From an optimization exercise on the open Yosys and OpenROAD flow, aimed at small area and a short achievable clock period; shortcuts taken in it are not production practice.
Where RTL was checked, it was by simulation tests only, not by an equivalence proof against the original.
Some runs may be left out. An edit can pass the tests and still lose a function that they never use.
No functional check of the RTL was part of runs 3, 4, 6, 7 and 17.
Power and IR drop assume default switching activity.

## flow/design.v

```verilog
module OV7670_gt #(parameter W = 8) (input [W-1:0] a, input [W-1:0] b, output y);
	wire [W:0] g;
	assign g[0] = 1'b0;
	genvar i;
	generate for (i = 0; i < W; i = i + 1) begin : s
		assign g[i+1] = (a[i] & ~b[i]) | ((a[i] | ~b[i]) & g[i]);
	end endgenerate
	assign y = g[W];
endmodule
module OV7670_inc #(parameter W = 8) (input [W-1:0] q, input en, output [W-1:0] y, output all1);
	wire [W:0] t;
	assign t[0] = 1'b1;
	genvar i;
	generate for (i = 0; i < W; i = i + 1) begin : s
		assign t[i+1] = t[i] & q[i];
		assign y[i] = q[i] ^ (en & t[i]);
	end endgenerate
	assign all1 = t[W];
endmodule
module OV7670_updn #(parameter W = 8) (input [W-1:0] q, input up, input dn, output [W-1:0] y);
	wire [W:0] c;
	assign c[0] = up | dn;
	genvar i;
	generate for (i = 0; i < W; i = i + 1) begin : s
		assign c[i+1] = c[i] & (q[i] ^ dn);
		assign y[i] = q[i] ^ c[i];
	end endgenerate
endmodule
module OV7670_col(
	input clk,
	input rst,
	input clr,        
	input vs_rise,
	input fall,       
	input rowclr,     
	input fresh,
	input fire,       
	output reg [11:0] Prom,
	output reg [7:0] Inc,
	output reg [7:0] D
);
	reg [5:0] A, P;
	wire [11:0] prom_n;
	wire [5:0] a_n;
	wire prom_all1, a_all1;
	OV7670_inc #(12) iprom(.q(Prom), .en(fire), .y(prom_n), .all1(prom_all1));
	OV7670_inc #(6) ia(.q(A), .en(fire), .y(a_n), .all1(a_all1));
	wire up, dn;
	OV7670_gt #(6) cup(.a(A), .b(P), .y(up));
	OV7670_gt #(6) cdn(.a(P), .b(A), .y(dn));
	wire [7:0] inc_n;
	OV7670_updn #(8) uinc(.q(Inc), .up(up), .dn(dn), .y(inc_n));
	wire inc_is0 = ~|Inc;
	wire inc_is255 = &Inc;
	wire d_is0 = ~|D;
	wire d_zero = fresh | (up & d_is0 & ~inc_is255) | (dn & inc_is0);
	wire d_full = up & inc_is255;
	wire [7:0] d_step;
	OV7670_updn #(8) ud(.q(D), .up(dn), .dn(up), .y(d_step));
	always @(posedge clk) begin
		Prom <= clr ? 12'd0 : prom_n;
		A <= (clr | rowclr) ? 6'd0 : a_n;
		if (clr) P <= 6'd0;
		else if (rowclr) P <= A;
		if (rst) Inc <= 8'd0;
		else if (vs_rise) Inc <= 8'd100;
		else if (fall) Inc <= inc_n;
		if (fall) D <= d_zero ? 8'd0 : d_full ? 8'd255 : d_step;
	end
endmodule
module OV7670(
	input Reset,
	output reg [11:0]  PixelData,
	output [14:0] PAddress,
	output reg WPixel,
	input Pclock,
	input Href,
	input Vsync,
	input [7:0] Data,
	output reg [1:0] Promedio,
	output reg [1:0] Forma
);
	reg Href_prev, VSync_prev, Sync;
	reg [7:0] XPixel, YPixel;
	reg [10:0] PAhi;             
	reg [1:0] fcol;              
	reg fk;                      
	reg fresh;                   
	reg [2:0] fd;                
	reg gRG, gGR, gRB, gBR, gGB, gBG;  
	assign PAddress = {PAhi, XPixel[3:0]};
	wire vs_rise = Vsync & ~VSync_prev;
	wire fall    = ~Vsync & ~Href & Href_prev;
	wire hi_byte = ~Vsync & Href & ~Sync;
	wire lo_byte = ~Vsync & Href & Sync;
	wire clr = Reset | vs_rise;
	wire [7:0] xp1, yp1;
	wire x_all1, y_all1;
	OV7670_inc #(8) ix(.q(XPixel), .en(1'b1), .y(xp1), .all1(x_all1));
	OV7670_inc #(8) iy(.q(YPixel), .en(1'b1), .y(yp1), .all1(y_all1));
	wire x_ge175 = XPixel[7] & (XPixel[6] | XPixel[5] & (XPixel[4] | (&XPixel[3:0])));
	wire x_gt175 = XPixel[7] & (XPixel[6] | XPixel[5] & XPixel[4]);
	wire y_ge143 = YPixel[7] & (YPixel[6] | YPixel[5] | YPixel[4] | (&YPixel[3:0]));
	wire y_gt143 = YPixel[7] & (YPixel[6] | YPixel[5] | YPixel[4]);
	wire x_out_inc = x_ge175 & ~x_all1;
	wire y_out_inc = y_ge143 & ~y_all1;
	wire pd_zero = ~Vsync & (fall ? y_out_inc : (y_gt143 | (lo_byte ? x_out_inc : x_gt175)));
	wire x_lo15 = &XPixel[3:0];
	wire [10:0] pa_inc = PAhi + (x_all1 ? 11'h7F1 : 11'h001);
	wire [10:0] d_fall = 11'd11 - {7'd0, XPixel[7:4]};
	wire [10:0] pa_fall = y_all1 ? 11'd0 : PAhi + d_fall;
	wire xwin = (XPixel >= 8'd38) & (XPixel <= 8'd136);
	wire ywin = (YPixel >= 8'd23) & (YPixel <= 8'd121);
	wire [3:0] cR = PixelData[11:8];
	wire [3:0] cG = PixelData[7:4];
	wire [3:0] cB = Data[7:4];
	wire rgtg, ggtr, mgtb, bgtm;
	OV7670_gt #(4) c0(.a(cR), .b(cG), .y(rgtg));
	OV7670_gt #(4) c1(.a(cG), .b(cR), .y(ggtr));
	wire [3:0] cM = rgtg ? cR : cG;
	OV7670_gt #(4) c2(.a(cM), .b(cB), .y(mgtb));
	OV7670_gt #(4) c3(.a(cB), .b(cM), .y(bgtm));
	wire wpre = Sync & xwin & ywin;
	wire armR = wpre & fk & (fcol == 2'd1) & rgtg;
	wire armG = wpre & fk & (fcol == 2'd2) & ggtr;
	wire armB = wpre & fk & (fcol == 2'd3);
	wire act = Href & ~Vsync;
	wire fireR = act & armR & mgtb;
	wire fireG = act & armG & mgtb;
	wire fireB = act & armB & bgtm;
	wire win = act & wpre;
	wire bdom = bgtm;
	wire gdom = ggtr & mgtb;
	wire rdom = rgtg & mgtb;
	wire [1:0] c = {bdom | gdom, bdom | rdom};
	wire upd = win & (bdom | gdom | rdom);
	wire same = (fcol == c);
	wire rowclr = fall & ~VSync_prev;
	wire [11:0] PR, PG, PB;
	wire [7:0] IR, IG, IB, DR, DG, DB;
	OV7670_col colR(.clk(Pclock), .rst(Reset), .clr(clr), .vs_rise(vs_rise), .fall(fall), .rowclr(rowclr), .fresh(fresh), .fire(fireR), .Prom(PR), .Inc(IR), .D(DR));
	OV7670_col colG(.clk(Pclock), .rst(Reset), .clr(clr), .vs_rise(vs_rise), .fall(fall), .rowclr(rowclr), .fresh(fresh), .fire(fireG), .Prom(PG), .Inc(IG), .D(DG));
	OV7670_col colB(.clk(Pclock), .rst(Reset), .clr(clr), .vs_rise(vs_rise), .fall(fall), .rowclr(rowclr), .fresh(fresh), .fire(fireB), .Prom(PB), .Inc(IB), .D(DB));
	wire eRG = (PR == PG);
	wire eRB = (PR == PB);
	wire eGB = (PG == PB);
	wire zR = ~|PR;
	wire zG = ~|PG;
	wire zB = ~|PB;
	reg nRG, nGR, nRB, nBR, nGB, nBG;
	always @(*) begin
		{nRG, nGR, nRB, nBR, nGB, nBG} = {gRG, gGR, gRB, gBR, gGB, gBG};
		if (fd[0]) begin  
			nRG = ~zR & ~gGR;  nGR = zR ? ~zG : gGR & ~eRG;
			nRB = ~zR & ~gBR;  nBR = zR ? ~zB : gBR & ~eRB;
		end
		if (fd[1]) begin  
			nGR = ~zG & ~gRG;  nRG = zG ? ~zR : gRG & ~eRG;
			nGB = ~zG & ~gBG;  nBG = zG ? ~zB : gBG & ~eGB;
		end
		if (fd[2]) begin  
			nBR = ~zB & ~gRB;  nRB = zB ? ~zR : gRB & ~eRB;
			nBG = ~zB & ~gGB;  nGB = zB ? ~zG : gGB & ~eGB;
		end
	end
	wire rwin = nRG & nRB;
	wire gwin = nGR & nGB;
	wire bwin = nBR & nBG;
	wire [7:0] Isel = rwin ? IR : gwin ? IG : IB;
	wire [7:0] Dsel = rwin ? DR : gwin ? DG : DB;
	wire inrange = (Isel > 8'd88) & (Isel < 8'd112);
	wire dgt12 = (Dsel > 8'd12);
	wire [1:0] f_shape = inrange ? ((fresh | dgt12) ? 2'b10 : 2'b01) : 2'b11;
	wire [1:0] p_n = rwin ? 2'b01 : gwin ? 2'b10 : bwin ? 2'b11 : 2'b00;
	wire [1:0] f_n = (rwin | gwin | bwin) ? f_shape : 2'b00;
	always @(posedge Pclock) begin
		if (Reset) begin
			Href_prev <= 1'b0;
			VSync_prev <= 1'b0;
			Sync <= 1'b0;
			WPixel <= 1'b0;
			XPixel <= 8'd0;
			YPixel <= 8'd0;
			PAhi <= 11'd0;
			PixelData <= 12'd0;
			fcol <= 2'd0;
			fk <= 1'b0;
			fresh <= 1'b1;
			fd <= 3'd0;
			{gRG, gGR, gRB, gBR, gGB, gBG} <= 6'd0;
			Promedio <= 2'd0;
			Forma <= 2'd0;
		end else begin
			Href_prev <= Href;
			VSync_prev <= Vsync;
			Sync <= hi_byte;
			WPixel <= lo_byte;
			if (Vsync | fall) XPixel <= 8'd0;
			else if (lo_byte) XPixel <= xp1;
			if (Vsync) YPixel <= 8'd0;
			else if (fall) YPixel <= yp1;
			if (Vsync) PAhi <= 11'd0;
			else if (fall) PAhi <= pa_fall;
			else if (lo_byte & x_lo15) PAhi <= pa_inc;
			if (pd_zero) PixelData <= 12'd0;
			else begin
				if (hi_byte) PixelData[11:4] <= Data;
				if (lo_byte) PixelData[3:0] <= Data[7:4];
			end
			if (upd) begin
				if (same & fk) begin
					fcol <= 2'd0;
					fk <= 1'b0;
				end else if (same) begin
					fk <= 1'b1;
				end else begin
					fcol <= c;
					fk <= 1'b0;
				end
			end
			fd <= {fireB, fireG, fireR};
			if (vs_rise) {gRG, gGR, gRB, gBR, gGB, gBG} <= 6'd0;
			else {gRG, gGR, gRB, gBR, gGB, gBG} <= {nRG, nGR, nRB, nBR, nGB, nBG};
			if (vs_rise) fresh <= 1'b1;
			else if (fall) fresh <= 1'b0;
			if (vs_rise) begin
				Promedio <= p_n;
				Forma <= f_n;
			end
		end
	end
endmodule
```

## flow/run.sh

```bash
#!/bin/bash
# synth_recipe.tcl (not shown) runs the flow's synth.tcl, then flattens the netlist and writes it again
# the make line also repeats each setting of config.mk as NAME=value (left out here)
make -C /OpenROAD-flow-scripts/flow DESIGN_CONFIG=/design/flow/config.mk WORK_HOME=/design/flow/orfs CLKGATE_MAP_FILE= SYNTH_SCRIPT=/design/flow/synth_recipe.tcl finish
```

## flow/config.mk

```make
export PLATFORM = sky130hd
export DESIGN_NAME = OV7670
export DESIGN_NICKNAME = OV7670
export VERILOG_FILES = /design/flow/design.v
export SDC_FILE = /design/flow/constraint.sdc
export NUM_CORES = 4
export LEC_CHECK = 0
export CAP_MARGIN = 20
export CORE_MARGIN = 2
export CORE_UTILIZATION = 40
export SETUP_SLACK_MARGIN = 5
export SLEW_MARGIN = 20
```

## flow/constraint.sdc

```tcl
create_clock -name core_clock -period 8.0 [get_ports {Pclock}]
set_input_delay 1.6000 -clock core_clock [delete_from_list [all_inputs] [get_ports {Pclock}]]
set_output_delay 1.6000 -clock core_clock [all_outputs]
set_load 0.01 [all_outputs]
```

==> run_1/floorplan.png <==
The bar under the picture is 50 um long. Pins as bars on the die edge. Tap cells in grey.
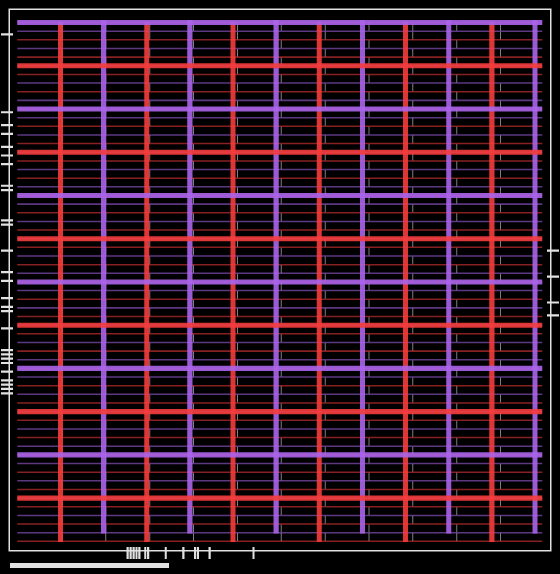
Key: purple = VDD; red = VSS
61 met1 rails follow the rows. 44 signal pins sit on the boundary. 12 straps on met5. 12 straps on met4. The core has 60 rows.

==> run_1/class_map.png <==
The bar under the picture is 50 um long.
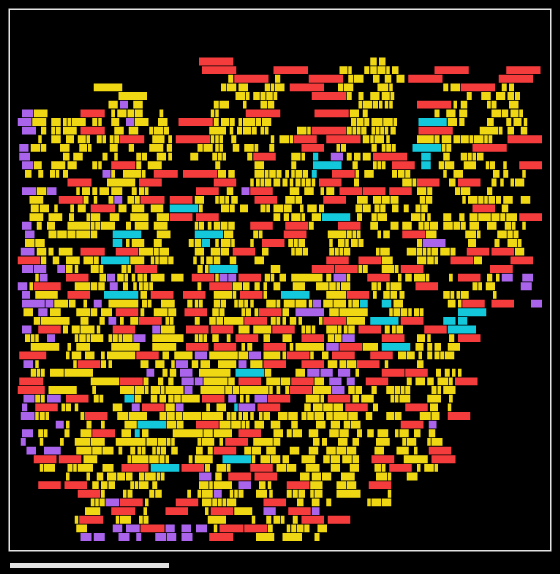
Key: cyan = clock drivers and dummy loads [cells 32]; purple = remaining buffers and delay cells [cells 95]; yellow = remaining logic cells [cells 1,089]; red = registers [cells 180]
Design Area, Final: 13,400 um2
Core Footprint: 26,950 um2
site row count: 60

==> run_1/clock_wires.png <==
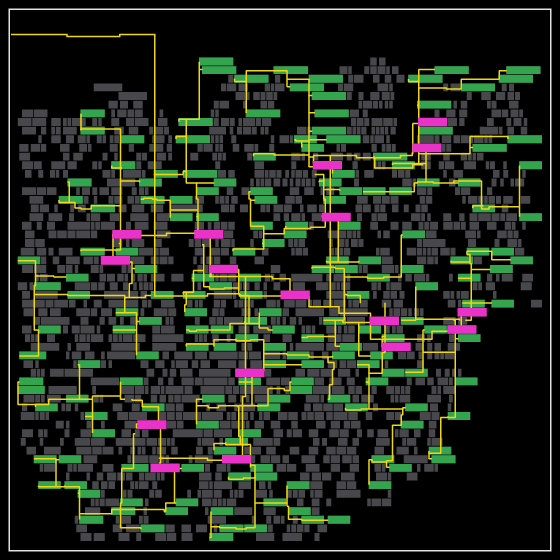
Key: magenta = clock-net drivers [count 17]; yellow = clock wires [length 2,420 um]; green = flip-flops [count 180]
Position of the flops: all over the die. There are 18 routed clock nets.

==> notes.md, run 1 <==
* Outcome: complete, no violations
* Utilization after layout at 0.4973
* Biggest Area Class: multi-input gates
* Die Ht at 169.9 um
* Gr ovfl total at 0
* Cell count after placement at 1,655
* Syn avg cell area at ~8.2 um2
* Share of cells above drive strength 1 at 0.1769
* Fin crit period at 3.314 ns
* Critical R2R Capture: PAhi[10]
* Non-filler cells, final at between 1.5k and 2k
* Placed cell area at between 10,000 and 15,000 um2
* # DRC at 0
* Worst-Margin Slew at a little under 1 ns
* CP max stage delay at between 0.4 and 0.5 ns
* #MultiIn Comb at ~1.1k
* Fin Hold WS at about 0.45 ns
* First-pass GRT wire length at 45,610 um
* Number of synthesized flops with an enable pin at 24
* Cell taking the most area after synthesis: dfxtp_1
* Max_slew headroom at 0.3391
* CP dominant cell by count: ha_4
* Clk pwr share at 0.441
* Mapped Area at approximately 11,000 um2
* Die footprint at slightly below 30,000 um2
* Skew-Pair Late Insertion Delay at ~0.44 ns
* Vias per inst at between 5 and 6
* Synth Area in Simple Gates at 0.2441
* Layer with the highest usage: met2
* R2R Path Start: XPixel[0]
* Layout inverter count without the clock tree at 38
* Setup Crit Path Kind: flop to flop
* Met1 Track Usage GR at 0.2590
* IO Count at 44
* Clock buffers at 19
* Vias at 9,612
* Hold Path Class: flop to flop
* Area share of xor/xnor cells in the synthesized design at 0.1082
* Total power at 0.001891 W
* Routing usage on met2 at 0.3228
==> inputs of run 2 (changes only) <==
--- a/flow/config.mk
+++ b/flow/config.mk
@@ -10,3 +10,2 @@
 export CORE_UTILIZATION = 40
-export SETUP_SLACK_MARGIN = 5
 export SLEW_MARGIN = 20
==> run_2/floorplan.png <==
The bar under the picture is 50 um long. Pins as bars on the die edge. Tap cells in grey.
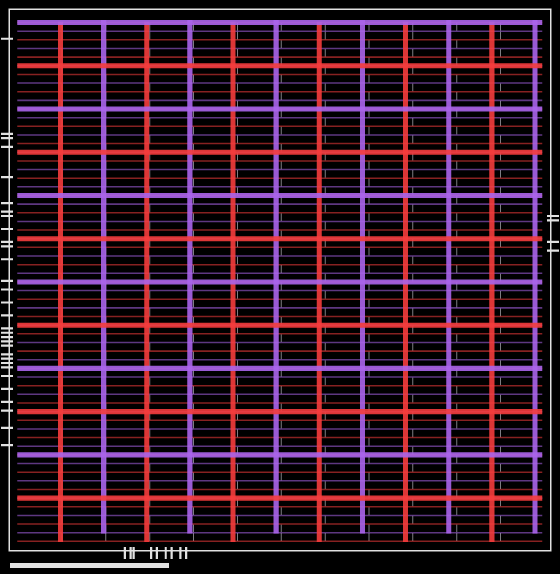
Key: red = VSS; purple = VDD
61 met1 rails follow the rows. 12 straps on met4.
die width: 169.9 um
Die Ht: 169.9 um
Peak VDD IR: 0.1508 mV

==> run_2/clock_wires.png <==
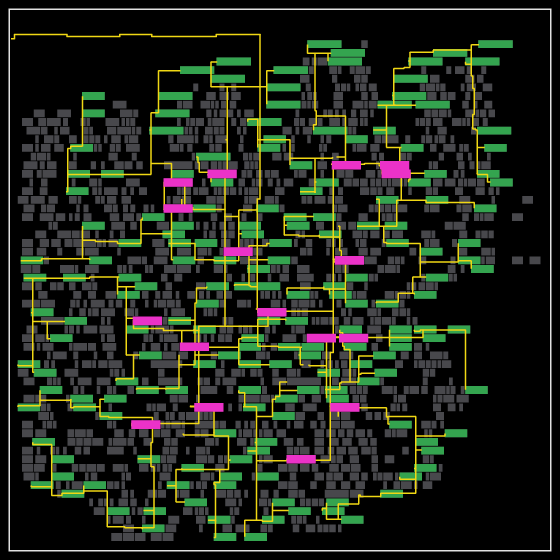
Key: green = flip-flops [count 180]; yellow = clock wires [length 2,390 um]; magenta = clock-net drivers [count 17]
There are 18 routed clock nets.

==> run_2/class_map.png <==
The bar under the picture is 50 um long.
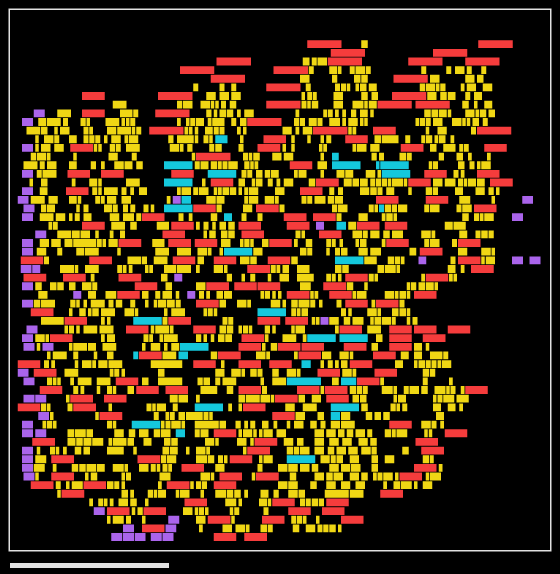
Key: cyan = clock drivers and dummy loads [cells 32]; red = registers [cells 180]; yellow = remaining logic cells [cells 1,085]; purple = remaining buffers and delay cells [cells 51]
utilization after layout: 0.4510
Design Area, Final: 12,150 um2
fraction of area in registers: 0.3162

==> run_2/layers.png <==
The bar under the picture is 50 um long. Two of the layers only.
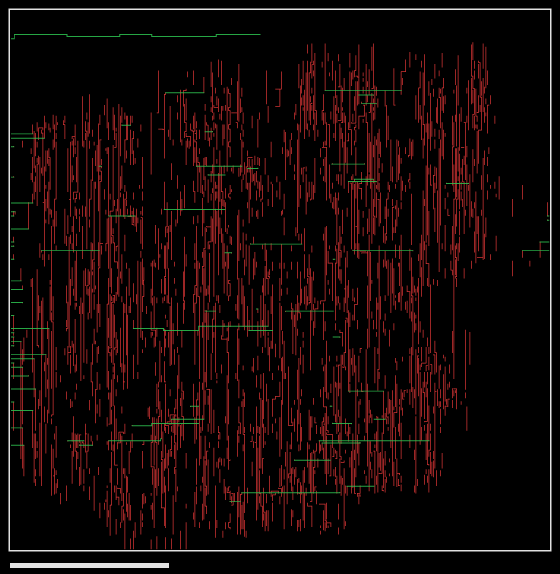
Key: red = M2 [wire length 11,600 um]; green = M3 [wire length 647 um]

==> notes.md, run 2 <==
* Outcome: complete, no violations
* # DRC at 0 (unchanged)
* Mapped Area at 11,000 um2 (unchanged)
* Max_slew headroom at 0.3602 (+0.02115)
* Critical R2R Capture: PAhi[10]
* Synth Area in Adders at 0.05549
* Die footprint at 28,850 um2 (unchanged)
* Clk pwr share at 0.446 (+0.005)
* Cell count after placement at 1,657 (+0.12%)
* Setup Crit Path Kind: primary input to flop
* Number of nets in the layout at ~1.4k
* Number of synthesized flops with an enable pin at 24 (unchanged)
* Internal at ~0.0014 W
* Vias at 9,134 (-5.0%)
* Top power group: sequential cells
* Synth Area in Simple Gates at 0.2441 (unchanged)
* Clock buffers at 20 (+1)
* Fin crit period at 4.457 ns (+1.142 ns)
* Skew-Pair Late Insertion Delay at 0.44 ns (about the same)
* Vias per inst at 5.408 (-2.3%)
* IO Count at 44 (unchanged)
* Site row count at 60 (unchanged)
* Share of cells above drive strength 1 at 0.05861 (-0.1183)
* Worst-Margin Slew at 0.9555 ns (-0.03159 ns)
* Hold Path Class: flop to flop
* Biggest Area Class: multi-input gates
* Placed cell area at 11,570 um2 (-1.0%)
* Syn avg cell area at 8.176 um2 (unchanged)
* R2R Path Start: XPixel[0]
* Layer with the highest usage: met2
* Gr ovfl total at 0 (unchanged)
* Core Footprint at 26,950 um2 (unchanged)
* First-pass GRT wire length at 43,260 um (-5.2%)
* Met1 Track Usage GR at 0.2502 (-0.008816)
* Cell taking the most area after synthesis: dfxtp_1
* Layout inverter count without the clock tree at 37 (-2.6%)
==> inputs of run 3 (changes only) <==
--- a/flow/design.v
+++ b/flow/design.v
@@ -108,5 +108,15 @@
 	wire x_lo15 = &XPixel[3:0];
-	wire [10:0] pa_inc = PAhi + (x_all1 ? 11'h7F1 : 11'h001);
-	wire [10:0] d_fall = 11'd11 - {7'd0, XPixel[7:4]};
-	wire [10:0] pa_fall = y_all1 ? 11'd0 : PAhi + d_fall;
+	wire [6:0] U = PAhi[10:4];
+	wire [3:0] L = PAhi[3:0];
+	wire [6:0] u_up, u_dn;
+	wire u_all1;
+	OV7670_inc #(7) iu(.q(U), .en(1'b1), .y(u_up), .all1(u_all1));
+	OV7670_updn #(7) du(.q(U), .up(1'b0), .dn(1'b1), .y(u_dn));
+	wire [4:0] li = {1'b0, L} + 5'd1;
+	wire [6:0] ui = li[4] ? (x_all1 ? U : u_up) : (x_all1 ? u_dn : U);
+	wire [10:0] pa_inc = {ui, li[3:0]};
+	wire [4:0] dfl = 5'd11 - {1'b0, XPixel[7:4]};
+	wire [4:0] lf = {1'b0, L} + {1'b0, dfl[3:0]};
+	wire [6:0] uf = lf[4] ? (dfl[4] ? U : u_up) : (dfl[4] ? u_dn : U);
+	wire [10:0] pa_fall = y_all1 ? 11'd0 : {uf, lf[3:0]};
 	wire xwin = (XPixel >= 8'd38) & (XPixel <= 8'd136);
==> flow/flow/run.sh (new file) <==
#!/bin/bash
# The standard layout, with plain buffers (instead of the default delay
# buffer) on the input and output ports.
set -euo pipefail
bash standard.sh 'BUFFER_PORTS_ARGS=-buffer_cell sky130_fd_sc_hd__buf_2' finish > standard.log 2>&1
==> flow/standard.sh (new file) <==
#!/bin/bash
# synth_recipe.tcl (not shown) runs the flow's synth.tcl, then flattens the netlist and writes it again
# the make line also repeats each setting of config.mk as NAME=value (left out here)
make -C /OpenROAD-flow-scripts/flow DESIGN_CONFIG=/design/flow/config.mk WORK_HOME=/design/flow/orfs CLKGATE_MAP_FILE= SYNTH_SCRIPT=/design/flow/synth_recipe.tcl "${@:-finish}"
--- a/flow/config.mk
+++ b/flow/config.mk
@@ -10,2 +10,3 @@
 export CORE_UTILIZATION = 40
+export SETUP_SLACK_MARGIN = 5
 export SLEW_MARGIN = 20
removed: flow/run.sh
==> run_3/clock_nets.png <==
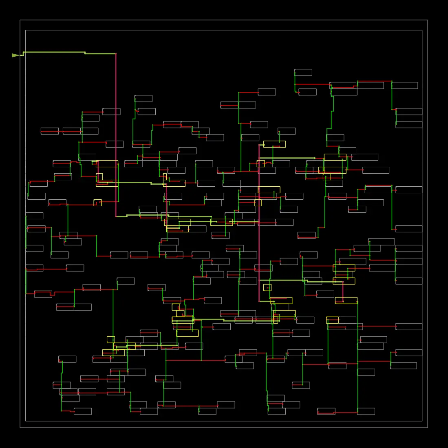
TritonCTS Buffers: 17
Skew-Pair Late Insertion Delay: 0.44 ns
Clock Skew: 0.01148 ns
CTS Sinks: 180
Clk power: 0.000849 W

==> run_3/floorplan.png <==
The bar under the picture is 50 um long. Pins as bars on the die edge. Tap cells in grey.
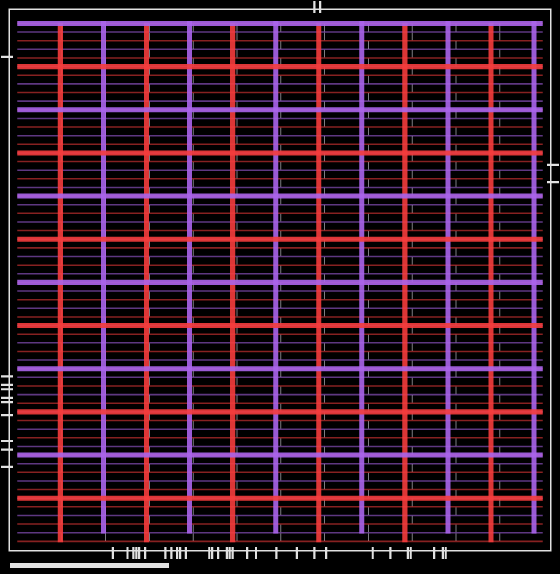
Key: purple = VDD; red = VSS
12 straps on met4. 61 met1 rails follow the rows.

==> run_3/class_map.png <==
The bar under the picture is 50 um long.
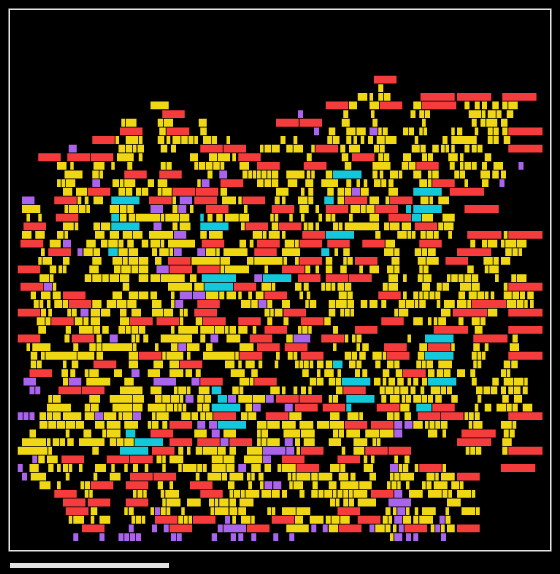
Key: red = registers [cells 180]; yellow = remaining logic cells [cells 1,088]; purple = remaining buffers and delay cells [cells 102]; cyan = clock drivers and dummy loads [cells 32]

==> run_3/clock_wires.png <==
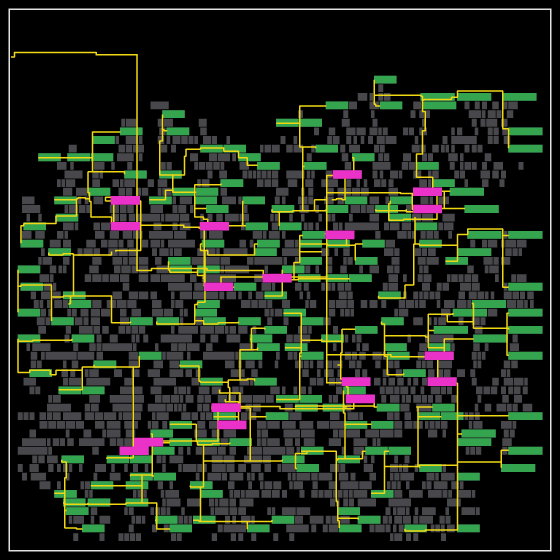
Key: magenta = clock-net drivers [count 17]; green = flip-flops [count 180]; yellow = clock wires [length 2,490 um]
There are 18 routed clock nets. Position of the flops: all over the die.
Clk pwr share: 0.440

==> notes.md, run 3 <==
* Met1 Track Usage GR at 0.2656 (+0.01539)
* #MultiIn Comb at 1,041
* TritonCTS clock tree: built
* Synth Area in Adders at 0.05031 (-0.005180)
* Number of nets in the layout at 1,444 (+3.7%)
* Sequential Area at roughly 3800 um2
* Worst setup path startpoint: Vsync
* Largest net degree at the start of global routing at 72
* DR WL/cell at ~16 um
* Register share of total power at 0.484
* Clock buffers at 20 (unchanged)
* WP data arrival at approximately 3.4 ns
* Fin crit period at 3.091 ns (-1.366 ns)
* Share of cells above drive strength 1 at 0.1726 (+0.1140)
* Comb pwr share at 0.076
* Top power group: sequential cells
* Netlist cell types at 97
* Hold Path Class: flop to flop
* R2R Path Start: PixelData[7]
* # DRC at 0 (unchanged)
* Number of synthesized flops with an enable pin at 24 (unchanged)
* Core Footprint at 27,030 um2 (+0.28%)
* Critical R2R Capture: colG.Prom[11]
* Vias at 9,746 (+6.7%)
* Layer with the highest usage: met2
* Cell taking the most area after synthesis: dfxtp_1
* Biggest Area Class: multi-input gates
* Fraction of area in registers at 0.2962 (-0.02009)
* First-pass GRT wire length at 44,990 um (+4.0%)
* Outcome: complete, no violations
* Die Ht at 170.2 um (+0.17%)
* Critical path, cell by cell: buf_12 -> nand3b_1 -> nor3_2 -> and4_4 -> buf_6 -> nand3_4 -> nor4_4 -> buf_6 -> a31oi_1 -> a41o_1
* Setup Crit Path Kind: primary input to flop
* Design Area, Final at 12,980 um2 (+6.8%)
* RSZ-0062 raised after global routing: yes
* Synth Net Count at ~1.4k
* Die footprint at 28,950 um2 (+0.34%)
* Mapped Area at 11,040 um2 (+0.35%)
* Cell count after placement at 1,654 (-0.18%)
* Die width at 170.2 um (+0.17%)
* GRT Total Usage at 0.1889
* Worst min-delay path endpoint: Promedio[1]
* Bufs and invs on worst path at 3
* IO Count at 44 (unchanged)
* Utilization after layout at 0.4802 (+0.02926)
* Worst-Margin Slew at 1.113 ns (+0.1572 ns)
* Peak VDD IR at 0.1215 mV (-19%)
* Total power at 0.001930 W
* Synth Area in Simple Gates at 0.2515 (+0.007414)
* Wl on met1 at approximately 14,000 um
* Gr ovfl total at 0 (unchanged)
* Post-CTS Hold Buffers at 0
* Max_slew headroom at 0.2519 (-0.1084)
* Internal at 0.001436 W (+0.84%)
* Nonclk buf count at 102
* Placed cell area at 11,560 um2 (about the same)
* Area grow syn2layout at 17.53%
* Vias per inst at 5.592 (+3.4%)
* Syn avg cell area at 8.180 um2 (about the same)
* Layout inverter count without the clock tree at 47 (+27%)
==> inputs of run 4 (changes only) <==
--- a/flow/design.v
+++ b/flow/design.v
@@ -87,2 +87,5 @@
 	reg fk;                      
+	reg rgtg, ggtr;              
+	reg [3:0] cM;                
+	reg armW, armR, armG, armB;  
 	reg fresh;                   
@@ -123,15 +126,21 @@
 	wire ywin = (YPixel >= 8'd23) & (YPixel <= 8'd121);
-	wire [3:0] cR = PixelData[11:8];
-	wire [3:0] cG = PixelData[7:4];
+	wire [3:0] dR = Data[7:4];
+	wire [3:0] dG = Data[3:0];
+	wire d_rgtg, d_ggtr;
+	OV7670_gt #(4) c0(.a(dR), .b(dG), .y(d_rgtg));
+	OV7670_gt #(4) c1(.a(dG), .b(dR), .y(d_ggtr));
+	wire d_wpre = ~Reset & hi_byte & xwin & ywin;
+	always @(posedge Pclock) begin
+		rgtg <= d_rgtg;
+		ggtr <= d_ggtr;
+		cM <= d_rgtg ? dR : dG;
+		armW <= d_wpre;
+		armR <= d_wpre & fk & (fcol == 2'd1) & d_rgtg;
+		armG <= d_wpre & fk & (fcol == 2'd2) & d_ggtr;
+		armB <= d_wpre & fk & (fcol == 2'd3);
+	end
 	wire [3:0] cB = Data[7:4];
-	wire rgtg, ggtr, mgtb, bgtm;
-	OV7670_gt #(4) c0(.a(cR), .b(cG), .y(rgtg));
-	OV7670_gt #(4) c1(.a(cG), .b(cR), .y(ggtr));
-	wire [3:0] cM = rgtg ? cR : cG;
+	wire mgtb, bgtm;
 	OV7670_gt #(4) c2(.a(cM), .b(cB), .y(mgtb));
 	OV7670_gt #(4) c3(.a(cB), .b(cM), .y(bgtm));
-	wire wpre = Sync & xwin & ywin;
-	wire armR = wpre & fk & (fcol == 2'd1) & rgtg;
-	wire armG = wpre & fk & (fcol == 2'd2) & ggtr;
-	wire armB = wpre & fk & (fcol == 2'd3);
 	wire act = Href & ~Vsync;
@@ -140,3 +149,3 @@
 	wire fireB = act & armB & bgtm;
-	wire win = act & wpre;
+	wire win = act & armW;
 	wire bdom = bgtm;
==> run_4/floorplan.png <==
The bar under the picture is 50 um long. Pins as bars on the die edge. Tap cells in grey.
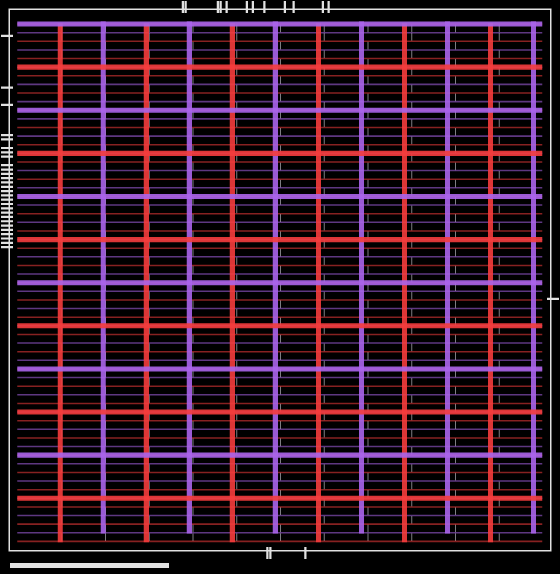
Key: red = VSS; purple = VDD
The core has 60 rows. 61 met1 rails follow the rows. 12 straps on met4.

==> run_4/clock_nets.png <==
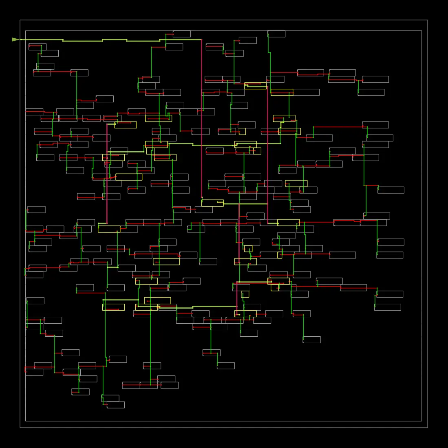
clock buffers: 19
FF+latch count: 190
CTS Sinks: 190
Clk power: 0.000943 W

==> run_4/layers.png <==
The bar under the picture is 50 um long. Two of the layers only.
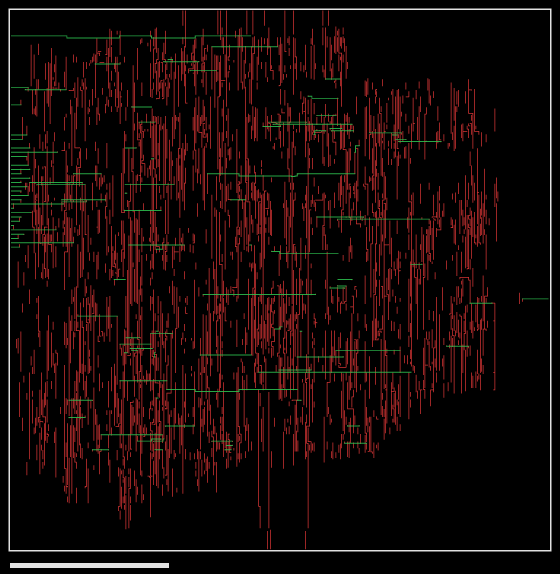
Key: red = M2 [wire length 12,200 um]; green = M3 [wire length 1,020 um]

==> run_4/clock_wires.png <==
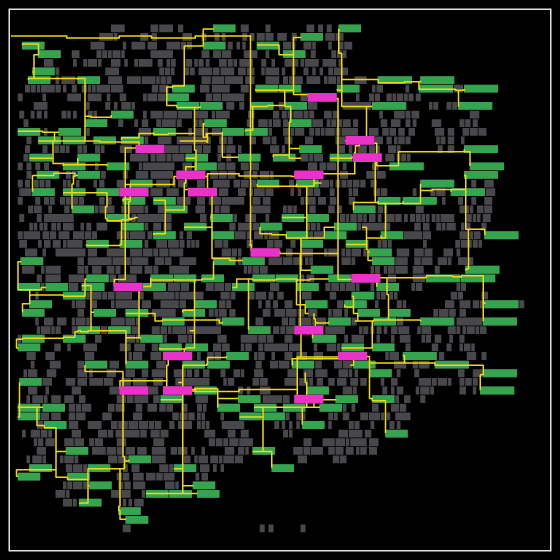
Key: green = flip-flops [count 190]; magenta = clock-net drivers [count 17]; yellow = clock wires [length 2,440 um]
There are 18 routed clock nets. Position of the flops: all over the die.
Clock Skew: 0.01460 ns
Clk pwr share: 0.459

==> notes.md, run 4 <==
* TritonCTS Buffers at 17 (unchanged)
* Die width at 170.3 um (+0.11%)
* Vias per inst at 5.528 (-1.1%)
* Share of cells above drive strength 1 at 0.1843 (+0.01168)
* DR WL/cell at 15.79 um (-0.25%)
* Sequential Area at 4045 um2 (+5.2%)
* Cell taking the most area after synthesis: dfxtp_1
* Synth Net Count at 1,375 (-2.1%)
* Vias at 9,414 (-3.4%)
* Most frequent cell after synthesis: dfxtp_1
* Die Ht at 170.3 um (+0.11%)
* Fin crit period at 3.107 ns (+0.01630 ns)
* Synth Area in Adders at 0.05878 (+0.008478)
* Critical path, cell by cell: buf_8 -> nand2b_4 -> a311oi_4 -> o31ai_4 -> a32oi_2 -> xnor2_1 -> nor2_2 -> mux2_4 -> a31o_4
* GRT Total Usage at 0.1836 (-0.005306)
* Nonclk buf count at 95 (-6.9%)
* RSZ-0062 raised after global routing: yes
* R2R Path Start: YPixel[0]
* Worst setup path startpoint: Data[5]
* Largest net degree at the start of global routing at 72 (unchanged)
* Switching Fraction at 0.2290
* Top power group: sequential cells
* #MultiIn Comb at 1,002 (-3.7%)
* Hold Path Class: flop to flop
* Syn avg cell area at 8.385 um2 (+2.5%)
* Biggest Area Class: multi-input gates
* First-pass GRT wire length at 43,410 um (-3.5%)
* WP data arrival at 3.44 ns (+0.02 ns)
* Number of nets in the layout at 1,406 (-2.6%)
* Tap Cells at 341
* Area grow syn2layout at 17.13%
* Netlist cell types at 93 (-4.1%)
* Post-CTS Hold Buffers at 0 (unchanged)
* Core Footprint at 27,030 um2 (unchanged)
* Number of synthesized flops with an enable pin at 24 (unchanged)
* Utilization after layout at 0.4797 (-0.0005550)
* Layer with the highest usage: met2
* Max_slew headroom at 0.4256 (+0.1737)
* Fraction of area in registers at 0.3120 (+0.01588)
* Layout inverter count without the clock tree at 45 (-4.3%)
* Die footprint at 29,020 um2 (+0.22%)
* TritonCTS clock tree: built
* Worst min-delay path endpoint: colR.P[5]
* Register share of total power at 0.482 (-0.002)
* Comb pwr share at 0.059 (-0.017)
* Internal at 0.001585 W (+10%)
* Placed cell area at 11,500 um2 (-0.52%)
* Outcome: complete, no violations
* Met1 Track Usage GR at 0.2616 (-0.003928)
* Total power at 0.002055 W (+6.5%)
* Mapped Area at 11,070 um2 (+0.23%)
==> inputs of run 5 (changes only) <==
--- a/flow/design.v
+++ b/flow/design.v
@@ -10,18 +10,14 @@
 module OV7670_inc #(parameter W = 8) (input [W-1:0] q, input en, output [W-1:0] y, output all1);
-	wire [W:0] t;
-	assign t[0] = 1'b1;
+	assign y[0] = q[0] ^ en;
 	genvar i;
-	generate for (i = 0; i < W; i = i + 1) begin : s
-		assign t[i+1] = t[i] & q[i];
-		assign y[i] = q[i] ^ (en & t[i]);
+	generate for (i = 1; i < W; i = i + 1) begin : s
+		assign y[i] = q[i] ^ (en & (&q[i-1:0]));
 	end endgenerate
-	assign all1 = t[W];
+	assign all1 = &q;
 endmodule
 module OV7670_updn #(parameter W = 8) (input [W-1:0] q, input up, input dn, output [W-1:0] y);
-	wire [W:0] c;
-	assign c[0] = up | dn;
+	assign y[0] = q[0] ^ (up | dn);
 	genvar i;
-	generate for (i = 0; i < W; i = i + 1) begin : s
-		assign c[i+1] = c[i] & (q[i] ^ dn);
-		assign y[i] = q[i] ^ c[i];
+	generate for (i = 1; i < W; i = i + 1) begin : s
+		assign y[i] = q[i] ^ ((up & (&q[i-1:0])) | (dn & ~(|q[i-1:0])));
 	end endgenerate
@@ -39,3 +35,4 @@
 	output reg [7:0] Inc,
-	output reg [7:0] D
+	output reg [7:0] D,
+	output [1:0] shape   
 );
@@ -59,2 +56,5 @@
 	OV7670_updn #(8) ud(.q(D), .up(dn), .dn(up), .y(d_step));
+	wire inrange = (Inc > 8'd88) & (Inc < 8'd112);
+	wire dgt12 = (D > 8'd12);
+	assign shape = inrange ? ((fresh | dgt12) ? 2'b10 : 2'b01) : 2'b11;
 	always @(posedge clk) begin
@@ -153,5 +153,6 @@
 	wire rdom = rgtg & mgtb;
-	wire [1:0] c = {bdom | gdom, bdom | rdom};
-	wire upd = win & (bdom | gdom | rdom);
-	wire same = (fcol == c);
+	wire [1:0] cm = rgtg ? 2'd1 : 2'd2;
+	wire mdom = mgtb & (rgtg | ggtr);
+	wire sameB = (fcol == 2'd3);
+	wire sameM = (fcol == cm);
 	wire rowclr = fall & ~VSync_prev;
@@ -159,5 +160,6 @@
 	wire [7:0] IR, IG, IB, DR, DG, DB;
-	OV7670_col colR(.clk(Pclock), .rst(Reset), .clr(clr), .vs_rise(vs_rise), .fall(fall), .rowclr(rowclr), .fresh(fresh), .fire(fireR), .Prom(PR), .Inc(IR), .D(DR));
-	OV7670_col colG(.clk(Pclock), .rst(Reset), .clr(clr), .vs_rise(vs_rise), .fall(fall), .rowclr(rowclr), .fresh(fresh), .fire(fireG), .Prom(PG), .Inc(IG), .D(DG));
-	OV7670_col colB(.clk(Pclock), .rst(Reset), .clr(clr), .vs_rise(vs_rise), .fall(fall), .rowclr(rowclr), .fresh(fresh), .fire(fireB), .Prom(PB), .Inc(IB), .D(DB));
+	wire [1:0] SR, SG, SB;
+	OV7670_col colR(.clk(Pclock), .rst(Reset), .clr(clr), .vs_rise(vs_rise), .fall(fall), .rowclr(rowclr), .fresh(fresh), .fire(fireR), .Prom(PR), .Inc(IR), .D(DR), .shape(SR));
+	OV7670_col colG(.clk(Pclock), .rst(Reset), .clr(clr), .vs_rise(vs_rise), .fall(fall), .rowclr(rowclr), .fresh(fresh), .fire(fireG), .Prom(PG), .Inc(IG), .D(DG), .shape(SG));
+	OV7670_col colB(.clk(Pclock), .rst(Reset), .clr(clr), .vs_rise(vs_rise), .fall(fall), .rowclr(rowclr), .fresh(fresh), .fire(fireB), .Prom(PB), .Inc(IB), .D(DB), .shape(SB));
 	wire eRG = (PR == PG);
@@ -187,7 +189,3 @@
 	wire bwin = nBR & nBG;
-	wire [7:0] Isel = rwin ? IR : gwin ? IG : IB;
-	wire [7:0] Dsel = rwin ? DR : gwin ? DG : DB;
-	wire inrange = (Isel > 8'd88) & (Isel < 8'd112);
-	wire dgt12 = (Dsel > 8'd12);
-	wire [1:0] f_shape = inrange ? ((fresh | dgt12) ? 2'b10 : 2'b01) : 2'b11;
+	wire [1:0] f_shape = rwin ? SR : gwin ? SG : SB;
 	wire [1:0] p_n = rwin ? 2'b01 : gwin ? 2'b10 : bwin ? 2'b11 : 2'b00;
@@ -228,12 +226,8 @@
 			end
-			if (upd) begin
-				if (same & fk) begin
-					fcol <= 2'd0;
-					fk <= 1'b0;
-				end else if (same) begin
-					fk <= 1'b1;
-				end else begin
-					fcol <= c;
-					fk <= 1'b0;
-				end
+			if (win & bdom) begin
+				fcol <= (sameB & fk) ? 2'd0 : 2'd3;
+				fk <= sameB & ~fk;
+			end else if (win & mdom) begin
+				fcol <= (sameM & fk) ? 2'd0 : cm;
+				fk <= sameM & ~fk;
 			end
==> run_5/clock_wires.png <==
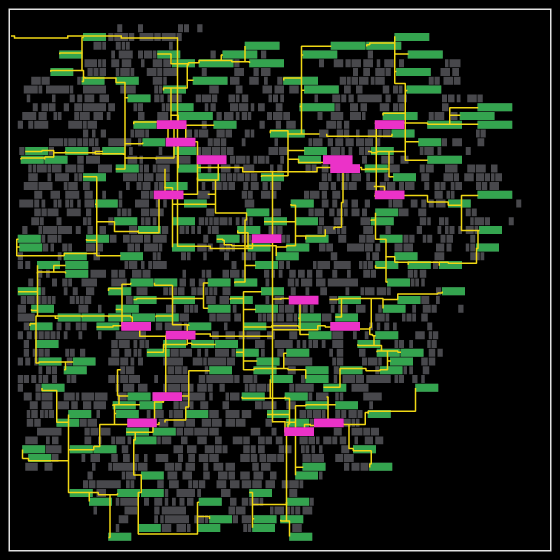
Key: magenta = clock-net drivers [count 17]; green = flip-flops [count 190]; yellow = clock wires [length 2,430 um]
Position of the flops: all over the die.
Clock Skew: 0.008865 ns
Clk power: 0.000849 W

==> run_5/clock_nets.png <==
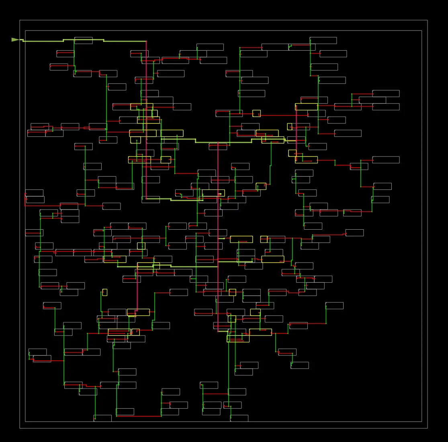
Skew-Pair Late Insertion Delay: 0.43 ns
clock buffers: 17

==> run_5/class_map.png <==
The bar under the picture is 50 um long.
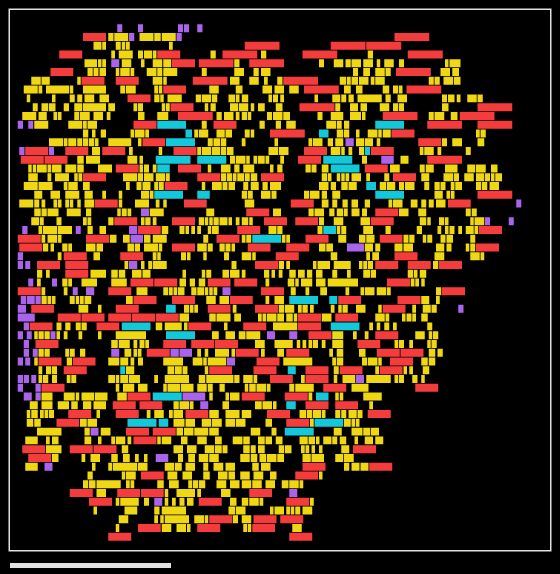
Key: yellow = remaining logic cells [cells 1,034]; cyan = clock drivers and dummy loads [cells 32]; red = registers [cells 190]; purple = remaining buffers and delay cells [cells 68]

==> run_5/floorplan.png <==
The bar under the picture is 50 um long. Pins as bars on the die edge. Tap cells in grey.
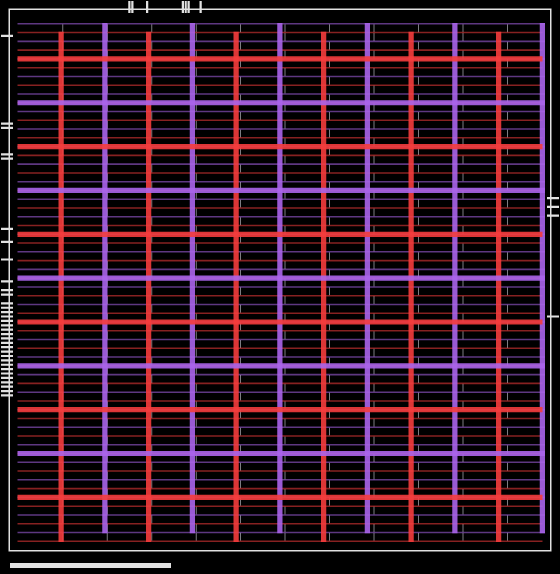
Key: purple = VDD; red = VSS
12 straps on met4. The core has 59 rows. 44 signal pins sit on the boundary. 11 straps on met5. 335 tap cells.
Die Ht: 167.5 um
Core Footprint: 26,130 um2
die width: 167.5 um
Peak VDD IR: 0.1297 mV

==> notes.md, run 5 <==
* Utilization after layout at 0.4642 (-0.01544)
* TritonCTS Buffers at 17 (unchanged)
* Most frequent cells in the layout: 166 x dfxtp_1, 134 x nand2_1, 126 x nor2_1
* Vias per inst at 5.423 (-1.9%)
* Synth Net Count at 1,342 (-2.4%)
* Final WL at about 25,000 um
* Root buf cell: clkbuf_16
* Fraction of area in registers at 0.3333 (+0.02130)
* Synth Area in Adders at 0.04775 (-0.01104)
* Top power group: sequential cells
* Syn avg cell area at 8.237 um2 (-1.8%)
* WP data arrival at 3.39 ns (-0.05 ns)
* Clk pwr share at 0.437 (-0.022)
* Worst min-delay path endpoint: Promedio[1]
* Sequential Area at 4044 um2 (about the same)
* Worst setup path startpoint: Data[5]
* Largest net degree at the start of global routing at 61 (-15%)
* Max_slew headroom at 0.4317 (+0.006118)
* Post-synth top cells: 166 x dfxtp_1, 139 x nand2_1, 130 x nor2_1
* Tap Cells at 335 (-1.8%)
* Post-CTS Hold Buffers at 0 (unchanged)
* FF+latch count at 190 (unchanged)
* GRT Total Usage at 0.1798 (-0.003748)
* Biggest Area Class: multi-input gates
* Layer with the highest usage: met2
* DR WL/cell at 15.00 um (-5.0%)
* Most frequent cell after synthesis: dfxtp_1
* Internal at 0.001456 W (-8.1%)
* Switching Fraction at 0.2505 (+0.02154)
* Cell taking the most area after synthesis: dfxtp_1
* Nonclk buf count at 68 (-28%)
* #MultiIn Comb at 973 (-2.9%)
* Sequential element share of the synthesized area at 0.3782
* Comb pwr share at 0.055 (-0.004)
* Outcome: complete, no violations
* Share of cells above drive strength 1 at 0.1314 (-0.05287)
* Met1 Track Usage GR at 0.2468 (-0.01486)
* Area grow syn2layout at 13.47%
* CTS Sinks at 190 (unchanged)
* Placed cell area at 11,120 um2 (-3.3%)
* R2R Path Start: XPixel[6]
* Register share of total power at 0.509 (+0.027)
* Initial core utilization at 0.4091
* Total power at 0.001943 W (-5.5%)
* # DRC at 0
* Vias at 8,997 (-4.4%)
* Pleak at between 4 and 5 nW
* TritonCTS clock tree: built
* Number of nets in the layout at 1,355 (-3.6%)
* Die footprint at 28,050 um2 (-3.3%)
* Fin crit period at 3.061 ns (-0.04575 ns)
* Netlist cell types at 79 (-15%)
* Layout inverter count without the clock tree at 61 (+36%)
* Critical path, cell by cell: buf_8 -> nor2b_4 -> o31ai_4 -> a21oi_2 -> maj3_2 -> buf_12 -> nor3_4 -> ha_2 -> and3_4
* Hold Path Class: flop to flop
* Number of synthesized flops with an enable pin at 24 (unchanged)
* Post-Place Setup Slack at ~3.7 ns
==> inputs of run 6 (changes only) <==
--- a/flow/design.v
+++ b/flow/design.v
@@ -38,11 +38,14 @@
 );
-	reg [5:0] A, P;
-	wire [11:0] prom_n;
+	reg [5:0] A;      
+	reg [6:0] E;      
+	wire fbk = Prom[11] ^ Prom[5] ^ Prom[3] ^ Prom[0] ^ ~|Prom[10:0];
+	wire [11:0] prom_n = fire ? {Prom[10:0], fbk} : Prom;
 	wire [5:0] a_n;
-	wire prom_all1, a_all1;
-	OV7670_inc #(12) iprom(.q(Prom), .en(fire), .y(prom_n), .all1(prom_all1));
+	wire a_all1;
 	OV7670_inc #(6) ia(.q(A), .en(fire), .y(a_n), .all1(a_all1));
-	wire up, dn;
-	OV7670_gt #(6) cup(.a(A), .b(P), .y(up));
-	OV7670_gt #(6) cdn(.a(P), .b(A), .y(dn));
+	wire [6:0] e_dec;
+	OV7670_updn #(7) ue(.q(E), .up(1'b0), .dn(fire), .y(e_dec));
+	wire [6:0] e_n = {e_dec[6] ^ (fire & a_all1), e_dec[5:0]};
+	wire up = E[6];
+	wire dn = ~E[6] & (|E[5:0]);
 	wire [7:0] inc_n;
@@ -62,4 +65,5 @@
 		A <= (clr | rowclr) ? 6'd0 : a_n;
-		if (clr) P <= 6'd0;
-		else if (rowclr) P <= A;
+		if (clr) E <= 7'd0;
+		else if (rowclr) E <= {1'b0, A};
+		else E <= e_n;
 		if (rst) Inc <= 8'd0;
==> run_6/class_map.png <==
The bar under the picture is 50 um long.
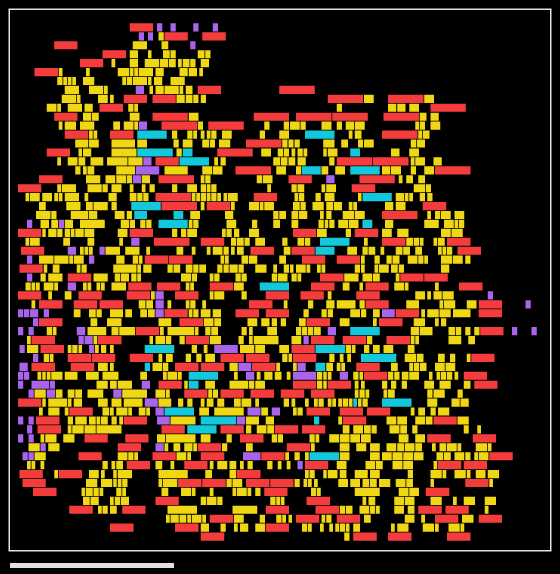
Key: red = registers [cells 193]; yellow = remaining logic cells [cells 962]; purple = remaining buffers and delay cells [cells 78]; cyan = clock drivers and dummy loads [cells 32]

==> run_6/floorplan.png <==
The bar under the picture is 50 um long. Pins as bars on the die edge. Tap cells in grey.
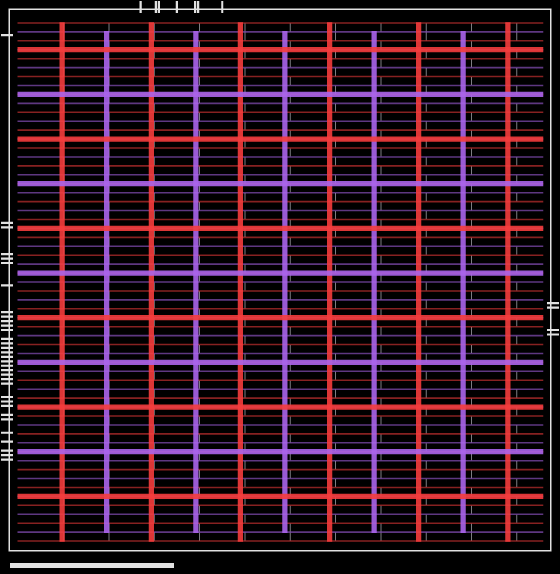
Key: purple = VDD; red = VSS
11 straps on met5. The core has 58 rows. 11 straps on met4. 59 met1 rails follow the rows. 330 tap cells.

==> run_6/clock_nets.png <==
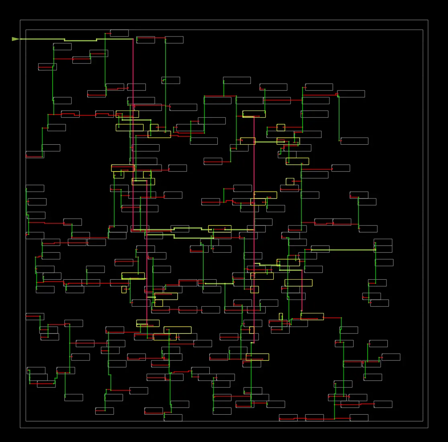
Clk power: 0.000913 W
Skew-Pair Late Insertion Delay: 0.44 ns

==> run_6/layers.png <==
The bar under the picture is 50 um long. Two of the layers only.
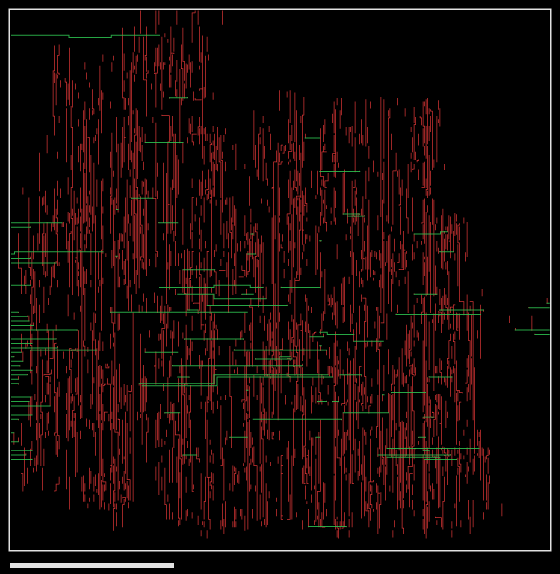
Key: red = M2 [wire length 11,600 um]; green = M3 [wire length 1,020 um]
Vias: 8,668
DR WL/cell: 15.46 um
GRT Total Usage: 0.1858

==> notes.md, run 6 <==
* Clk pwr share at 0.445 (+0.008)
* Layout inverter count without the clock tree at 42 (-31%)
* Number of synthesized flops with an enable pin at 24 (unchanged)
* Utilization after layout at 0.4769 (+0.01268)
* Largest net degree at the start of global routing at 47 (-23%)
* Nonclk buf count at 78 (+15%)
* TritonCTS Buffers at 17 (unchanged)
* Final WL at 24,660 um (-0.90%)
* Synth Net Count at 1,259 (-6.2%)
* Outcome: complete, no violations
* Sequential Area at 4104 um2 (+1.5%)
* Die width at 164.4 um (-1.8%)
* Worst setup path startpoint: Data[5]
* Sequential element share of the synthesized area at 0.3987 (+0.02045)
* Post-CTS Hold Buffers at 0 (unchanged)
* Layer with the highest usage: met2
* Hold Path Class: flop to flop
* Register share of total power at 0.491 (-0.018)
* Met1 Track Usage GR at 0.2479 (+0.001099)
* Worst min-delay path endpoint: PixelData[0]
* CTS Sinks at 193 (+1.6%)
* Cell taking the most area after synthesis: dfxtp_1
* Netlist cell types at 72 (-8.9%)
* R2R Path Start: XPixel[4]
* Die Ht at 164.4 um (-1.8%)
* Initial core utilization at 0.4076 (-0.001526)
* TritonCTS clock tree: built
* Vias per inst at 5.434 (+0.21%)
* Placed cell area at 10,900 um2 (-2.0%)
* Clock Skew at 0.01411 ns (+0.005246 ns)
* #MultiIn Comb at 920 (-5.4%)
* Tap Cells at 330 (-1.5%)
* Most frequent cells in the layout: 169 x dfxtp_1, 127 x nor2_1, 116 x nand2_1
* FF+latch count at 193 (+1.6%)
* Top power group: sequential cells
* Post-Place Setup Slack at 3.551 ns (-0.1018 ns)
* Comb pwr share at 0.064 (+0.009)
* Peak VDD IR at 0.09684 mV (-25%)
* Die footprint at 27,030 um2 (-3.6%)
* Pleak at 4.602 nW (+1.3%)
* Biggest Area Class: multi-input gates
* Fin crit period at 2.976 ns (-0.08550 ns)
* Total power at 0.002052 W (+5.6%)
* Number of nets in the layout at 1,296 (-4.4%)
* Area grow syn2layout at 17.01%
* # DRC at 0 (unchanged)
* Fraction of area in registers at 0.3407 (+0.007408)
* Share of cells above drive strength 1 at 0.1399 (+0.008501)
==> inputs of run 7 (changes only) <==
==> flow/flow/run.sh (replaced) <==
#!/bin/bash
# The standard layout, with plain buffers (instead of the default delay
# buffer) on the input and output ports, and timing repair aimed at a
# setup slack of 5.5 ns.
set -euo pipefail
bash standard.sh 'BUFFER_PORTS_ARGS=-buffer_cell sky130_fd_sc_hd__buf_2' SETUP_SLACK_MARGIN=5.5 finish > standard.log 2>&1
==> run_7/clock_nets.png <==
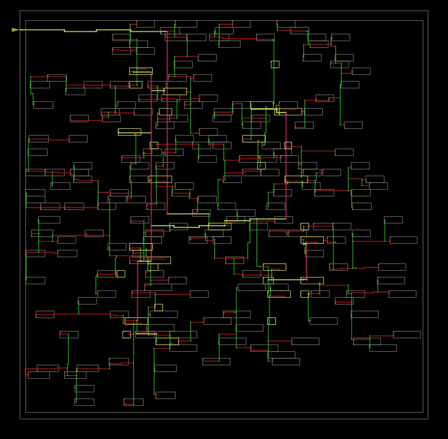
Clk power: 0.000844 W
CTS Sinks: 193
FF+latch count: 193

==> run_7/clock_wires.png <==
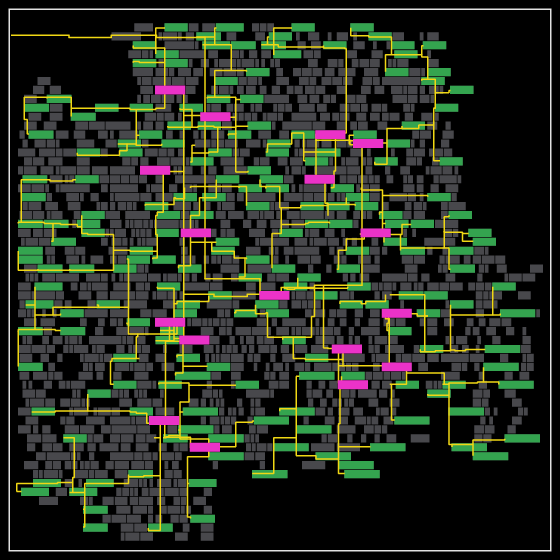
Key: magenta = clock-net drivers [count 17]; yellow = clock wires [length 2,540 um]; green = flip-flops [count 193]
Position of the flops: all over the die. There are 18 routed clock nets.
Clock Skew: 0.01202 ns
Clk pwr share: 0.414

==> run_7/class_map.png <==
The bar under the picture is 50 um long.
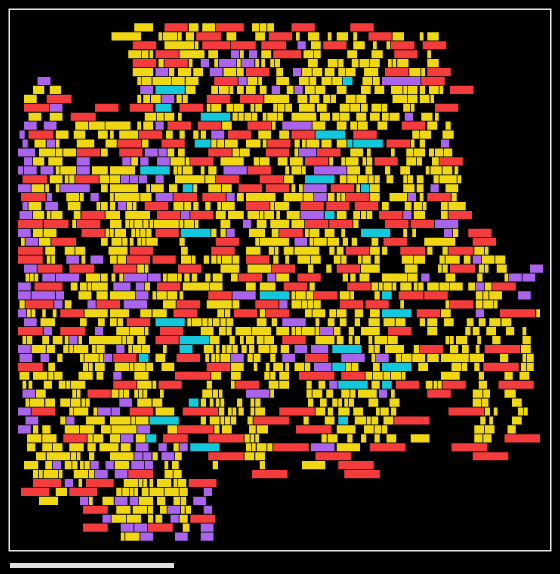
Key: yellow = remaining logic cells [cells 972]; cyan = clock drivers and dummy loads [cells 32]; red = registers [cells 193]; purple = remaining buffers and delay cells [cells 161]

==> run_7/floorplan.png <==
The bar under the picture is 50 um long. Pins as bars on the die edge. Tap cells in grey.
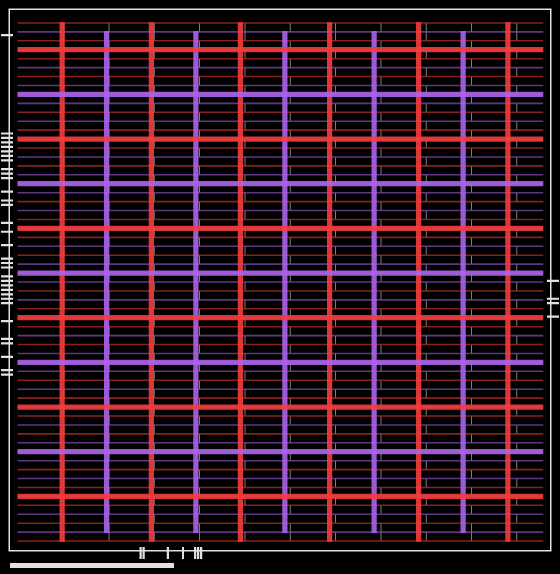
Key: red = VSS; purple = VDD
59 met1 rails follow the rows. 11 straps on met5. The core has 58 rows. 44 signal pins sit on the boundary.
Die Ht: 164.4 um
Peak VDD IR: 0.1127 mV

==> notes.md, run 7 <==
* DR WL/cell at 16.93 um (+9.5%)
* Comb pwr share at 0.093 (+0.029)
* R2R Path Start: colR.Prom[8]
* Share of cells above drive strength 1 at 0.3343 (+0.1944)
* Post-CTS Hold Buffers at 0 (unchanged)
* Sequential element share of the synthesized area at 0.3987 (unchanged)
* Clock buffers at 19
* Routing usage on met2 at 0.3461
* GRT Total Usage at 0.2059 (+0.02008)
* Pleak at 5.621 nW (+22%)
* Met1 Track Usage GR at 0.2772 (+0.02932)
* Register share of total power at 0.494 (+0.003)
* DR top layer: met4
* Sequential Area at 4178 um2 (+1.8%)
* Biggest Area Class: multi-input gates
* Die footprint at 27,030 um2 (unchanged)
* Nonclk buf count at 161 (+110%)
* Synth Net Count at 1,259 (unchanged)
* Synth async-reset ratio at 0
* Final WL at 28,580 um (+16%)
* Total power at 0.002040 W (-0.56%)
* Initial core utilization at 0.4076 (unchanged)
* Multi-input logic area at 7083 um2
* Met2 Routed Length at around 14,000 um
* Netlist cell types at 72 (unchanged)
* Hpwl dp at 16,000 um
* Vias per inst at 5.508 (+1.4%)
* Worst setup path startpoint: Data[5]
* Tap Cells at 330 (unchanged)
* Largest net degree at the start of global routing at 55 (+17%)
* Pwr/cell area at 142.8 nW/um2
* CTS resizes at about 240
* Critical path, cell by cell: buf_8 -> nor2b_4 -> o311a_4 -> o31ai_4 -> nand4_1 -> buf_4 -> or3_4 -> xor2_1 -> a21oi_1
* Drt first pass iters at 5
* # DRC at 0 (unchanged)
* Gr ovfl total at 0
* TritonCTS Buffers at 17 (unchanged)
* Placed cell area at 11,070 um2 (+1.6%)
* Startpoint Class: primary input
* ClkCell Share at 0.03968
* Hold Path Class: flop to flop
* Layout inverter count without the clock tree at 47 (+12%)
* Final Max Slew Viols at 0
* Vias at 9,298 (+7.3%)
* Area grow syn2layout at 38.75%
* Die width at 164.4 um (unchanged)
* Number of nets in the layout at 1,389 (+7.2%)
* Top power group: sequential cells
* Number of synthesized flops with an enable pin at 24 (unchanged)
* Worst min-delay path endpoint: PixelData[2]
* Crit-path slowest cell: o311a_4
* Cell taking the most area after synthesis: dfxtp_1
* Post-synth top cells: 169 x dfxtp_1, 128 x nor2_1, 121 x nand2_1
* Most common cell after layout, fill and taps aside: dfxtp_1
* Fraction of area in registers at 0.2925 (-0.04823)
* Fin crit period at 2.967 ns (-0.008830 ns)
* Drt initial violations at about 460
* Outcome: complete, no violations
* Skew-Pair Late Insertion Delay at 0.44 ns (about the same)
==> inputs of run 8 (changes only) <==
--- a/flow/design.v
+++ b/flow/design.v
@@ -124,5 +124,10 @@
 	wire [10:0] pa_inc = {ui, li[3:0]};
-	wire [4:0] dfl = 5'd11 - {1'b0, XPixel[7:4]};
-	wire [4:0] lf = {1'b0, L} + {1'b0, dfl[3:0]};
-	wire [6:0] uf = lf[4] ? (dfl[4] ? U : u_up) : (dfl[4] ? u_dn : U);
+	wire [3:0] x4 = XPixel[7:4];
+	wire [3:0] lfs = L + 4'd11 - x4;
+	wire [4:0] x4p4 = {1'b0, x4} + 5'd4;
+	wire fup;
+	OV7670_gt #(5) cfu(.a({1'b0, L}), .b(x4p4), .y(fup));
+	wire fdn = ~L[3] & ~L[2] & x4[3] & x4[2] & ((x4[1] & ~L[1]) | ((x4[1] | ~L[1]) & (x4[0] | ~L[0])));
+	wire [6:0] uf = fup ? u_up : fdn ? u_dn : U;
+	wire [4:0] lf = {1'b0, lfs};
 	wire [10:0] pa_fall = y_all1 ? 11'd0 : {uf, lf[3:0]};
==> flow/flow/run.sh (replaced) <==
#!/bin/bash
# The standard layout, with plain buffers (instead of the default delay
# buffer) on the input and output ports.
set -euo pipefail
bash standard.sh 'BUFFER_PORTS_ARGS=-buffer_cell sky130_fd_sc_hd__buf_2' finish > standard.log 2>&1
==> run_8/class_map.png <==
The bar under the picture is 50 um long.
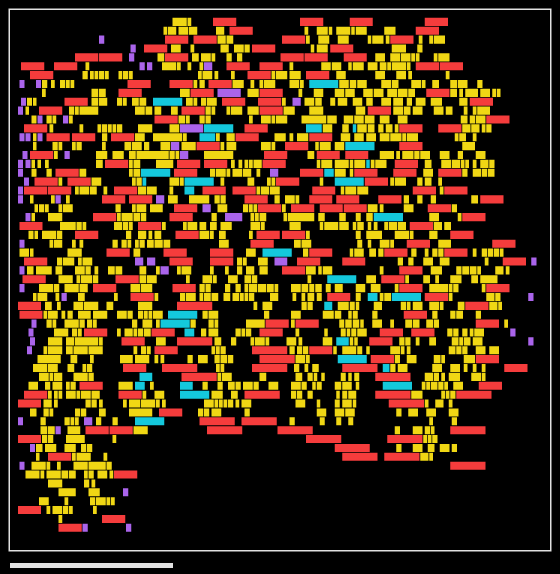
Key: red = registers [cells 193]; yellow = remaining logic cells [cells 965]; cyan = clock drivers and dummy loads [cells 32]; purple = remaining buffers and delay cells [cells 58]

==> run_8/clock_nets.png <==
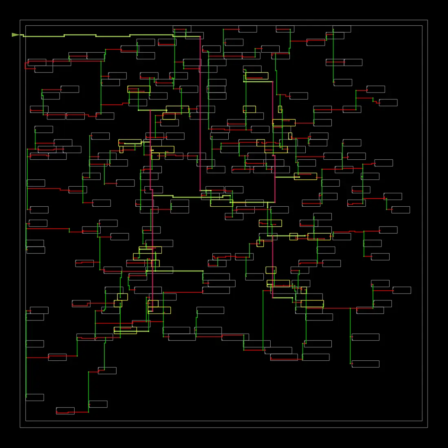
Clock Skew: 0.01788 ns
Clk power: 0.000828 W

==> run_8/clock_wires.png <==
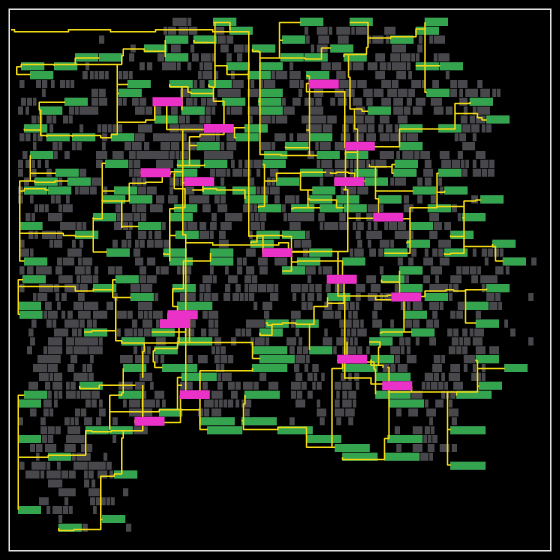
Key: magenta = clock-net drivers [count 17]; green = flip-flops [count 193]; yellow = clock wires [length 2,530 um]
There are 18 routed clock nets. Position of the flops: all over the die.

==> run_8/floorplan.png <==
The bar under the picture is 50 um long. Pins as bars on the die edge. Tap cells in grey.
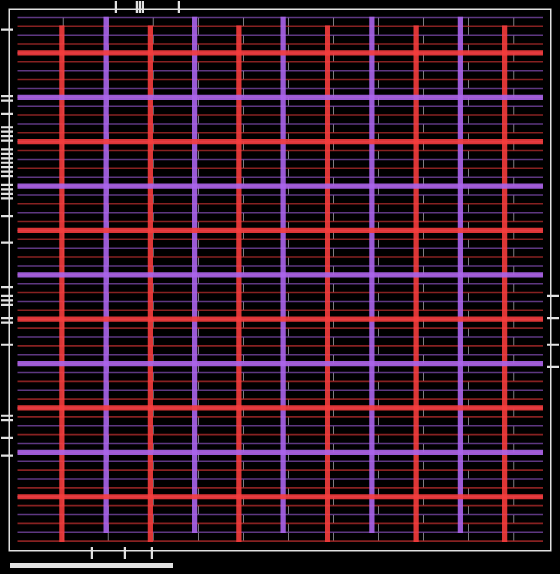
Key: purple = VDD; red = VSS
60 met1 rails follow the rows. 11 straps on met5.

==> notes.md, run 8 <==
* CTS resizes at 14 (-94%)
* Gr ovfl total at 0 (unchanged)
* Share of cells above drive strength 1 at 0.1122 (-0.2221)
* Biggest Area Class: multi-input gates
* Area grow syn2layout at 11.72%
* Drt first pass iters at 4 (-1)
* Met1 Track Usage GR at 0.2421 (-0.03509)
* Register share of total power at 0.518 (+0.024)
* R2R Path Start: XPixel[4]
* Outcome: complete, no violations
* DR top layer: met4
* Die Ht at 165.5 um (+0.64%)
* Pleak at 4.216 nW (-25%)
* FF+latch count at 193 (unchanged)
* Post-synth top cells: 170 x nor2_1, 169 x dfxtp_1, 106 x nand2_1
* Die width at 165.5 um (+0.64%)
* Routing usage on met2 at 0.2893 (-0.05681)
* Vias at 8,421 (-9.4%)
* Synth Net Count at 1,270 (+0.87%)
* Post-CTS Hold Buffers at 0 (unchanged)
* Met2 Routed Length at 11,060 um (-20%)
* Netlist cell types at 75 (+4.2%)
* TritonCTS Buffers at 17 (unchanged)
* Hold Path Class: flop to flop
* Most common cell after layout, fill and taps aside: dfxtp_1
* Final WL at 23,690 um (-17%)
* Worst min-delay path endpoint: Promedio[1]
* Comb pwr share at 0.056 (-0.037)
* Fin crit period at 2.934 ns (-0.03350 ns)
* Drt initial violations at 427 (-7.0%)
* Pwr/cell area at 166.7 nW/um2 (+17%)
* CP Capture Type: flop
* Synth async-reset ratio at 0 (unchanged)
* Sequential Area at 4104 um2 (-1.8%)
* Worst setup path startpoint: Data[4]
* Clk pwr share at 0.426 (+0.012)
* Die footprint at 27,380 um2 (+1.3%)
* Startpoint Class: primary input
* Vias per inst at 5.320 (-3.4%)
* Placed cell area at 10,890 um2 (-1.7%)
* Number of synthesized flops with an enable pin at 24 (unchanged)
* Final Max Slew Viols at 0 (unchanged)
* Peak VDD IR at 0.1072 mV (-4.9%)
* GRT Total Usage at 0.1763 (-0.02953)
* Critical path, cell by cell: buf_2 -> inv_12 -> o31a_1 -> a2111oi_4 -> or2_4 -> buf_4 -> nand2_1 -> xnor3_1 -> nor2_1
* DR WL/cell at 14.97 um (-12%)
* Total power at 0.001942 W (-4.8%)
* Clock buffers at 22 (+3)
* Largest net degree at the start of global routing at 55 (unchanged)
* Nonclk buf count at 58 (-64%)
* Number of nets in the layout at 1,282 (-7.7%)
* Sequential element share of the synthesized area at 0.3935 (-0.005213)
* CTS Sinks at 193 (unchanged)
* Crit-path slowest cell: a2111oi_4
* # DRC at 0 (unchanged)
==> inputs of run 9 (changes only) <==
--- a/flow/config.mk
+++ b/flow/config.mk
@@ -9,3 +9,4 @@
 export CORE_MARGIN = 2
-export CORE_UTILIZATION = 40
+export CORE_UTILIZATION = 65
+export PLACE_DENSITY = 0.75
 export SETUP_SLACK_MARGIN = 5
==> run_9/clock_wires.png <==
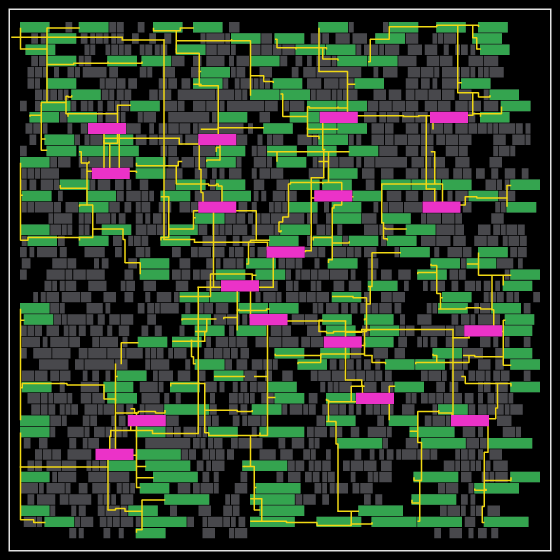
Key: yellow = clock wires [length 2,170 um]; magenta = clock-net drivers [count 17]; green = flip-flops [count 193]
There are 18 routed clock nets. Position of the flops: all over the die.
Clk power: 0.000901 W
Clk pwr share: 0.446
Clock Skew: 0.01534 ns

==> run_9/floorplan.png <==
The bar under the picture is 50 um long. Pins as bars on the die edge. Tap cells in grey.
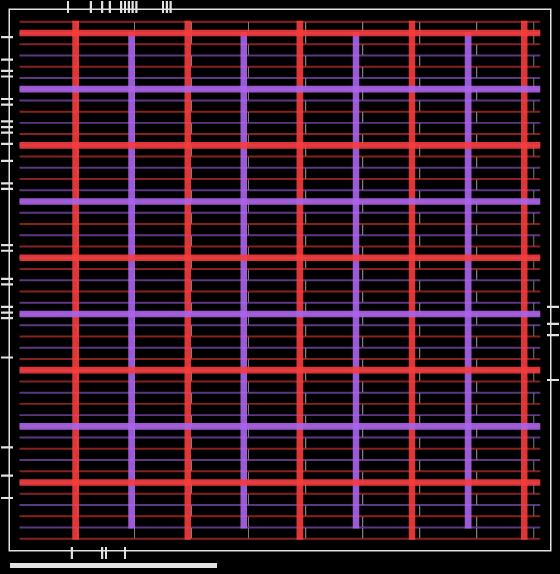
Key: red = VSS; purple = VDD
44 signal pins sit on the boundary. 9 straps on met4. 216 tap cells. 47 met1 rails follow the rows. The core has 46 rows.
Core Footprint: 15,770 um2
Peak VDD IR: 0.1700 mV

==> run_9/clock_nets.png <==
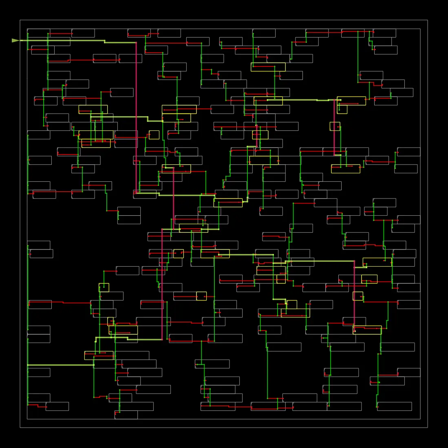
clock buffers: 19

==> run_9/layers.png <==
The bar under the picture is 50 um long. Two of the layers only.
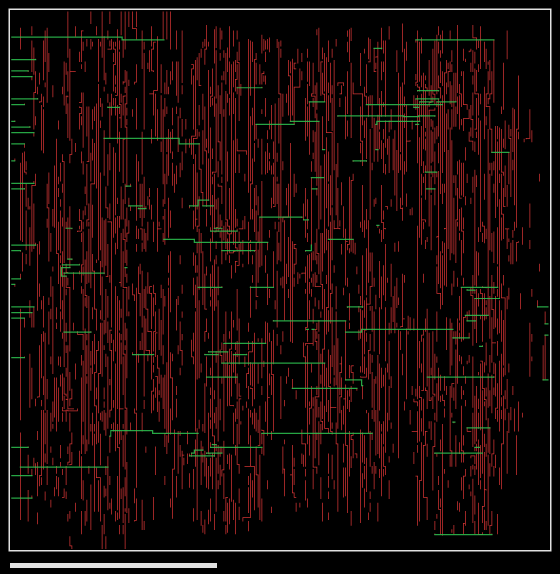
Key: green = M3 [wire length 712 um]; red = M2 [wire length 11,400 um]
DR WL/cell: 15.76 um
GRT Total Usage: 0.2652

==> notes.md, run 9 <==
* Post-CTS Hold Buffers at 0 (unchanged)
* CP Capture Type: flop
* Setup tns final at 0 ns
* Pleak at 4.274 nW (+1.4%)
* Final WL at 23,180 um (-2.2%)
* Multi-input combinational area share at 0.5165
* First-pass GRT wire length at roughly 36,000 um
* Number of synthesized flops with an enable pin at 24 (unchanged)
* Fraction of area in registers at 0.3533
* Register share of total power at 0.499 (-0.019)
* Startpoint Class: primary input
* Synth warn at 2
* Top power group: sequential cells
* Area share of xor/xnor cells in the synthesized design at 0.1130
* Gr ovfl total at 0 (unchanged)
* #MultiIn Comb at 917
* Die width at 130.7 um (-21%)
* Biggest Area Class: multi-input gates
* R2R Path Start: XPixel[4]
* Outcome: complete, no violations
* Met2 Routed Length at 11,390 um (+3.0%)
* Routing usage on met2 at 0.4507 (+0.1613)
* Share of cells above drive strength 1 at 0.1235 (+0.01133)
* Largest net degree at the start of global routing at 60 (+9.1%)
* Total power at 0.002019 W (+4.0%)
* CTS resizes at 10 (-4)
* DR top layer: met4
* Comb pwr share at 0.055 (about the same)
* FF+latch count at 193 (unchanged)
* Die Ht at 130.7 um (-21%)
* Drt initial violations at 523 (+22%)
* Most common cell after layout, fill and taps aside: dfxtp_1
* Netlist cell types at 75 (unchanged)
* Post-Place Setup Slack at 3.798 ns
* Nonclk buf count at 64 (+10%)
* Crit-path slowest cell: a21oi_1
* CTS Sinks at 193 (unchanged)
* Number of nets in the layout at 1,289 (+0.55%)
* Placed cell area at 10,730 um2 (-1.4%)
* Vias per inst at 5.842 (+9.8%)
* Die footprint at 17,080 um2 (-38%)
* Pwr/cell area at 173.8 nW/um2 (+4.3%)
* Synth Net Count at 1,270 (unchanged)
* Hold Path Class: flop to flop
* Met1 Track Usage GR at 0.3431 (+0.1009)
* TritonCTS Buffers at 17 (unchanged)
* IO Count at between 40 and 50
* Worst min-delay path endpoint: Promedio[1]
* Critical path, cell by cell: buf_2 -> nand2b_4 -> or2_4 -> a21oi_1 -> a21oi_1 -> o32a_1 -> a21oi_1
* Fin crit period at 2.964 ns (+0.03076 ns)
* Worst setup path startpoint: Href
* Sequential element share of the synthesized area at 0.3935 (unchanged)
* # DRC at 0 (unchanged)
* Area grow syn2layout at 11.37%
* Sequential Area at 4104 um2 (unchanged)
==> inputs of run 10 (changes only) <==
--- a/flow/config.mk
+++ b/flow/config.mk
@@ -7,7 +7,7 @@
 export LEC_CHECK = 0
-export CAP_MARGIN = 20
+export CAP_MARGIN = 0
 export CORE_MARGIN = 2
-export CORE_UTILIZATION = 65
-export PLACE_DENSITY = 0.75
+export CORE_UTILIZATION = 40
+export CTS_BUF_LIST = sky130_fd_sc_hd__clkbuf_4 sky130_fd_sc_hd__clkbuf_8
 export SETUP_SLACK_MARGIN = 5
-export SLEW_MARGIN = 20
+export SLEW_MARGIN = 0
==> run_10/class_map.png <==
The bar under the picture is 50 um long.
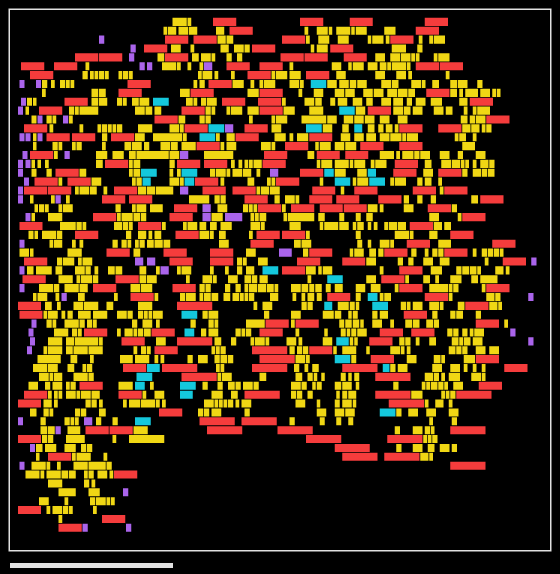
Key: cyan = clock drivers and dummy loads [cells 32]; yellow = remaining logic cells [cells 964]; red = registers [cells 193]; purple = remaining buffers and delay cells [cells 56]

==> run_10/clock_wires.png <==
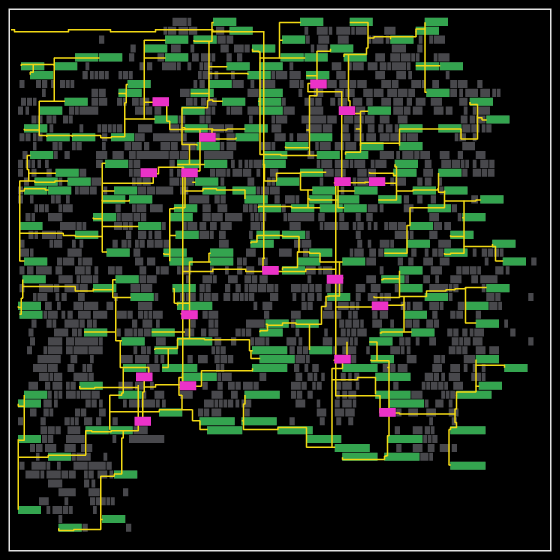
Key: magenta = clock-net drivers [count 17]; green = flip-flops [count 193]; yellow = clock wires [length 2,500 um]
There are 18 routed clock nets.
Skew-Pair Late Insertion Delay: 0.48 ns
Clk power: 0.000628 W
Clk pwr share: 0.361
Clock Skew: 0.02693 ns

==> run_10/clock_nets.png <==
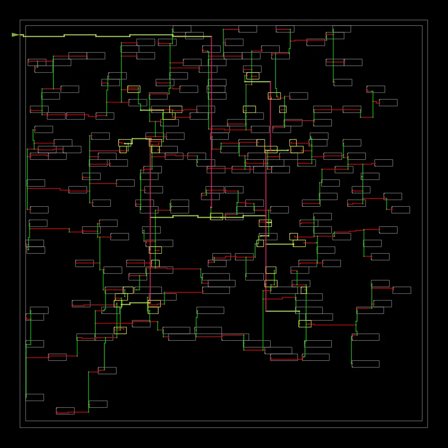
clock buffers: 22

==> run_10/layers.png <==
The bar under the picture is 50 um long. Two of the layers only.
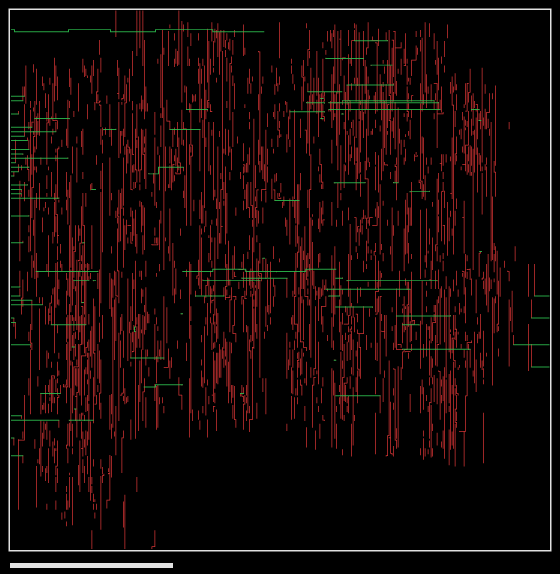
Key: green = M3 [wire length 790 um]; red = M2 [wire length 10,800 um]
GRT Total Usage: 0.1728
final WL: 23,430 um

==> notes.md, run 10 <==
* Top power group: sequential cells
* FF+latch count at 193 (unchanged)
* R2R Path Start: XPixel[4]
* Peak VDD IR at 0.08846 mV (-48%)
* Met1 Track Usage GR at 0.2377 (-0.1054)
* Synth warn at 2 (unchanged)
* Netlist cell types at 75 (unchanged)
* #MultiIn Comb at 916 (-0.11%)
* First-pass GRT wire length at 38,120 um (+4.9%)
* Placed cell area at 10,890 um2 (+1.5%)
* Share of cells above drive strength 1 at 0.1141 (-0.009450)
* Vias per inst at 5.295 (-9.4%)
* Post-CTS Hold Buffers at 0 (unchanged)
* Crit-path slowest cell: a2111oi_4
* Nonclk buf count at 56 (-13%)
* DR WL/cell at 14.82 um (-6.0%)
* Drt initial violations at 412 (-21%)
* Outcome: complete, no violations
* Die width at 165.5 um (+27%)
* Largest net degree at the start of global routing at 55 (-8.3%)
* Comb pwr share at 0.062 (+0.007)
* Critical path, cell by cell: buf_2 -> nor2b_4 -> nand2_1 -> a2111oi_4 -> o2111ai_2 -> nor2_2 -> xnor3_1 -> nor2_1
* Area share of xor/xnor cells in the synthesized design at 0.1130 (unchanged)
* Pwr/cell area at 152.4 nW/um2 (-12%)
* Number of synthesized flops with an enable pin at 24 (unchanged)
* Total power at 0.001742 W (-14%)
* TritonCTS Buffers at 17 (unchanged)
* Core Footprint at 25,840 um2 (+64%)
* DR top layer: met4
* Sequential Area at 4104 um2 (unchanged)
* Register share of total power at 0.578 (+0.079)
* Multi-input combinational area share at 0.5237 (+0.007259)
* Area grow syn2layout at 9.645%
* # DRC at 0 (unchanged)
* Pleak at 4.110 nW (-3.8%)
* CTS Sinks at 193 (unchanged)
==> inputs of run 11 (changes only) <==
--- a/flow/config.mk
+++ b/flow/config.mk
@@ -7,3 +7,3 @@
 export LEC_CHECK = 0
-export CAP_MARGIN = 0
+export CAP_MARGIN = 10
 export CORE_MARGIN = 2
@@ -12,2 +12,2 @@
 export SETUP_SLACK_MARGIN = 5
-export SLEW_MARGIN = 0
+export SLEW_MARGIN = 10
==> notes.md, run 11 <==
* Critical R2R Capture: PAhi[7]
* Post-CTS Setup Inserts at 2
* Placed cell area at 10,890 um2 (unchanged)
* Skew-Pair Late Insertion Delay at 0.48 ns (about the same)
* TritonCTS Buffers at 17 (unchanged)
* Register share of total power at 0.578 (about the same)
* First-pass GRT wire length at 38,120 um (unchanged)
* Critical path, cell by cell: buf_2 -> nor2b_4 -> nand2_1 -> a2111oi_4 -> o2111ai_2 -> nor2_2 -> xnor3_1 -> nor2_1
* DR WL/cell at 14.82 um (unchanged)
* Top power group: sequential cells
* Post-CTS Hold Buffers at 0 (unchanged)
* Slack of the critical path at just over 5 ns
* CTS Sinks at 193 (unchanged)
* Outcome: complete, no violations
* Total power at 0.001742 W (unchanged)
* Synth warn at 2 (unchanged)
* Worst-Margin Slew at 0.6772 ns
* Die width at 165.5 um (unchanged)
* Clock buffers at 22 (unchanged)
* Fin Hold WS at ~0.46 ns
* #MultiIn Comb at 916 (unchanged)
* Nonclk buf count at 56 (unchanged)
* Sequential Area at 4104 um2 (unchanged)
* Area grow syn2layout at 9.645% (unchanged)
* Most frequent cells in the layout: 169 x dfxtp_1, 167 x nor2_1, 105 x nand2_1
* Number of synthesized flops with an enable pin at 24 (unchanged)
* DR top layer: met4
* R2R Path Start: XPixel[4]
* FF+latch count at 193 (unchanged)
* Comb pwr share at 0.062 (about the same)
* Area share of xor/xnor cells in the synthesized design at 0.1130 (unchanged)
* Clk power at 0.000628 W (about the same)
* Pwr/cell area at 152.4 nW/um2 (unchanged)
* Die footprint at roughly 27,000 um2
* Drt initial violations at 412 (unchanged)
* Largest net degree at the start of global routing at 55 (unchanged)
* GRT Total Usage at 0.1728 (unchanged)
* Peak VDD IR at 0.08846 mV (unchanged)
* Core Footprint at 25,840 um2 (unchanged)
* Crit-path slowest cell: a2111oi_4
* Clk pwr share at 0.361 (about the same)
* # DRC at 0 (unchanged)
* Vias per inst at 5.295 (unchanged)
* Final WL at 23,430 um (unchanged)
* Multi-input combinational area share at 0.5237 (unchanged)
* Pleak at 4.110 nW (unchanged)
* Mapped Area at around 10,000 um2
* Share of cells above drive strength 1 at 0.1141 (unchanged)
==> inputs of run 12 (changes only) <==
--- a/flow/config.mk
+++ b/flow/config.mk
@@ -13 +13,2 @@
 export SLEW_MARGIN = 10
+export TNS_END_PERCENT = 10
==> run_12/layers.png <==
The bar under the picture is 50 um long. Two of the layers only.
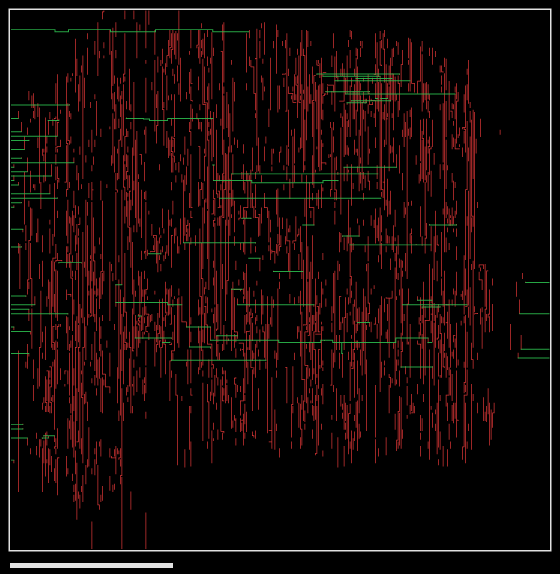
Key: red = M2 [wire length 11,100 um]; green = M3 [wire length 944 um]
DR WL/cell: 15.11 um
Vias: 8,450

==> run_12/floorplan.png <==
The bar under the picture is 50 um long. Pins as bars on the die edge. Tap cells in grey.
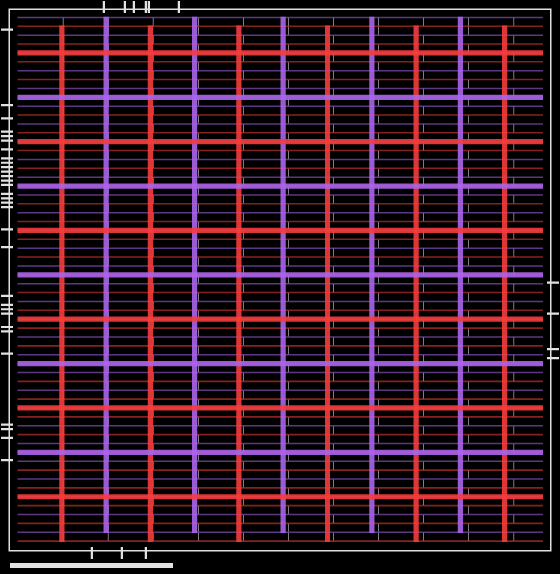
Key: red = VSS; purple = VDD
11 straps on met5. 44 signal pins sit on the boundary. 335 tap cells. 60 met1 rails follow the rows. The core has 59 rows.
Core Footprint: 25,840 um2
die width: 165.5 um
Peak VDD IR: 0.09764 mV

==> run_12/clock_nets.png <==
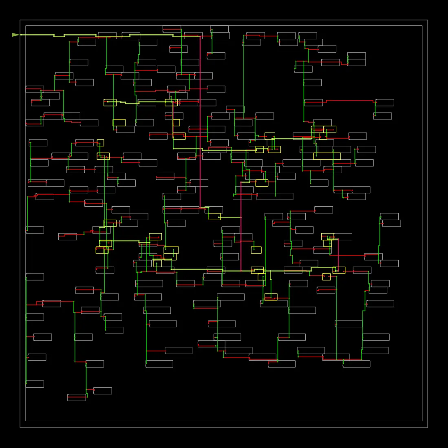
Clk power: 0.000656 W
Clock Skew: 0.02257 ns
Skew-Pair Late Insertion Delay: 0.49 ns
clock buffers: 18

==> run_12/class_map.png <==
The bar under the picture is 50 um long.
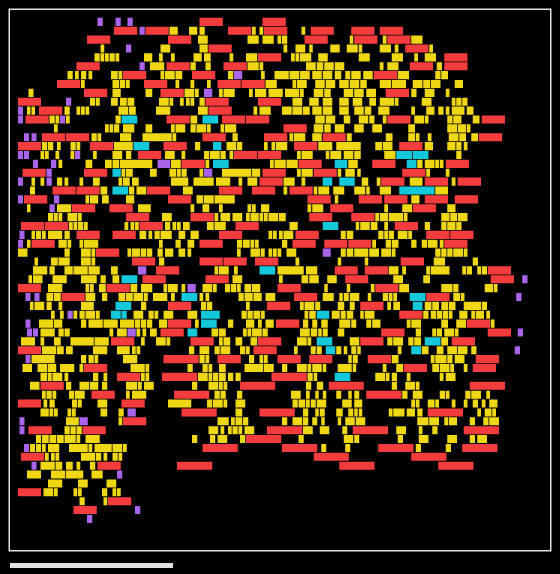
Key: yellow = remaining logic cells [cells 965]; purple = remaining buffers and delay cells [cells 53]; red = registers [cells 193]; cyan = clock drivers and dummy loads [cells 32]

==> notes.md, run 12 <==
* Synth warn at 2 (unchanged)
* Total power at 0.001771 W (+1.6%)
* Worst-Margin Slew at 0.6832 ns (+0.006035 ns)
* Area grow syn2layout at 9.369%
* Area share of xor/xnor cells in the synthesized design at 0.1130 (unchanged)
* Critical path, cell by cell: buf_2 -> nand2b_1 -> nand2b_2 -> buf_4 -> nor2_1
* Tap Cells at roughly 340
* Outcome: complete, no violations
* Biggest Area Class: multi-input gates
* Pleak at 4.081 nW (-0.70%)
* Vias per inst at 5.355 (+1.1%)
* CTS Sinks at 193 (unchanged)
* #MultiIn Comb at 916 (unchanged)
* First-pass GRT wire length at 39,450 um (+3.5%)
* Comb pwr share at 0.061 (about the same)
* TritonCTS Buffers at 17 (unchanged)
* R2R Path Start: XPixel[4]
* GRT Total Usage at 0.1802 (+0.007384)
* DR top layer: met4
* Fin Hold WS at 0.4605 ns (+0.002469 ns)
* Share of cells above drive strength 1 at 0.1094 (-0.004644)
* Slack of the critical path at 4.966 ns (-0.1100 ns)
* Placed cell area at 10,850 um2 (-0.41%)
* Switching power at ~0.00048 W
* Register share of total power at 0.568 (-0.010)
* Number of synthesized flops with an enable pin at 24 (unchanged)
* Critical R2R Capture: PAhi[9]
* Mapped Area at 10,430 um2 (unchanged)
* Initial antenna violation count at 0
* FF+latch count at 193 (unchanged)
* Site row count at around 60
* Sequential Area at 4104 um2 (unchanged)
* Setup Crit Path Kind: primary input to flop
* Die footprint at 27,380 um2 (unchanged)
* Final WL at 23,850 um (+1.8%)
* Most frequent cells in the layout: 169 x dfxtp_1, 168 x nor2_1, 105 x nand2_1
* # DRC at 0 (unchanged)
* Crit-path slowest cell: buf_4
* Top power group: sequential cells
* Post-CTS Hold Buffers at 0 (unchanged)
* Pwr/cell area at 155.2 nW/um2 (+1.9%)
* Nonclk buf count at 53 (-5.4%)
* Multi-input combinational area share at 0.5246 (+0.0008840)
* Drt initial violations at 443 (+7.5%)
==> inputs of run 13 (changes only) <==
--- a/flow/config.mk
+++ b/flow/config.mk
@@ -11,4 +11,2 @@
 export CTS_BUF_LIST = sky130_fd_sc_hd__clkbuf_4 sky130_fd_sc_hd__clkbuf_8
-export SETUP_SLACK_MARGIN = 5
 export SLEW_MARGIN = 10
-export TNS_END_PERCENT = 10
==> run_13/floorplan.png <==
The bar under the picture is 50 um long. Pins as bars on the die edge. Tap cells in grey.
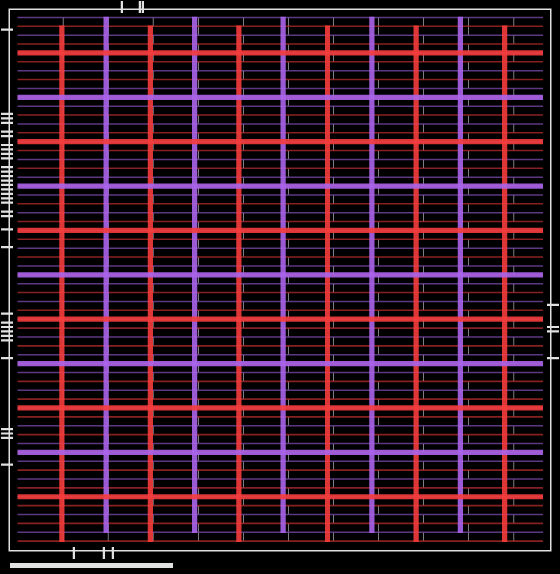
Key: purple = VDD; red = VSS
11 straps on met4. The core has 59 rows. 11 straps on met5. 335 tap cells. 60 met1 rails follow the rows.

==> run_13/clock_wires.png <==
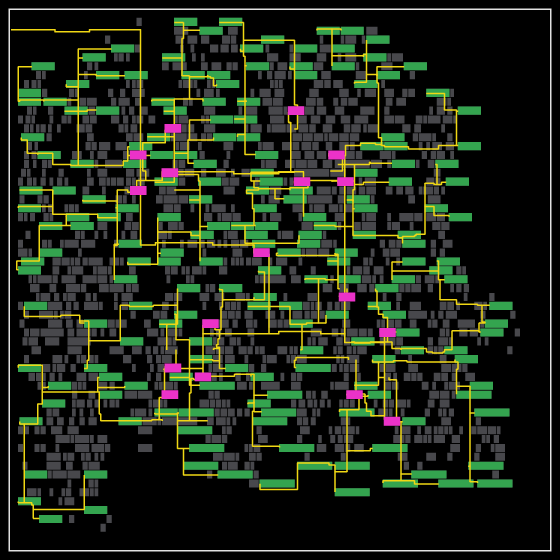
Key: green = flip-flops [count 193]; yellow = clock wires [length 2,570 um]; magenta = clock-net drivers [count 17]
There are 18 routed clock nets.

==> run_13/class_map.png <==
The bar under the picture is 50 um long.
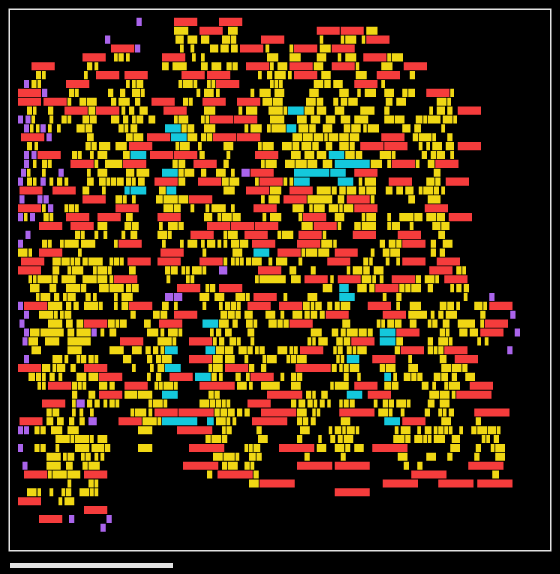
Key: yellow = remaining logic cells [cells 962]; red = registers [cells 193]; cyan = clock drivers and dummy loads [cells 32]; purple = remaining buffers and delay cells [cells 49]
utilization after layout: 0.4347
site row count: 59
Design Area, Final: 11,230 um2

==> run_13/clock_nets.png <==
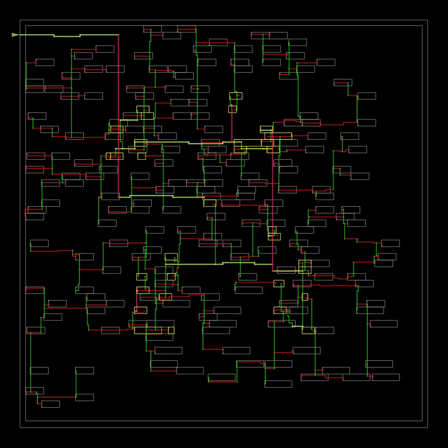
Clock Skew: 0.01664 ns
clock buffers: 20
Clk power: 0.000718 W
Skew-Pair Late Insertion Delay: 0.47 ns

==> notes.md, run 13 <==
* Outcome: complete, no violations
* Post-CTS Setup Inserts at 0
* Core Footprint at 25,840 um2 (unchanged)
* Area share of xor/xnor cells in the synthesized design at 0.1130 (unchanged)
* Register share of total power at 0.551 (-0.017)
* Hold Path Stages at 2
* Initial antenna violation count at 0 (unchanged)
* Drt initial violations at 380 (-14%)
* Clk pwr share at 0.393
* Comb pwr share at 0.056 (-0.005)
* Tap Cells at 335 (unchanged)
* Met1 Track Usage GR at 0.2328
* FF+latch count at 193 (unchanged)
* DRT antenna net count at 0
* Post-CTS Hold Buffers at 0 (unchanged)
* Top power group: sequential cells
* Critical R2R Capture: PAhi[9]
* Crit-path slowest cell: or2_1
* GRT Total Usage at 0.1716 (-0.008602)
* Fin Hold WS at 0.4575 ns (-0.002975 ns)
* Pwr/cell area at 162.5 nW/um2 (+4.7%)
* TritonCTS Buffers at 17 (unchanged)
* Setup Crit Path Kind: primary input to flop
* Final WL at 23,080 um (-3.2%)
* Die footprint at 27,380 um2 (unchanged)
* Slack of the critical path at 4.196 ns (-0.7695 ns)
* Vias per inst at 5.286 (-1.3%)
* Multi-input combinational area share at 0.5189 (-0.005741)
* R2R Path Start: XPixel[4]
* Share of cells above drive strength 1 at 0.08819 (-0.02123)
* Sequential Area at 4104 um2 (unchanged)
* Startpoint Class: primary input
* Peak VDD IR at 0.1299 mV (+33%)
* # DRC at 0 (unchanged)
* Total power at 0.001826 W (+3.1%)
* Critical path, cell by cell: buf_2 -> nor2b_1 -> nand2_1 -> a2111oi_2 -> or2_1 -> nand2_1 -> xor2_1 -> a211oi_1
* Most frequent cells in the layout: 170 x nor2_1, 169 x dfxtp_1, 106 x nand2_1
* First-pass GRT wire length at 37,980 um (-3.7%)
* Die width at 165.5 um (unchanged)
* Largest net degree at the start of global routing at a little over 50
* Switching power at 0.0004568 W (-4.1%)
* Synth warn at 2 (unchanged)
* Number of synthesized flops with an enable pin at 24 (unchanged)
* CTS Sinks at 193 (unchanged)
* Mapped Area at 10,430 um2 (unchanged)
* Area grow syn2layout at 7.689%
* Biggest Area Class: multi-input gates
* Nonclk buf count at 49 (-7.5%)
* #MultiIn Comb at 914 (-0.22%)
* DR WL/cell at 14.69 um (-2.8%)
* DR top layer: met4
* Vias at 8,305 (-1.7%)
* Pleak at 4.051 nW (-0.73%)
* Worst-Margin Slew at 0.9479 ns (+0.2647 ns)
==> inputs of run 14 (changes only) <==
--- a/flow/config.mk
+++ b/flow/config.mk
@@ -11,2 +11,5 @@
 export CTS_BUF_LIST = sky130_fd_sc_hd__clkbuf_4 sky130_fd_sc_hd__clkbuf_8
+export GPL_ROUTABILITY_DRIVEN = 0
+export GPL_TIMING_DRIVEN = 0
+export SETUP_SLACK_MARGIN = 5
 export SLEW_MARGIN = 10
==> run_14/clock_nets.png <==
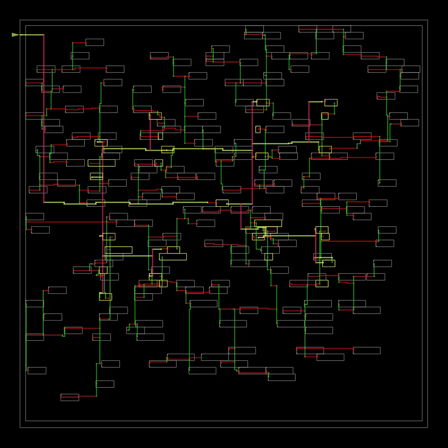
clock buffers: 18
Clock Skew: 0.01797 ns
Skew-Pair Late Insertion Delay: 0.48 ns

==> run_14/class_map.png <==
The bar under the picture is 50 um long.
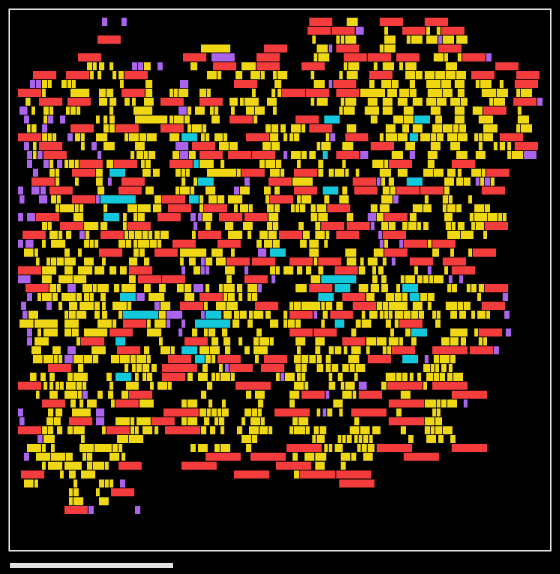
Key: red = registers [cells 193]; yellow = remaining logic cells [cells 962]; purple = remaining buffers and delay cells [cells 116]; cyan = clock drivers and dummy loads [cells 30]

==> run_14/layers.png <==
The bar under the picture is 50 um long. Two of the layers only.
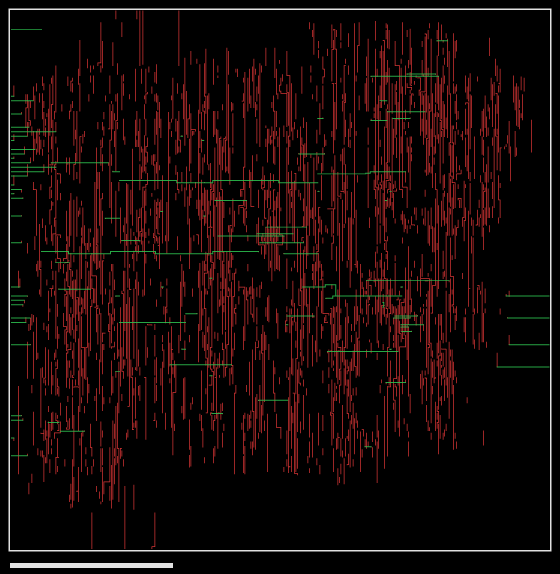
Key: green = M3 [wire length 745 um]; red = M2 [wire length 11,700 um]
Vias: 8,674
GRT Total Usage: 0.1865
DR WL/cell: 15.19 um
final WL: 24,860 um

==> run_14/clock_wires.png <==
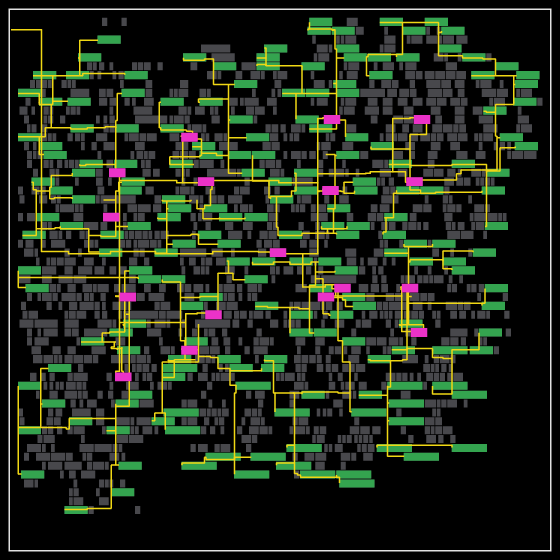
Key: magenta = clock-net drivers [count 17]; yellow = clock wires [length 2,590 um]; green = flip-flops [count 193]
There are 18 routed clock nets.
Clk power: 0.000717 W
Clk pwr share: 0.390

==> notes.md, run 14 <==
* #MultiIn Comb at 914 (unchanged)
* First-pass GRT wire length at 40,790 um (+7.4%)
* Post-CTS Setup Inserts at 1 (+1)
* Sequential Area at 4104 um2 (unchanged)
* Peak VDD IR at 0.1038 mV (-20%)
* IO buf count at 42
* Hold path start: Promedio[1]
* Nonclk buf count at 116 (+140%)
* Area grow syn2layout at 12.55%
* Area share of xor/xnor cells in the synthesized design at 0.1130 (unchanged)
* Startpoint Class: primary input
* Met1 Track Usage GR at 0.2510 (+0.01813)
* Hold Path Stages at 2 (unchanged)
* Utilization after layout at 0.4543 (+0.01961)
* Comb pwr share at 0.063 (+0.007)
* # DRC at 0 (unchanged)
* FF+latch count at 193 (unchanged)
* Number of synthesized flops with an enable pin at 24 (unchanged)
* Pleak at 4.272 nW (+5.5%)
* DR top layer: met4
* Design Area, Final at 11,740 um2 (+4.5%)
* Biggest Area Class: multi-input gates
* Largest net degree at the start of global routing at 34 (-33%)
* R2R Path Start: XPixel[4]
* Synth Area in Adders at 0.04535
* Total power at 0.001837 W (+0.62%)
* Synth warn at 2 (unchanged)
* Tap Cells at 335 (unchanged)
* Cell family with most CP delay: compound AO/OA/AOI/OAI gates
* Critical R2R Capture: PAhi[9]
* TritonCTS Buffers at 17 (unchanged)
* Number of global-route vias before repair at between 8k and 9k
* Site row count at 59 (unchanged)
* FILL cells at 2,590
* Vias per inst at 5.302 (+0.29%)
* Post-CTS Hold Buffers at 0 (unchanged)
* Pwr/cell area at 156.5 nW/um2 (-3.7%)
* Setup Crit Path Kind: primary input to flop
* Worst-Margin Slew at 0.8332 ns (-0.1147 ns)
* Critical path, cell by cell: clkbuf_4 -> inv_12 -> o31a_1 -> a2111oi_4 -> o2111ai_1 -> nor2_1 -> xnor3_1 -> nor2_1
* Multi-input combinational area share at 0.5075 (-0.01142)
* Most frequent cells in the layout: 169 x dfxtp_1, 168 x nor2_1, 104 x nand2_1
* DRT antenna net count at 0 (unchanged)
* Fin Hold WS at 0.4560 ns (-0.001544 ns)
* Die footprint at 27,380 um2 (unchanged)
* Mapped Area at 10,430 um2 (unchanged)
* Die width at 165.5 um (unchanged)
* Drt initial violations at 447 (+18%)
* Initial antenna violation count at 0 (unchanged)
* Outcome: complete, no violations
* CTS resizes at 3
* Top power group: sequential cells
* CP max stage delay at 0.32 ns
==> inputs of run 15 (changes only) <==
--- a/flow/config.mk
+++ b/flow/config.mk
@@ -9,6 +9,5 @@
 export CORE_MARGIN = 2
-export CORE_UTILIZATION = 40
+export CORE_UTILIZATION = 50
 export CTS_BUF_LIST = sky130_fd_sc_hd__clkbuf_4 sky130_fd_sc_hd__clkbuf_8
-export GPL_ROUTABILITY_DRIVEN = 0
-export GPL_TIMING_DRIVEN = 0
+export PLACE_DENSITY = 0.65
 export SETUP_SLACK_MARGIN = 5
==> run_15/clock_wires.png <==
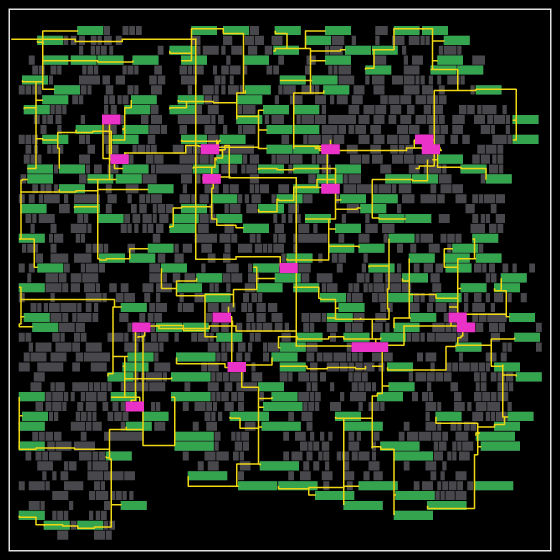
Key: green = flip-flops [count 193]; magenta = clock-net drivers [count 17]; yellow = clock wires [length 2,380 um]
There are 18 routed clock nets. Position of the flops: all over the die.
Clk pwr share: 0.359
Clk power: 0.000625 W

==> run_15/layers.png <==
The bar under the picture is 50 um long. Two of the layers only.
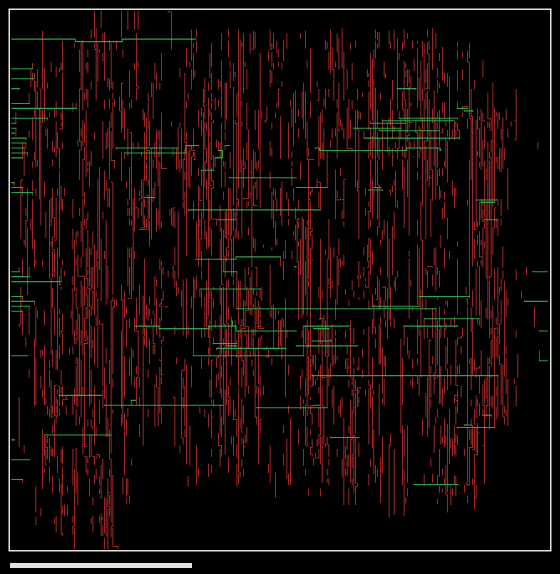
Key: green = M3 [wire length 950 um]; red = M2 [wire length 10,400 um]
final WL: 22,570 um
DR WL/cell: 14.87 um
GRT Total Usage: 0.2068

==> run_15/floorplan.png <==
The bar under the picture is 50 um long. Pins as bars on the die edge. Tap cells in grey.
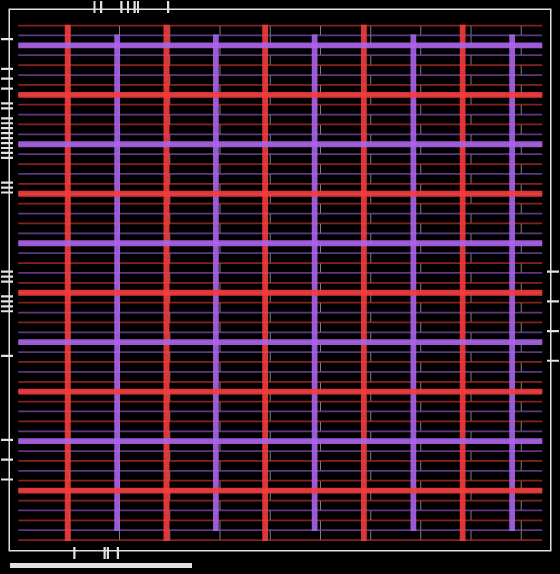
Key: red = VSS; purple = VDD
44 signal pins sit on the boundary. The core has 52 rows. 10 straps on met5.

==> run_15/clock_nets.png <==
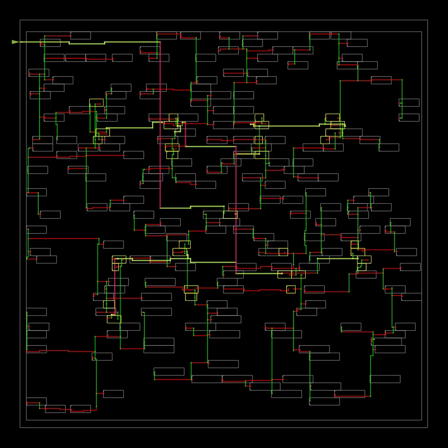
Clock Skew: 0.01823 ns
clock buffers: 17

==> notes.md, run 15 <==
* Outcome: complete, no violations
* Nonclk buf count at 59 (-49%)
* Mapped Area at 10,430 um2 (unchanged)
* Initial core utilization at 0.5122
* Area share of xor/xnor cells in the synthesized design at 0.1130 (unchanged)
* R2R Path Start: XPixel[4]
* Die footprint at 22,030 um2 (-20%)
* Die width at 148.4 um (-10%)
* Multi-input combinational area share at 0.5251 (+0.01766)
* First-pass GRT wire length at 37,540 um (-8.0%)
* Number of global-route vias before repair at 7,718 (-5.3%)
* Initial antenna violation count at 0 (unchanged)
* Utilization after layout at 0.5576 (+0.1033)
* Total power at 0.001740 W (-5.3%)
* Sequential Area at 4104 um2 (unchanged)
* Design Area, Final at 11,360 um2 (-3.3%)
* Critical path, cell by cell: buf_2 -> nor2b_4 -> buf_12 -> nand2_1 -> a2111oi_4 -> o2111ai_2 -> nor2_2 -> xnor3_1 -> nor2_1
* Fin Hold WS at 0.4525 ns (-0.003542 ns)
* Synth Area in Adders at 0.04535 (unchanged)
* TritonCTS Buffers at 17 (unchanged)
* TritonCTS clock tree: built
* Critical R2R Capture: PAhi[7]
* Synth warn at 2 (unchanged)
* Skew-Pair Late Insertion Delay at 0.48 ns (about the same)
* DR top layer: met4
* Worst-Margin Slew at 0.7272 ns (-0.1059 ns)
* Comb pwr share at 0.062 (about the same)
* Largest net degree at the start of global routing at 66 (+94%)
* Peak VDD IR at 0.09874 mV (-4.9%)
* Top power group: sequential cells
* Worst min-delay path endpoint: Promedio[1]
* #MultiIn Comb at 916 (+0.22%)
* Hold Path Stages at 2 (unchanged)
* Drt initial violations at 404 (-9.6%)
* Cell family with most CP delay: compound AO/OA/AOI/OAI gates
* Number of synthesized flops with an enable pin at 24 (unchanged)
* Site row count at 52 (-12%)
* Startpoint Class: primary input
* Hold path start: Promedio[1]
* FF+latch count at 193 (unchanged)
* Biggest Area Class: multi-input gates
* DRT antenna net count at 0 (unchanged)
* Vias at 8,343 (-3.8%)
* FILL cells at 1,867 (-28%)
* Area grow syn2layout at 8.877%
* Met1 Track Usage GR at 0.2823 (+0.03132)
* # DRC at 0 (unchanged)
* IO buf count at 43 (+2.4%)
* Pwr/cell area at 153.3 nW/um2 (-2.1%)
* Post-CTS Setup Inserts at 3 (+2)
* Setup Crit Path Kind: primary input to flop
* Most frequent cells in the layout: 169 x dfxtp_1, 167 x nor2_1, 106 x nand2_1
* Internal at 0.001262 W
==> inputs of run 16 (changes only) <==
==> flow/flow/run.sh (replaced) <==
#!/bin/bash
# The standard layout, with plain buffers (instead of the default delay
# buffer) on the input and output ports.
set -euo pipefail
bash standard.sh 'BUFFER_PORTS_ARGS=-buffer_cell sky130_fd_sc_hd__buf_1' finish > standard.log 2>&1
--- a/flow/config.mk
+++ b/flow/config.mk
@@ -9,5 +9,4 @@
 export CORE_MARGIN = 2
-export CORE_UTILIZATION = 50
+export CORE_UTILIZATION = 40
 export CTS_BUF_LIST = sky130_fd_sc_hd__clkbuf_4 sky130_fd_sc_hd__clkbuf_8
-export PLACE_DENSITY = 0.65
 export SETUP_SLACK_MARGIN = 5
==> run_16/clock_nets.png <==
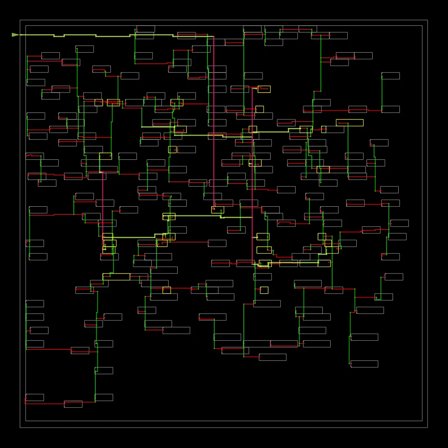
Clk power: 0.000676 W
Clock Skew: 0.02273 ns

==> run_16/class_map.png <==
The bar under the picture is 50 um long.
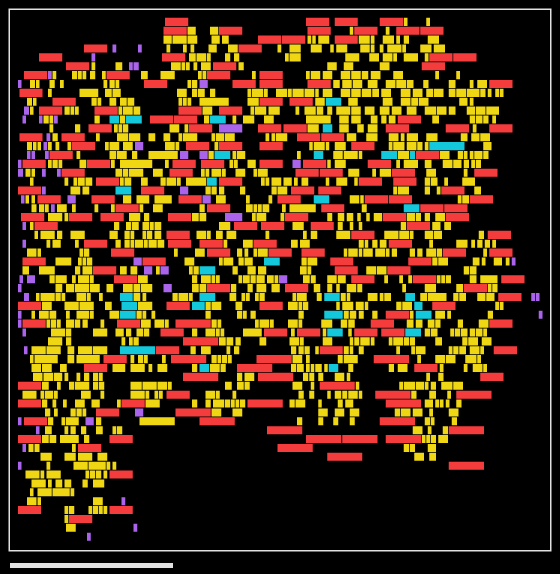
Key: purple = remaining buffers and delay cells [cells 61]; red = registers [cells 193]; yellow = remaining logic cells [cells 964]; cyan = clock drivers and dummy loads [cells 31]
fraction of area in registers: 0.3585
utilization after layout: 0.4431
Design Area, Final: 11,450 um2

==> run_16/clock_wires.png <==
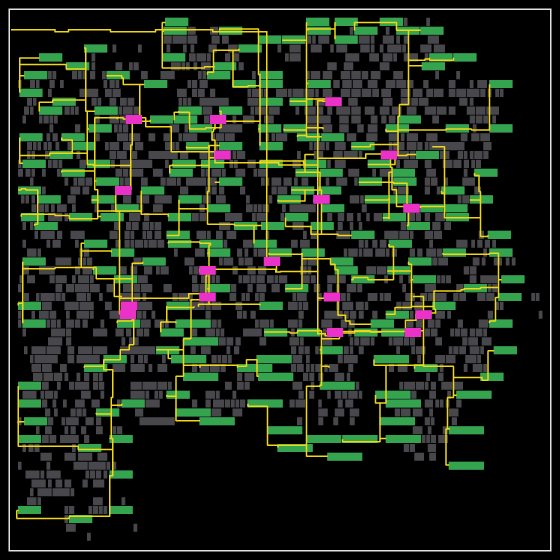
Key: green = flip-flops [count 193]; yellow = clock wires [length 2,560 um]; magenta = clock-net drivers [count 17]
There are 18 routed clock nets. Position of the flops: all over the die.

==> run_16/layers.png <==
The bar under the picture is 50 um long. Two of the layers only.
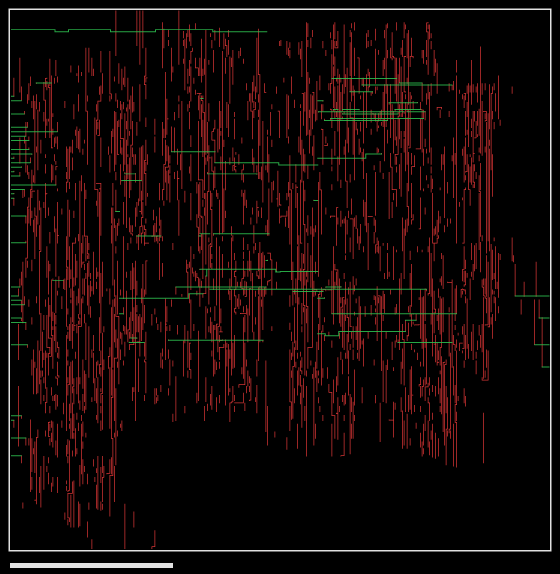
Key: red = M2 [wire length 10,600 um]; green = M3 [wire length 836 um]
Vias: 8,349
final WL: 23,220 um

==> notes.md, run 16 <==
* Worst-Margin Slew at 0.7030 ns (-0.02420 ns)
* IO buf count at 43 (unchanged)
* Hold path start: PixelData[2]
* Comb pwr share at 0.060 (-0.002)
* Synth Area in Adders at 0.04535 (unchanged)
* Critical path, cell by cell: buf_2 -> nor2b_4 -> and2_1 -> nand3_1 -> buf_8 -> or4_1 -> xor2_1 -> a21oi_1
* Die footprint at 27,380 um2 (+24%)
* Post-CTS Setup Inserts at 2 (-1)
* Drt initial violations at 437 (+8.2%)
* Clock buffers at 17 (unchanged)
* Worst min-delay path endpoint: PixelData[2]
* Mapped Area at 10,430 um2 (unchanged)
* Biggest Area Class: multi-input gates
* R2R Path Start: XPixel[4]
* DR WL/cell at 14.66 um (-1.4%)
* Critical R2R Capture: PAhi[9]
* Fin Hold WS at 0.4666 ns (+0.01409 ns)
* Sequential Area at 4104 um2 (unchanged)
* Outcome: complete, no violations
* FILL cells at 2,573 (+38%)
* First-pass GRT wire length at 38,420 um (+2.3%)
* FF+latch count at 193 (unchanged)
* GRT Total Usage at 0.1738 (-0.03295)
* Most frequent cells in the layout: 169 x dfxtp_1, 167 x nor2_1, 106 x nand2_1
* Pwr/cell area at 156.4 nW/um2 (+2.0%)
* Site row count at 59 (+13%)
* Cell family with most CP delay: simple AND/OR/NAND/NOR gates
* Die width at 165.5 um (+11%)
==> inputs of run 17 (changes only) <==
--- a/flow/design.v
+++ b/flow/design.v
@@ -46,4 +46,5 @@
 	wire [6:0] e_dec;
-	OV7670_updn #(7) ue(.q(E), .up(1'b0), .dn(fire), .y(e_dec));
-	wire [6:0] e_n = {e_dec[6] ^ (fire & a_all1), e_dec[5:0]};
+	OV7670_updn #(7) ue(.q(E), .up(1'b0), .dn(1'b1), .y(e_dec));
+	wire [6:0] E1 = {e_dec[6] ^ a_all1, e_dec[5:0]};
+	wire [6:0] e_n = fire ? E1 : E;
 	wire up = E[6];
==> flow/flow/run.sh (replaced) <==
#!/bin/bash
# The standard layout, with plain buffers (instead of the default delay
# buffer) on the input and output ports.
set -euo pipefail
bash standard.sh 'BUFFER_PORTS_ARGS=-buffer_cell sky130_fd_sc_hd__buf_2' finish > standard.log 2>&1
==> run_17/clock_nets.png <==
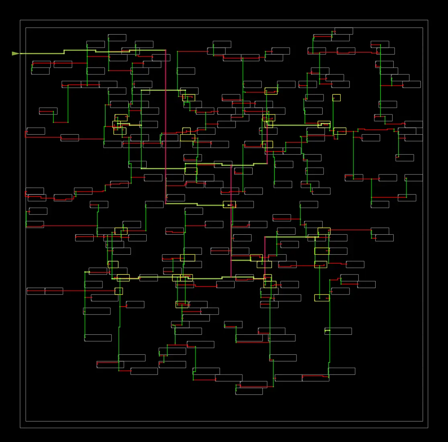
Skew-Pair Late Insertion Delay: 0.49 ns
Clk power: 0.000648 W

==> run_17/layers.png <==
The bar under the picture is 50 um long. Two of the layers only.
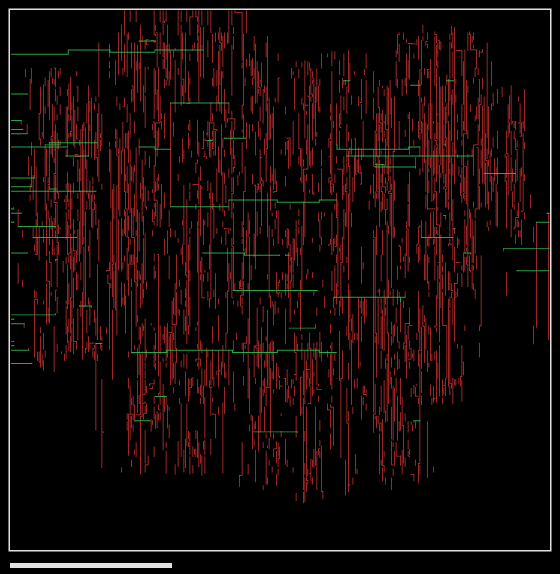
Key: green = M3 [wire length 637 um]; red = M2 [wire length 11,400 um]

==> run_17/clock_wires.png <==
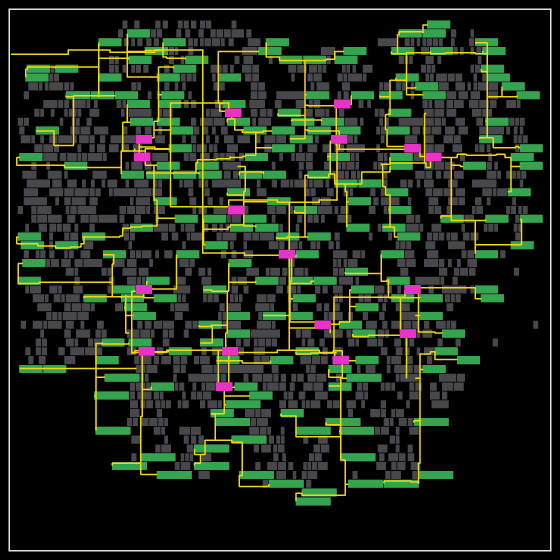
Key: yellow = clock wires [length 2,490 um]; magenta = clock-net drivers [count 17]; green = flip-flops [count 193]
Position of the flops: all over the die. There are 18 routed clock nets.

==> run_17/floorplan.png <==
The bar under the picture is 50 um long. Pins as bars on the die edge. Tap cells in grey.
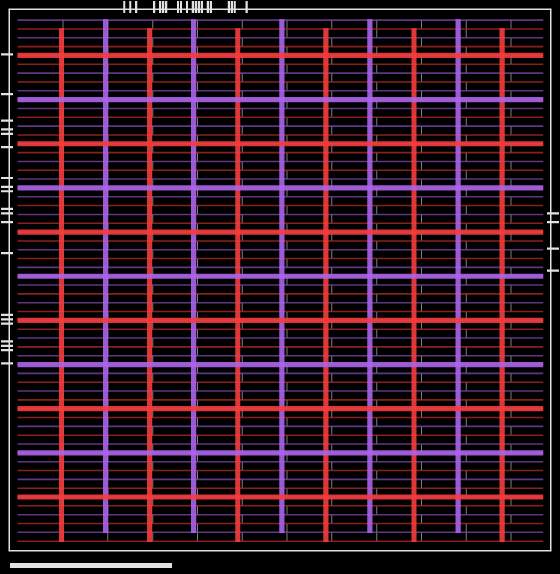
Key: red = VSS; purple = VDD
60 met1 rails follow the rows. The core has 59 rows. 44 signal pins sit on the boundary. 335 tap cells.

==> notes.md, run 17 <==
* Outcome: complete, no violations
* Worst-Margin Slew at 0.8684 ns (+0.1654 ns)
* Most frequent cells in the layout: 168 x dfxtp_1, 162 x nand2_1, 140 x a21oi_1
* Critical R2R Capture: colR.D[5]
* FF+latch count at 193 (unchanged)
* Final WL at 23,920 um (+3.0%)
* Critical path, cell by cell: buf_2 -> nor2b_2 -> and2_4 -> nand2_1 -> o21ai_2 -> o21ai_2 -> or3_1 -> a21oi_1
* Worst min-delay path endpoint: PixelData[0]
* Biggest Area Class: multi-input gates
* Sequential Area at 4105 um2 (about the same)
* Pwr/cell area at 150.8 nW/um2 (-3.6%)
* Clock Skew at 0.02370 ns (+0.0009715 ns)
* Synth Area in Adders at 0.06102 (+0.01568)
* Cell family with most CP delay: simple AND/OR/NAND/NOR gates
* DR WL/cell at 14.77 um (+0.73%)
* Die width at 166.3 um (+0.51%)
* Clock buffers at 17 (unchanged)
* Vias at 8,586 (+2.8%)
* Site row count at 59 (unchanged)
* R2R Path Start: colR.E[0]
* Hold path start: PixelData[0]
* GRT Total Usage at 0.1706 (-0.003183)
* Fin Hold WS at 0.4621 ns (-0.004452 ns)
* Design Area, Final at 11,690 um2 (+2.1%)
* First-pass GRT wire length at 39,470 um (+2.7%)
* Comb pwr share at 0.060 (about the same)
* IO buf count at 43 (unchanged)
* FILL cells at 2,602 (+1.1%)
* Die footprint at 27,660 um2 (+1.0%)
* Drt initial violations at 507 (+16%)

==> separate check: timing with driven ports <==
How much do the figures lean on ideal ports? The routed layouts below were timed once more, with nothing changed but the port constraints. Step 1, drivers: a clkbuf_16 drives Pclock and a buf_2 each remaining input, both assumed. Step 2 times the ports against the registers' clock, not the clock port: input delays grow and output delays shrink by t, the midpoint of the rising clock arrivals with the driver on. Three values: ideal, step 1, step 2; two values: the first two.
run | t, ns | setup slack, ns | clock arrival spread, ns | worst register clock-pin slew, ns
run 1 | 0.482 | 4.686 / 4.686 / 4.408 | 0.010 / 0.010 | 0.08 / 0.08
run 2 | 0.475 | 3.543 / 3.570 / 3.095 | 0.014 / 0.014 | 0.08 / 0.08
run 3 | 0.478 | 4.909 / 4.910 / 4.432 | 0.012 / 0.012 | 0.08 / 0.08
run 4 | 0.482 | 4.893 / 4.902 / 4.420 | 0.015 / 0.016 | 0.08 / 0.08
run 5 | 0.476 | 4.939 / 4.946 / 4.470 | 0.010 / 0.010 | 0.08 / 0.08
run 6 | 0.480 | 5.024 / 5.032 / 4.552 | 0.016 / 0.015 | 0.08 / 0.08
run 7 | 0.484 | 5.033 / 5.044 / 4.559 | 0.013 / 0.013 | 0.08 / 0.08
run 8 | 0.477 | 5.066 / 5.093 / 4.617 | 0.019 / 0.019 | 0.08 / 0.08
run 9 | 0.479 | 5.036 / 5.061 / 4.582 | 0.015 / 0.016 | 0.07 / 0.07
run 10 | 0.509 | 5.076 / 5.089 / 4.580 | 0.027 / 0.028 | 0.12 / 0.12
run 11 | 0.509 | 5.076 / 5.089 / 4.580 | 0.027 / 0.028 | 0.12 / 0.12
run 12 | 0.522 | 4.966 / 4.976 / 4.455 | 0.023 / 0.023 | 0.12 / 0.12
run 13 | 0.506 | 4.196 / 4.204 / 3.699 | 0.018 / 0.017 | 0.11 / 0.11
run 14 | 0.518 | 5.082 / 5.104 / 4.586 | 0.019 / 0.020 | 0.11 / 0.11
run 15 | 0.513 | 5.067 / 5.081 / 4.568 | 0.018 / 0.018 | 0.11 / 0.11
run 16 | 0.512 | 5.063 / 5.084 / 4.573 | 0.024 / 0.023 | 0.12 / 0.12
run 17 | 0.523 | 4.951 / 4.962 / 4.439 | 0.029 / 0.028 | 0.12 / 0.12
After both steps setup and hold are still met in every run listed. For run 17, which loses most, drivers alone change the setup slack by +0.011 ns; drivers and shift together by -0.512 ns.
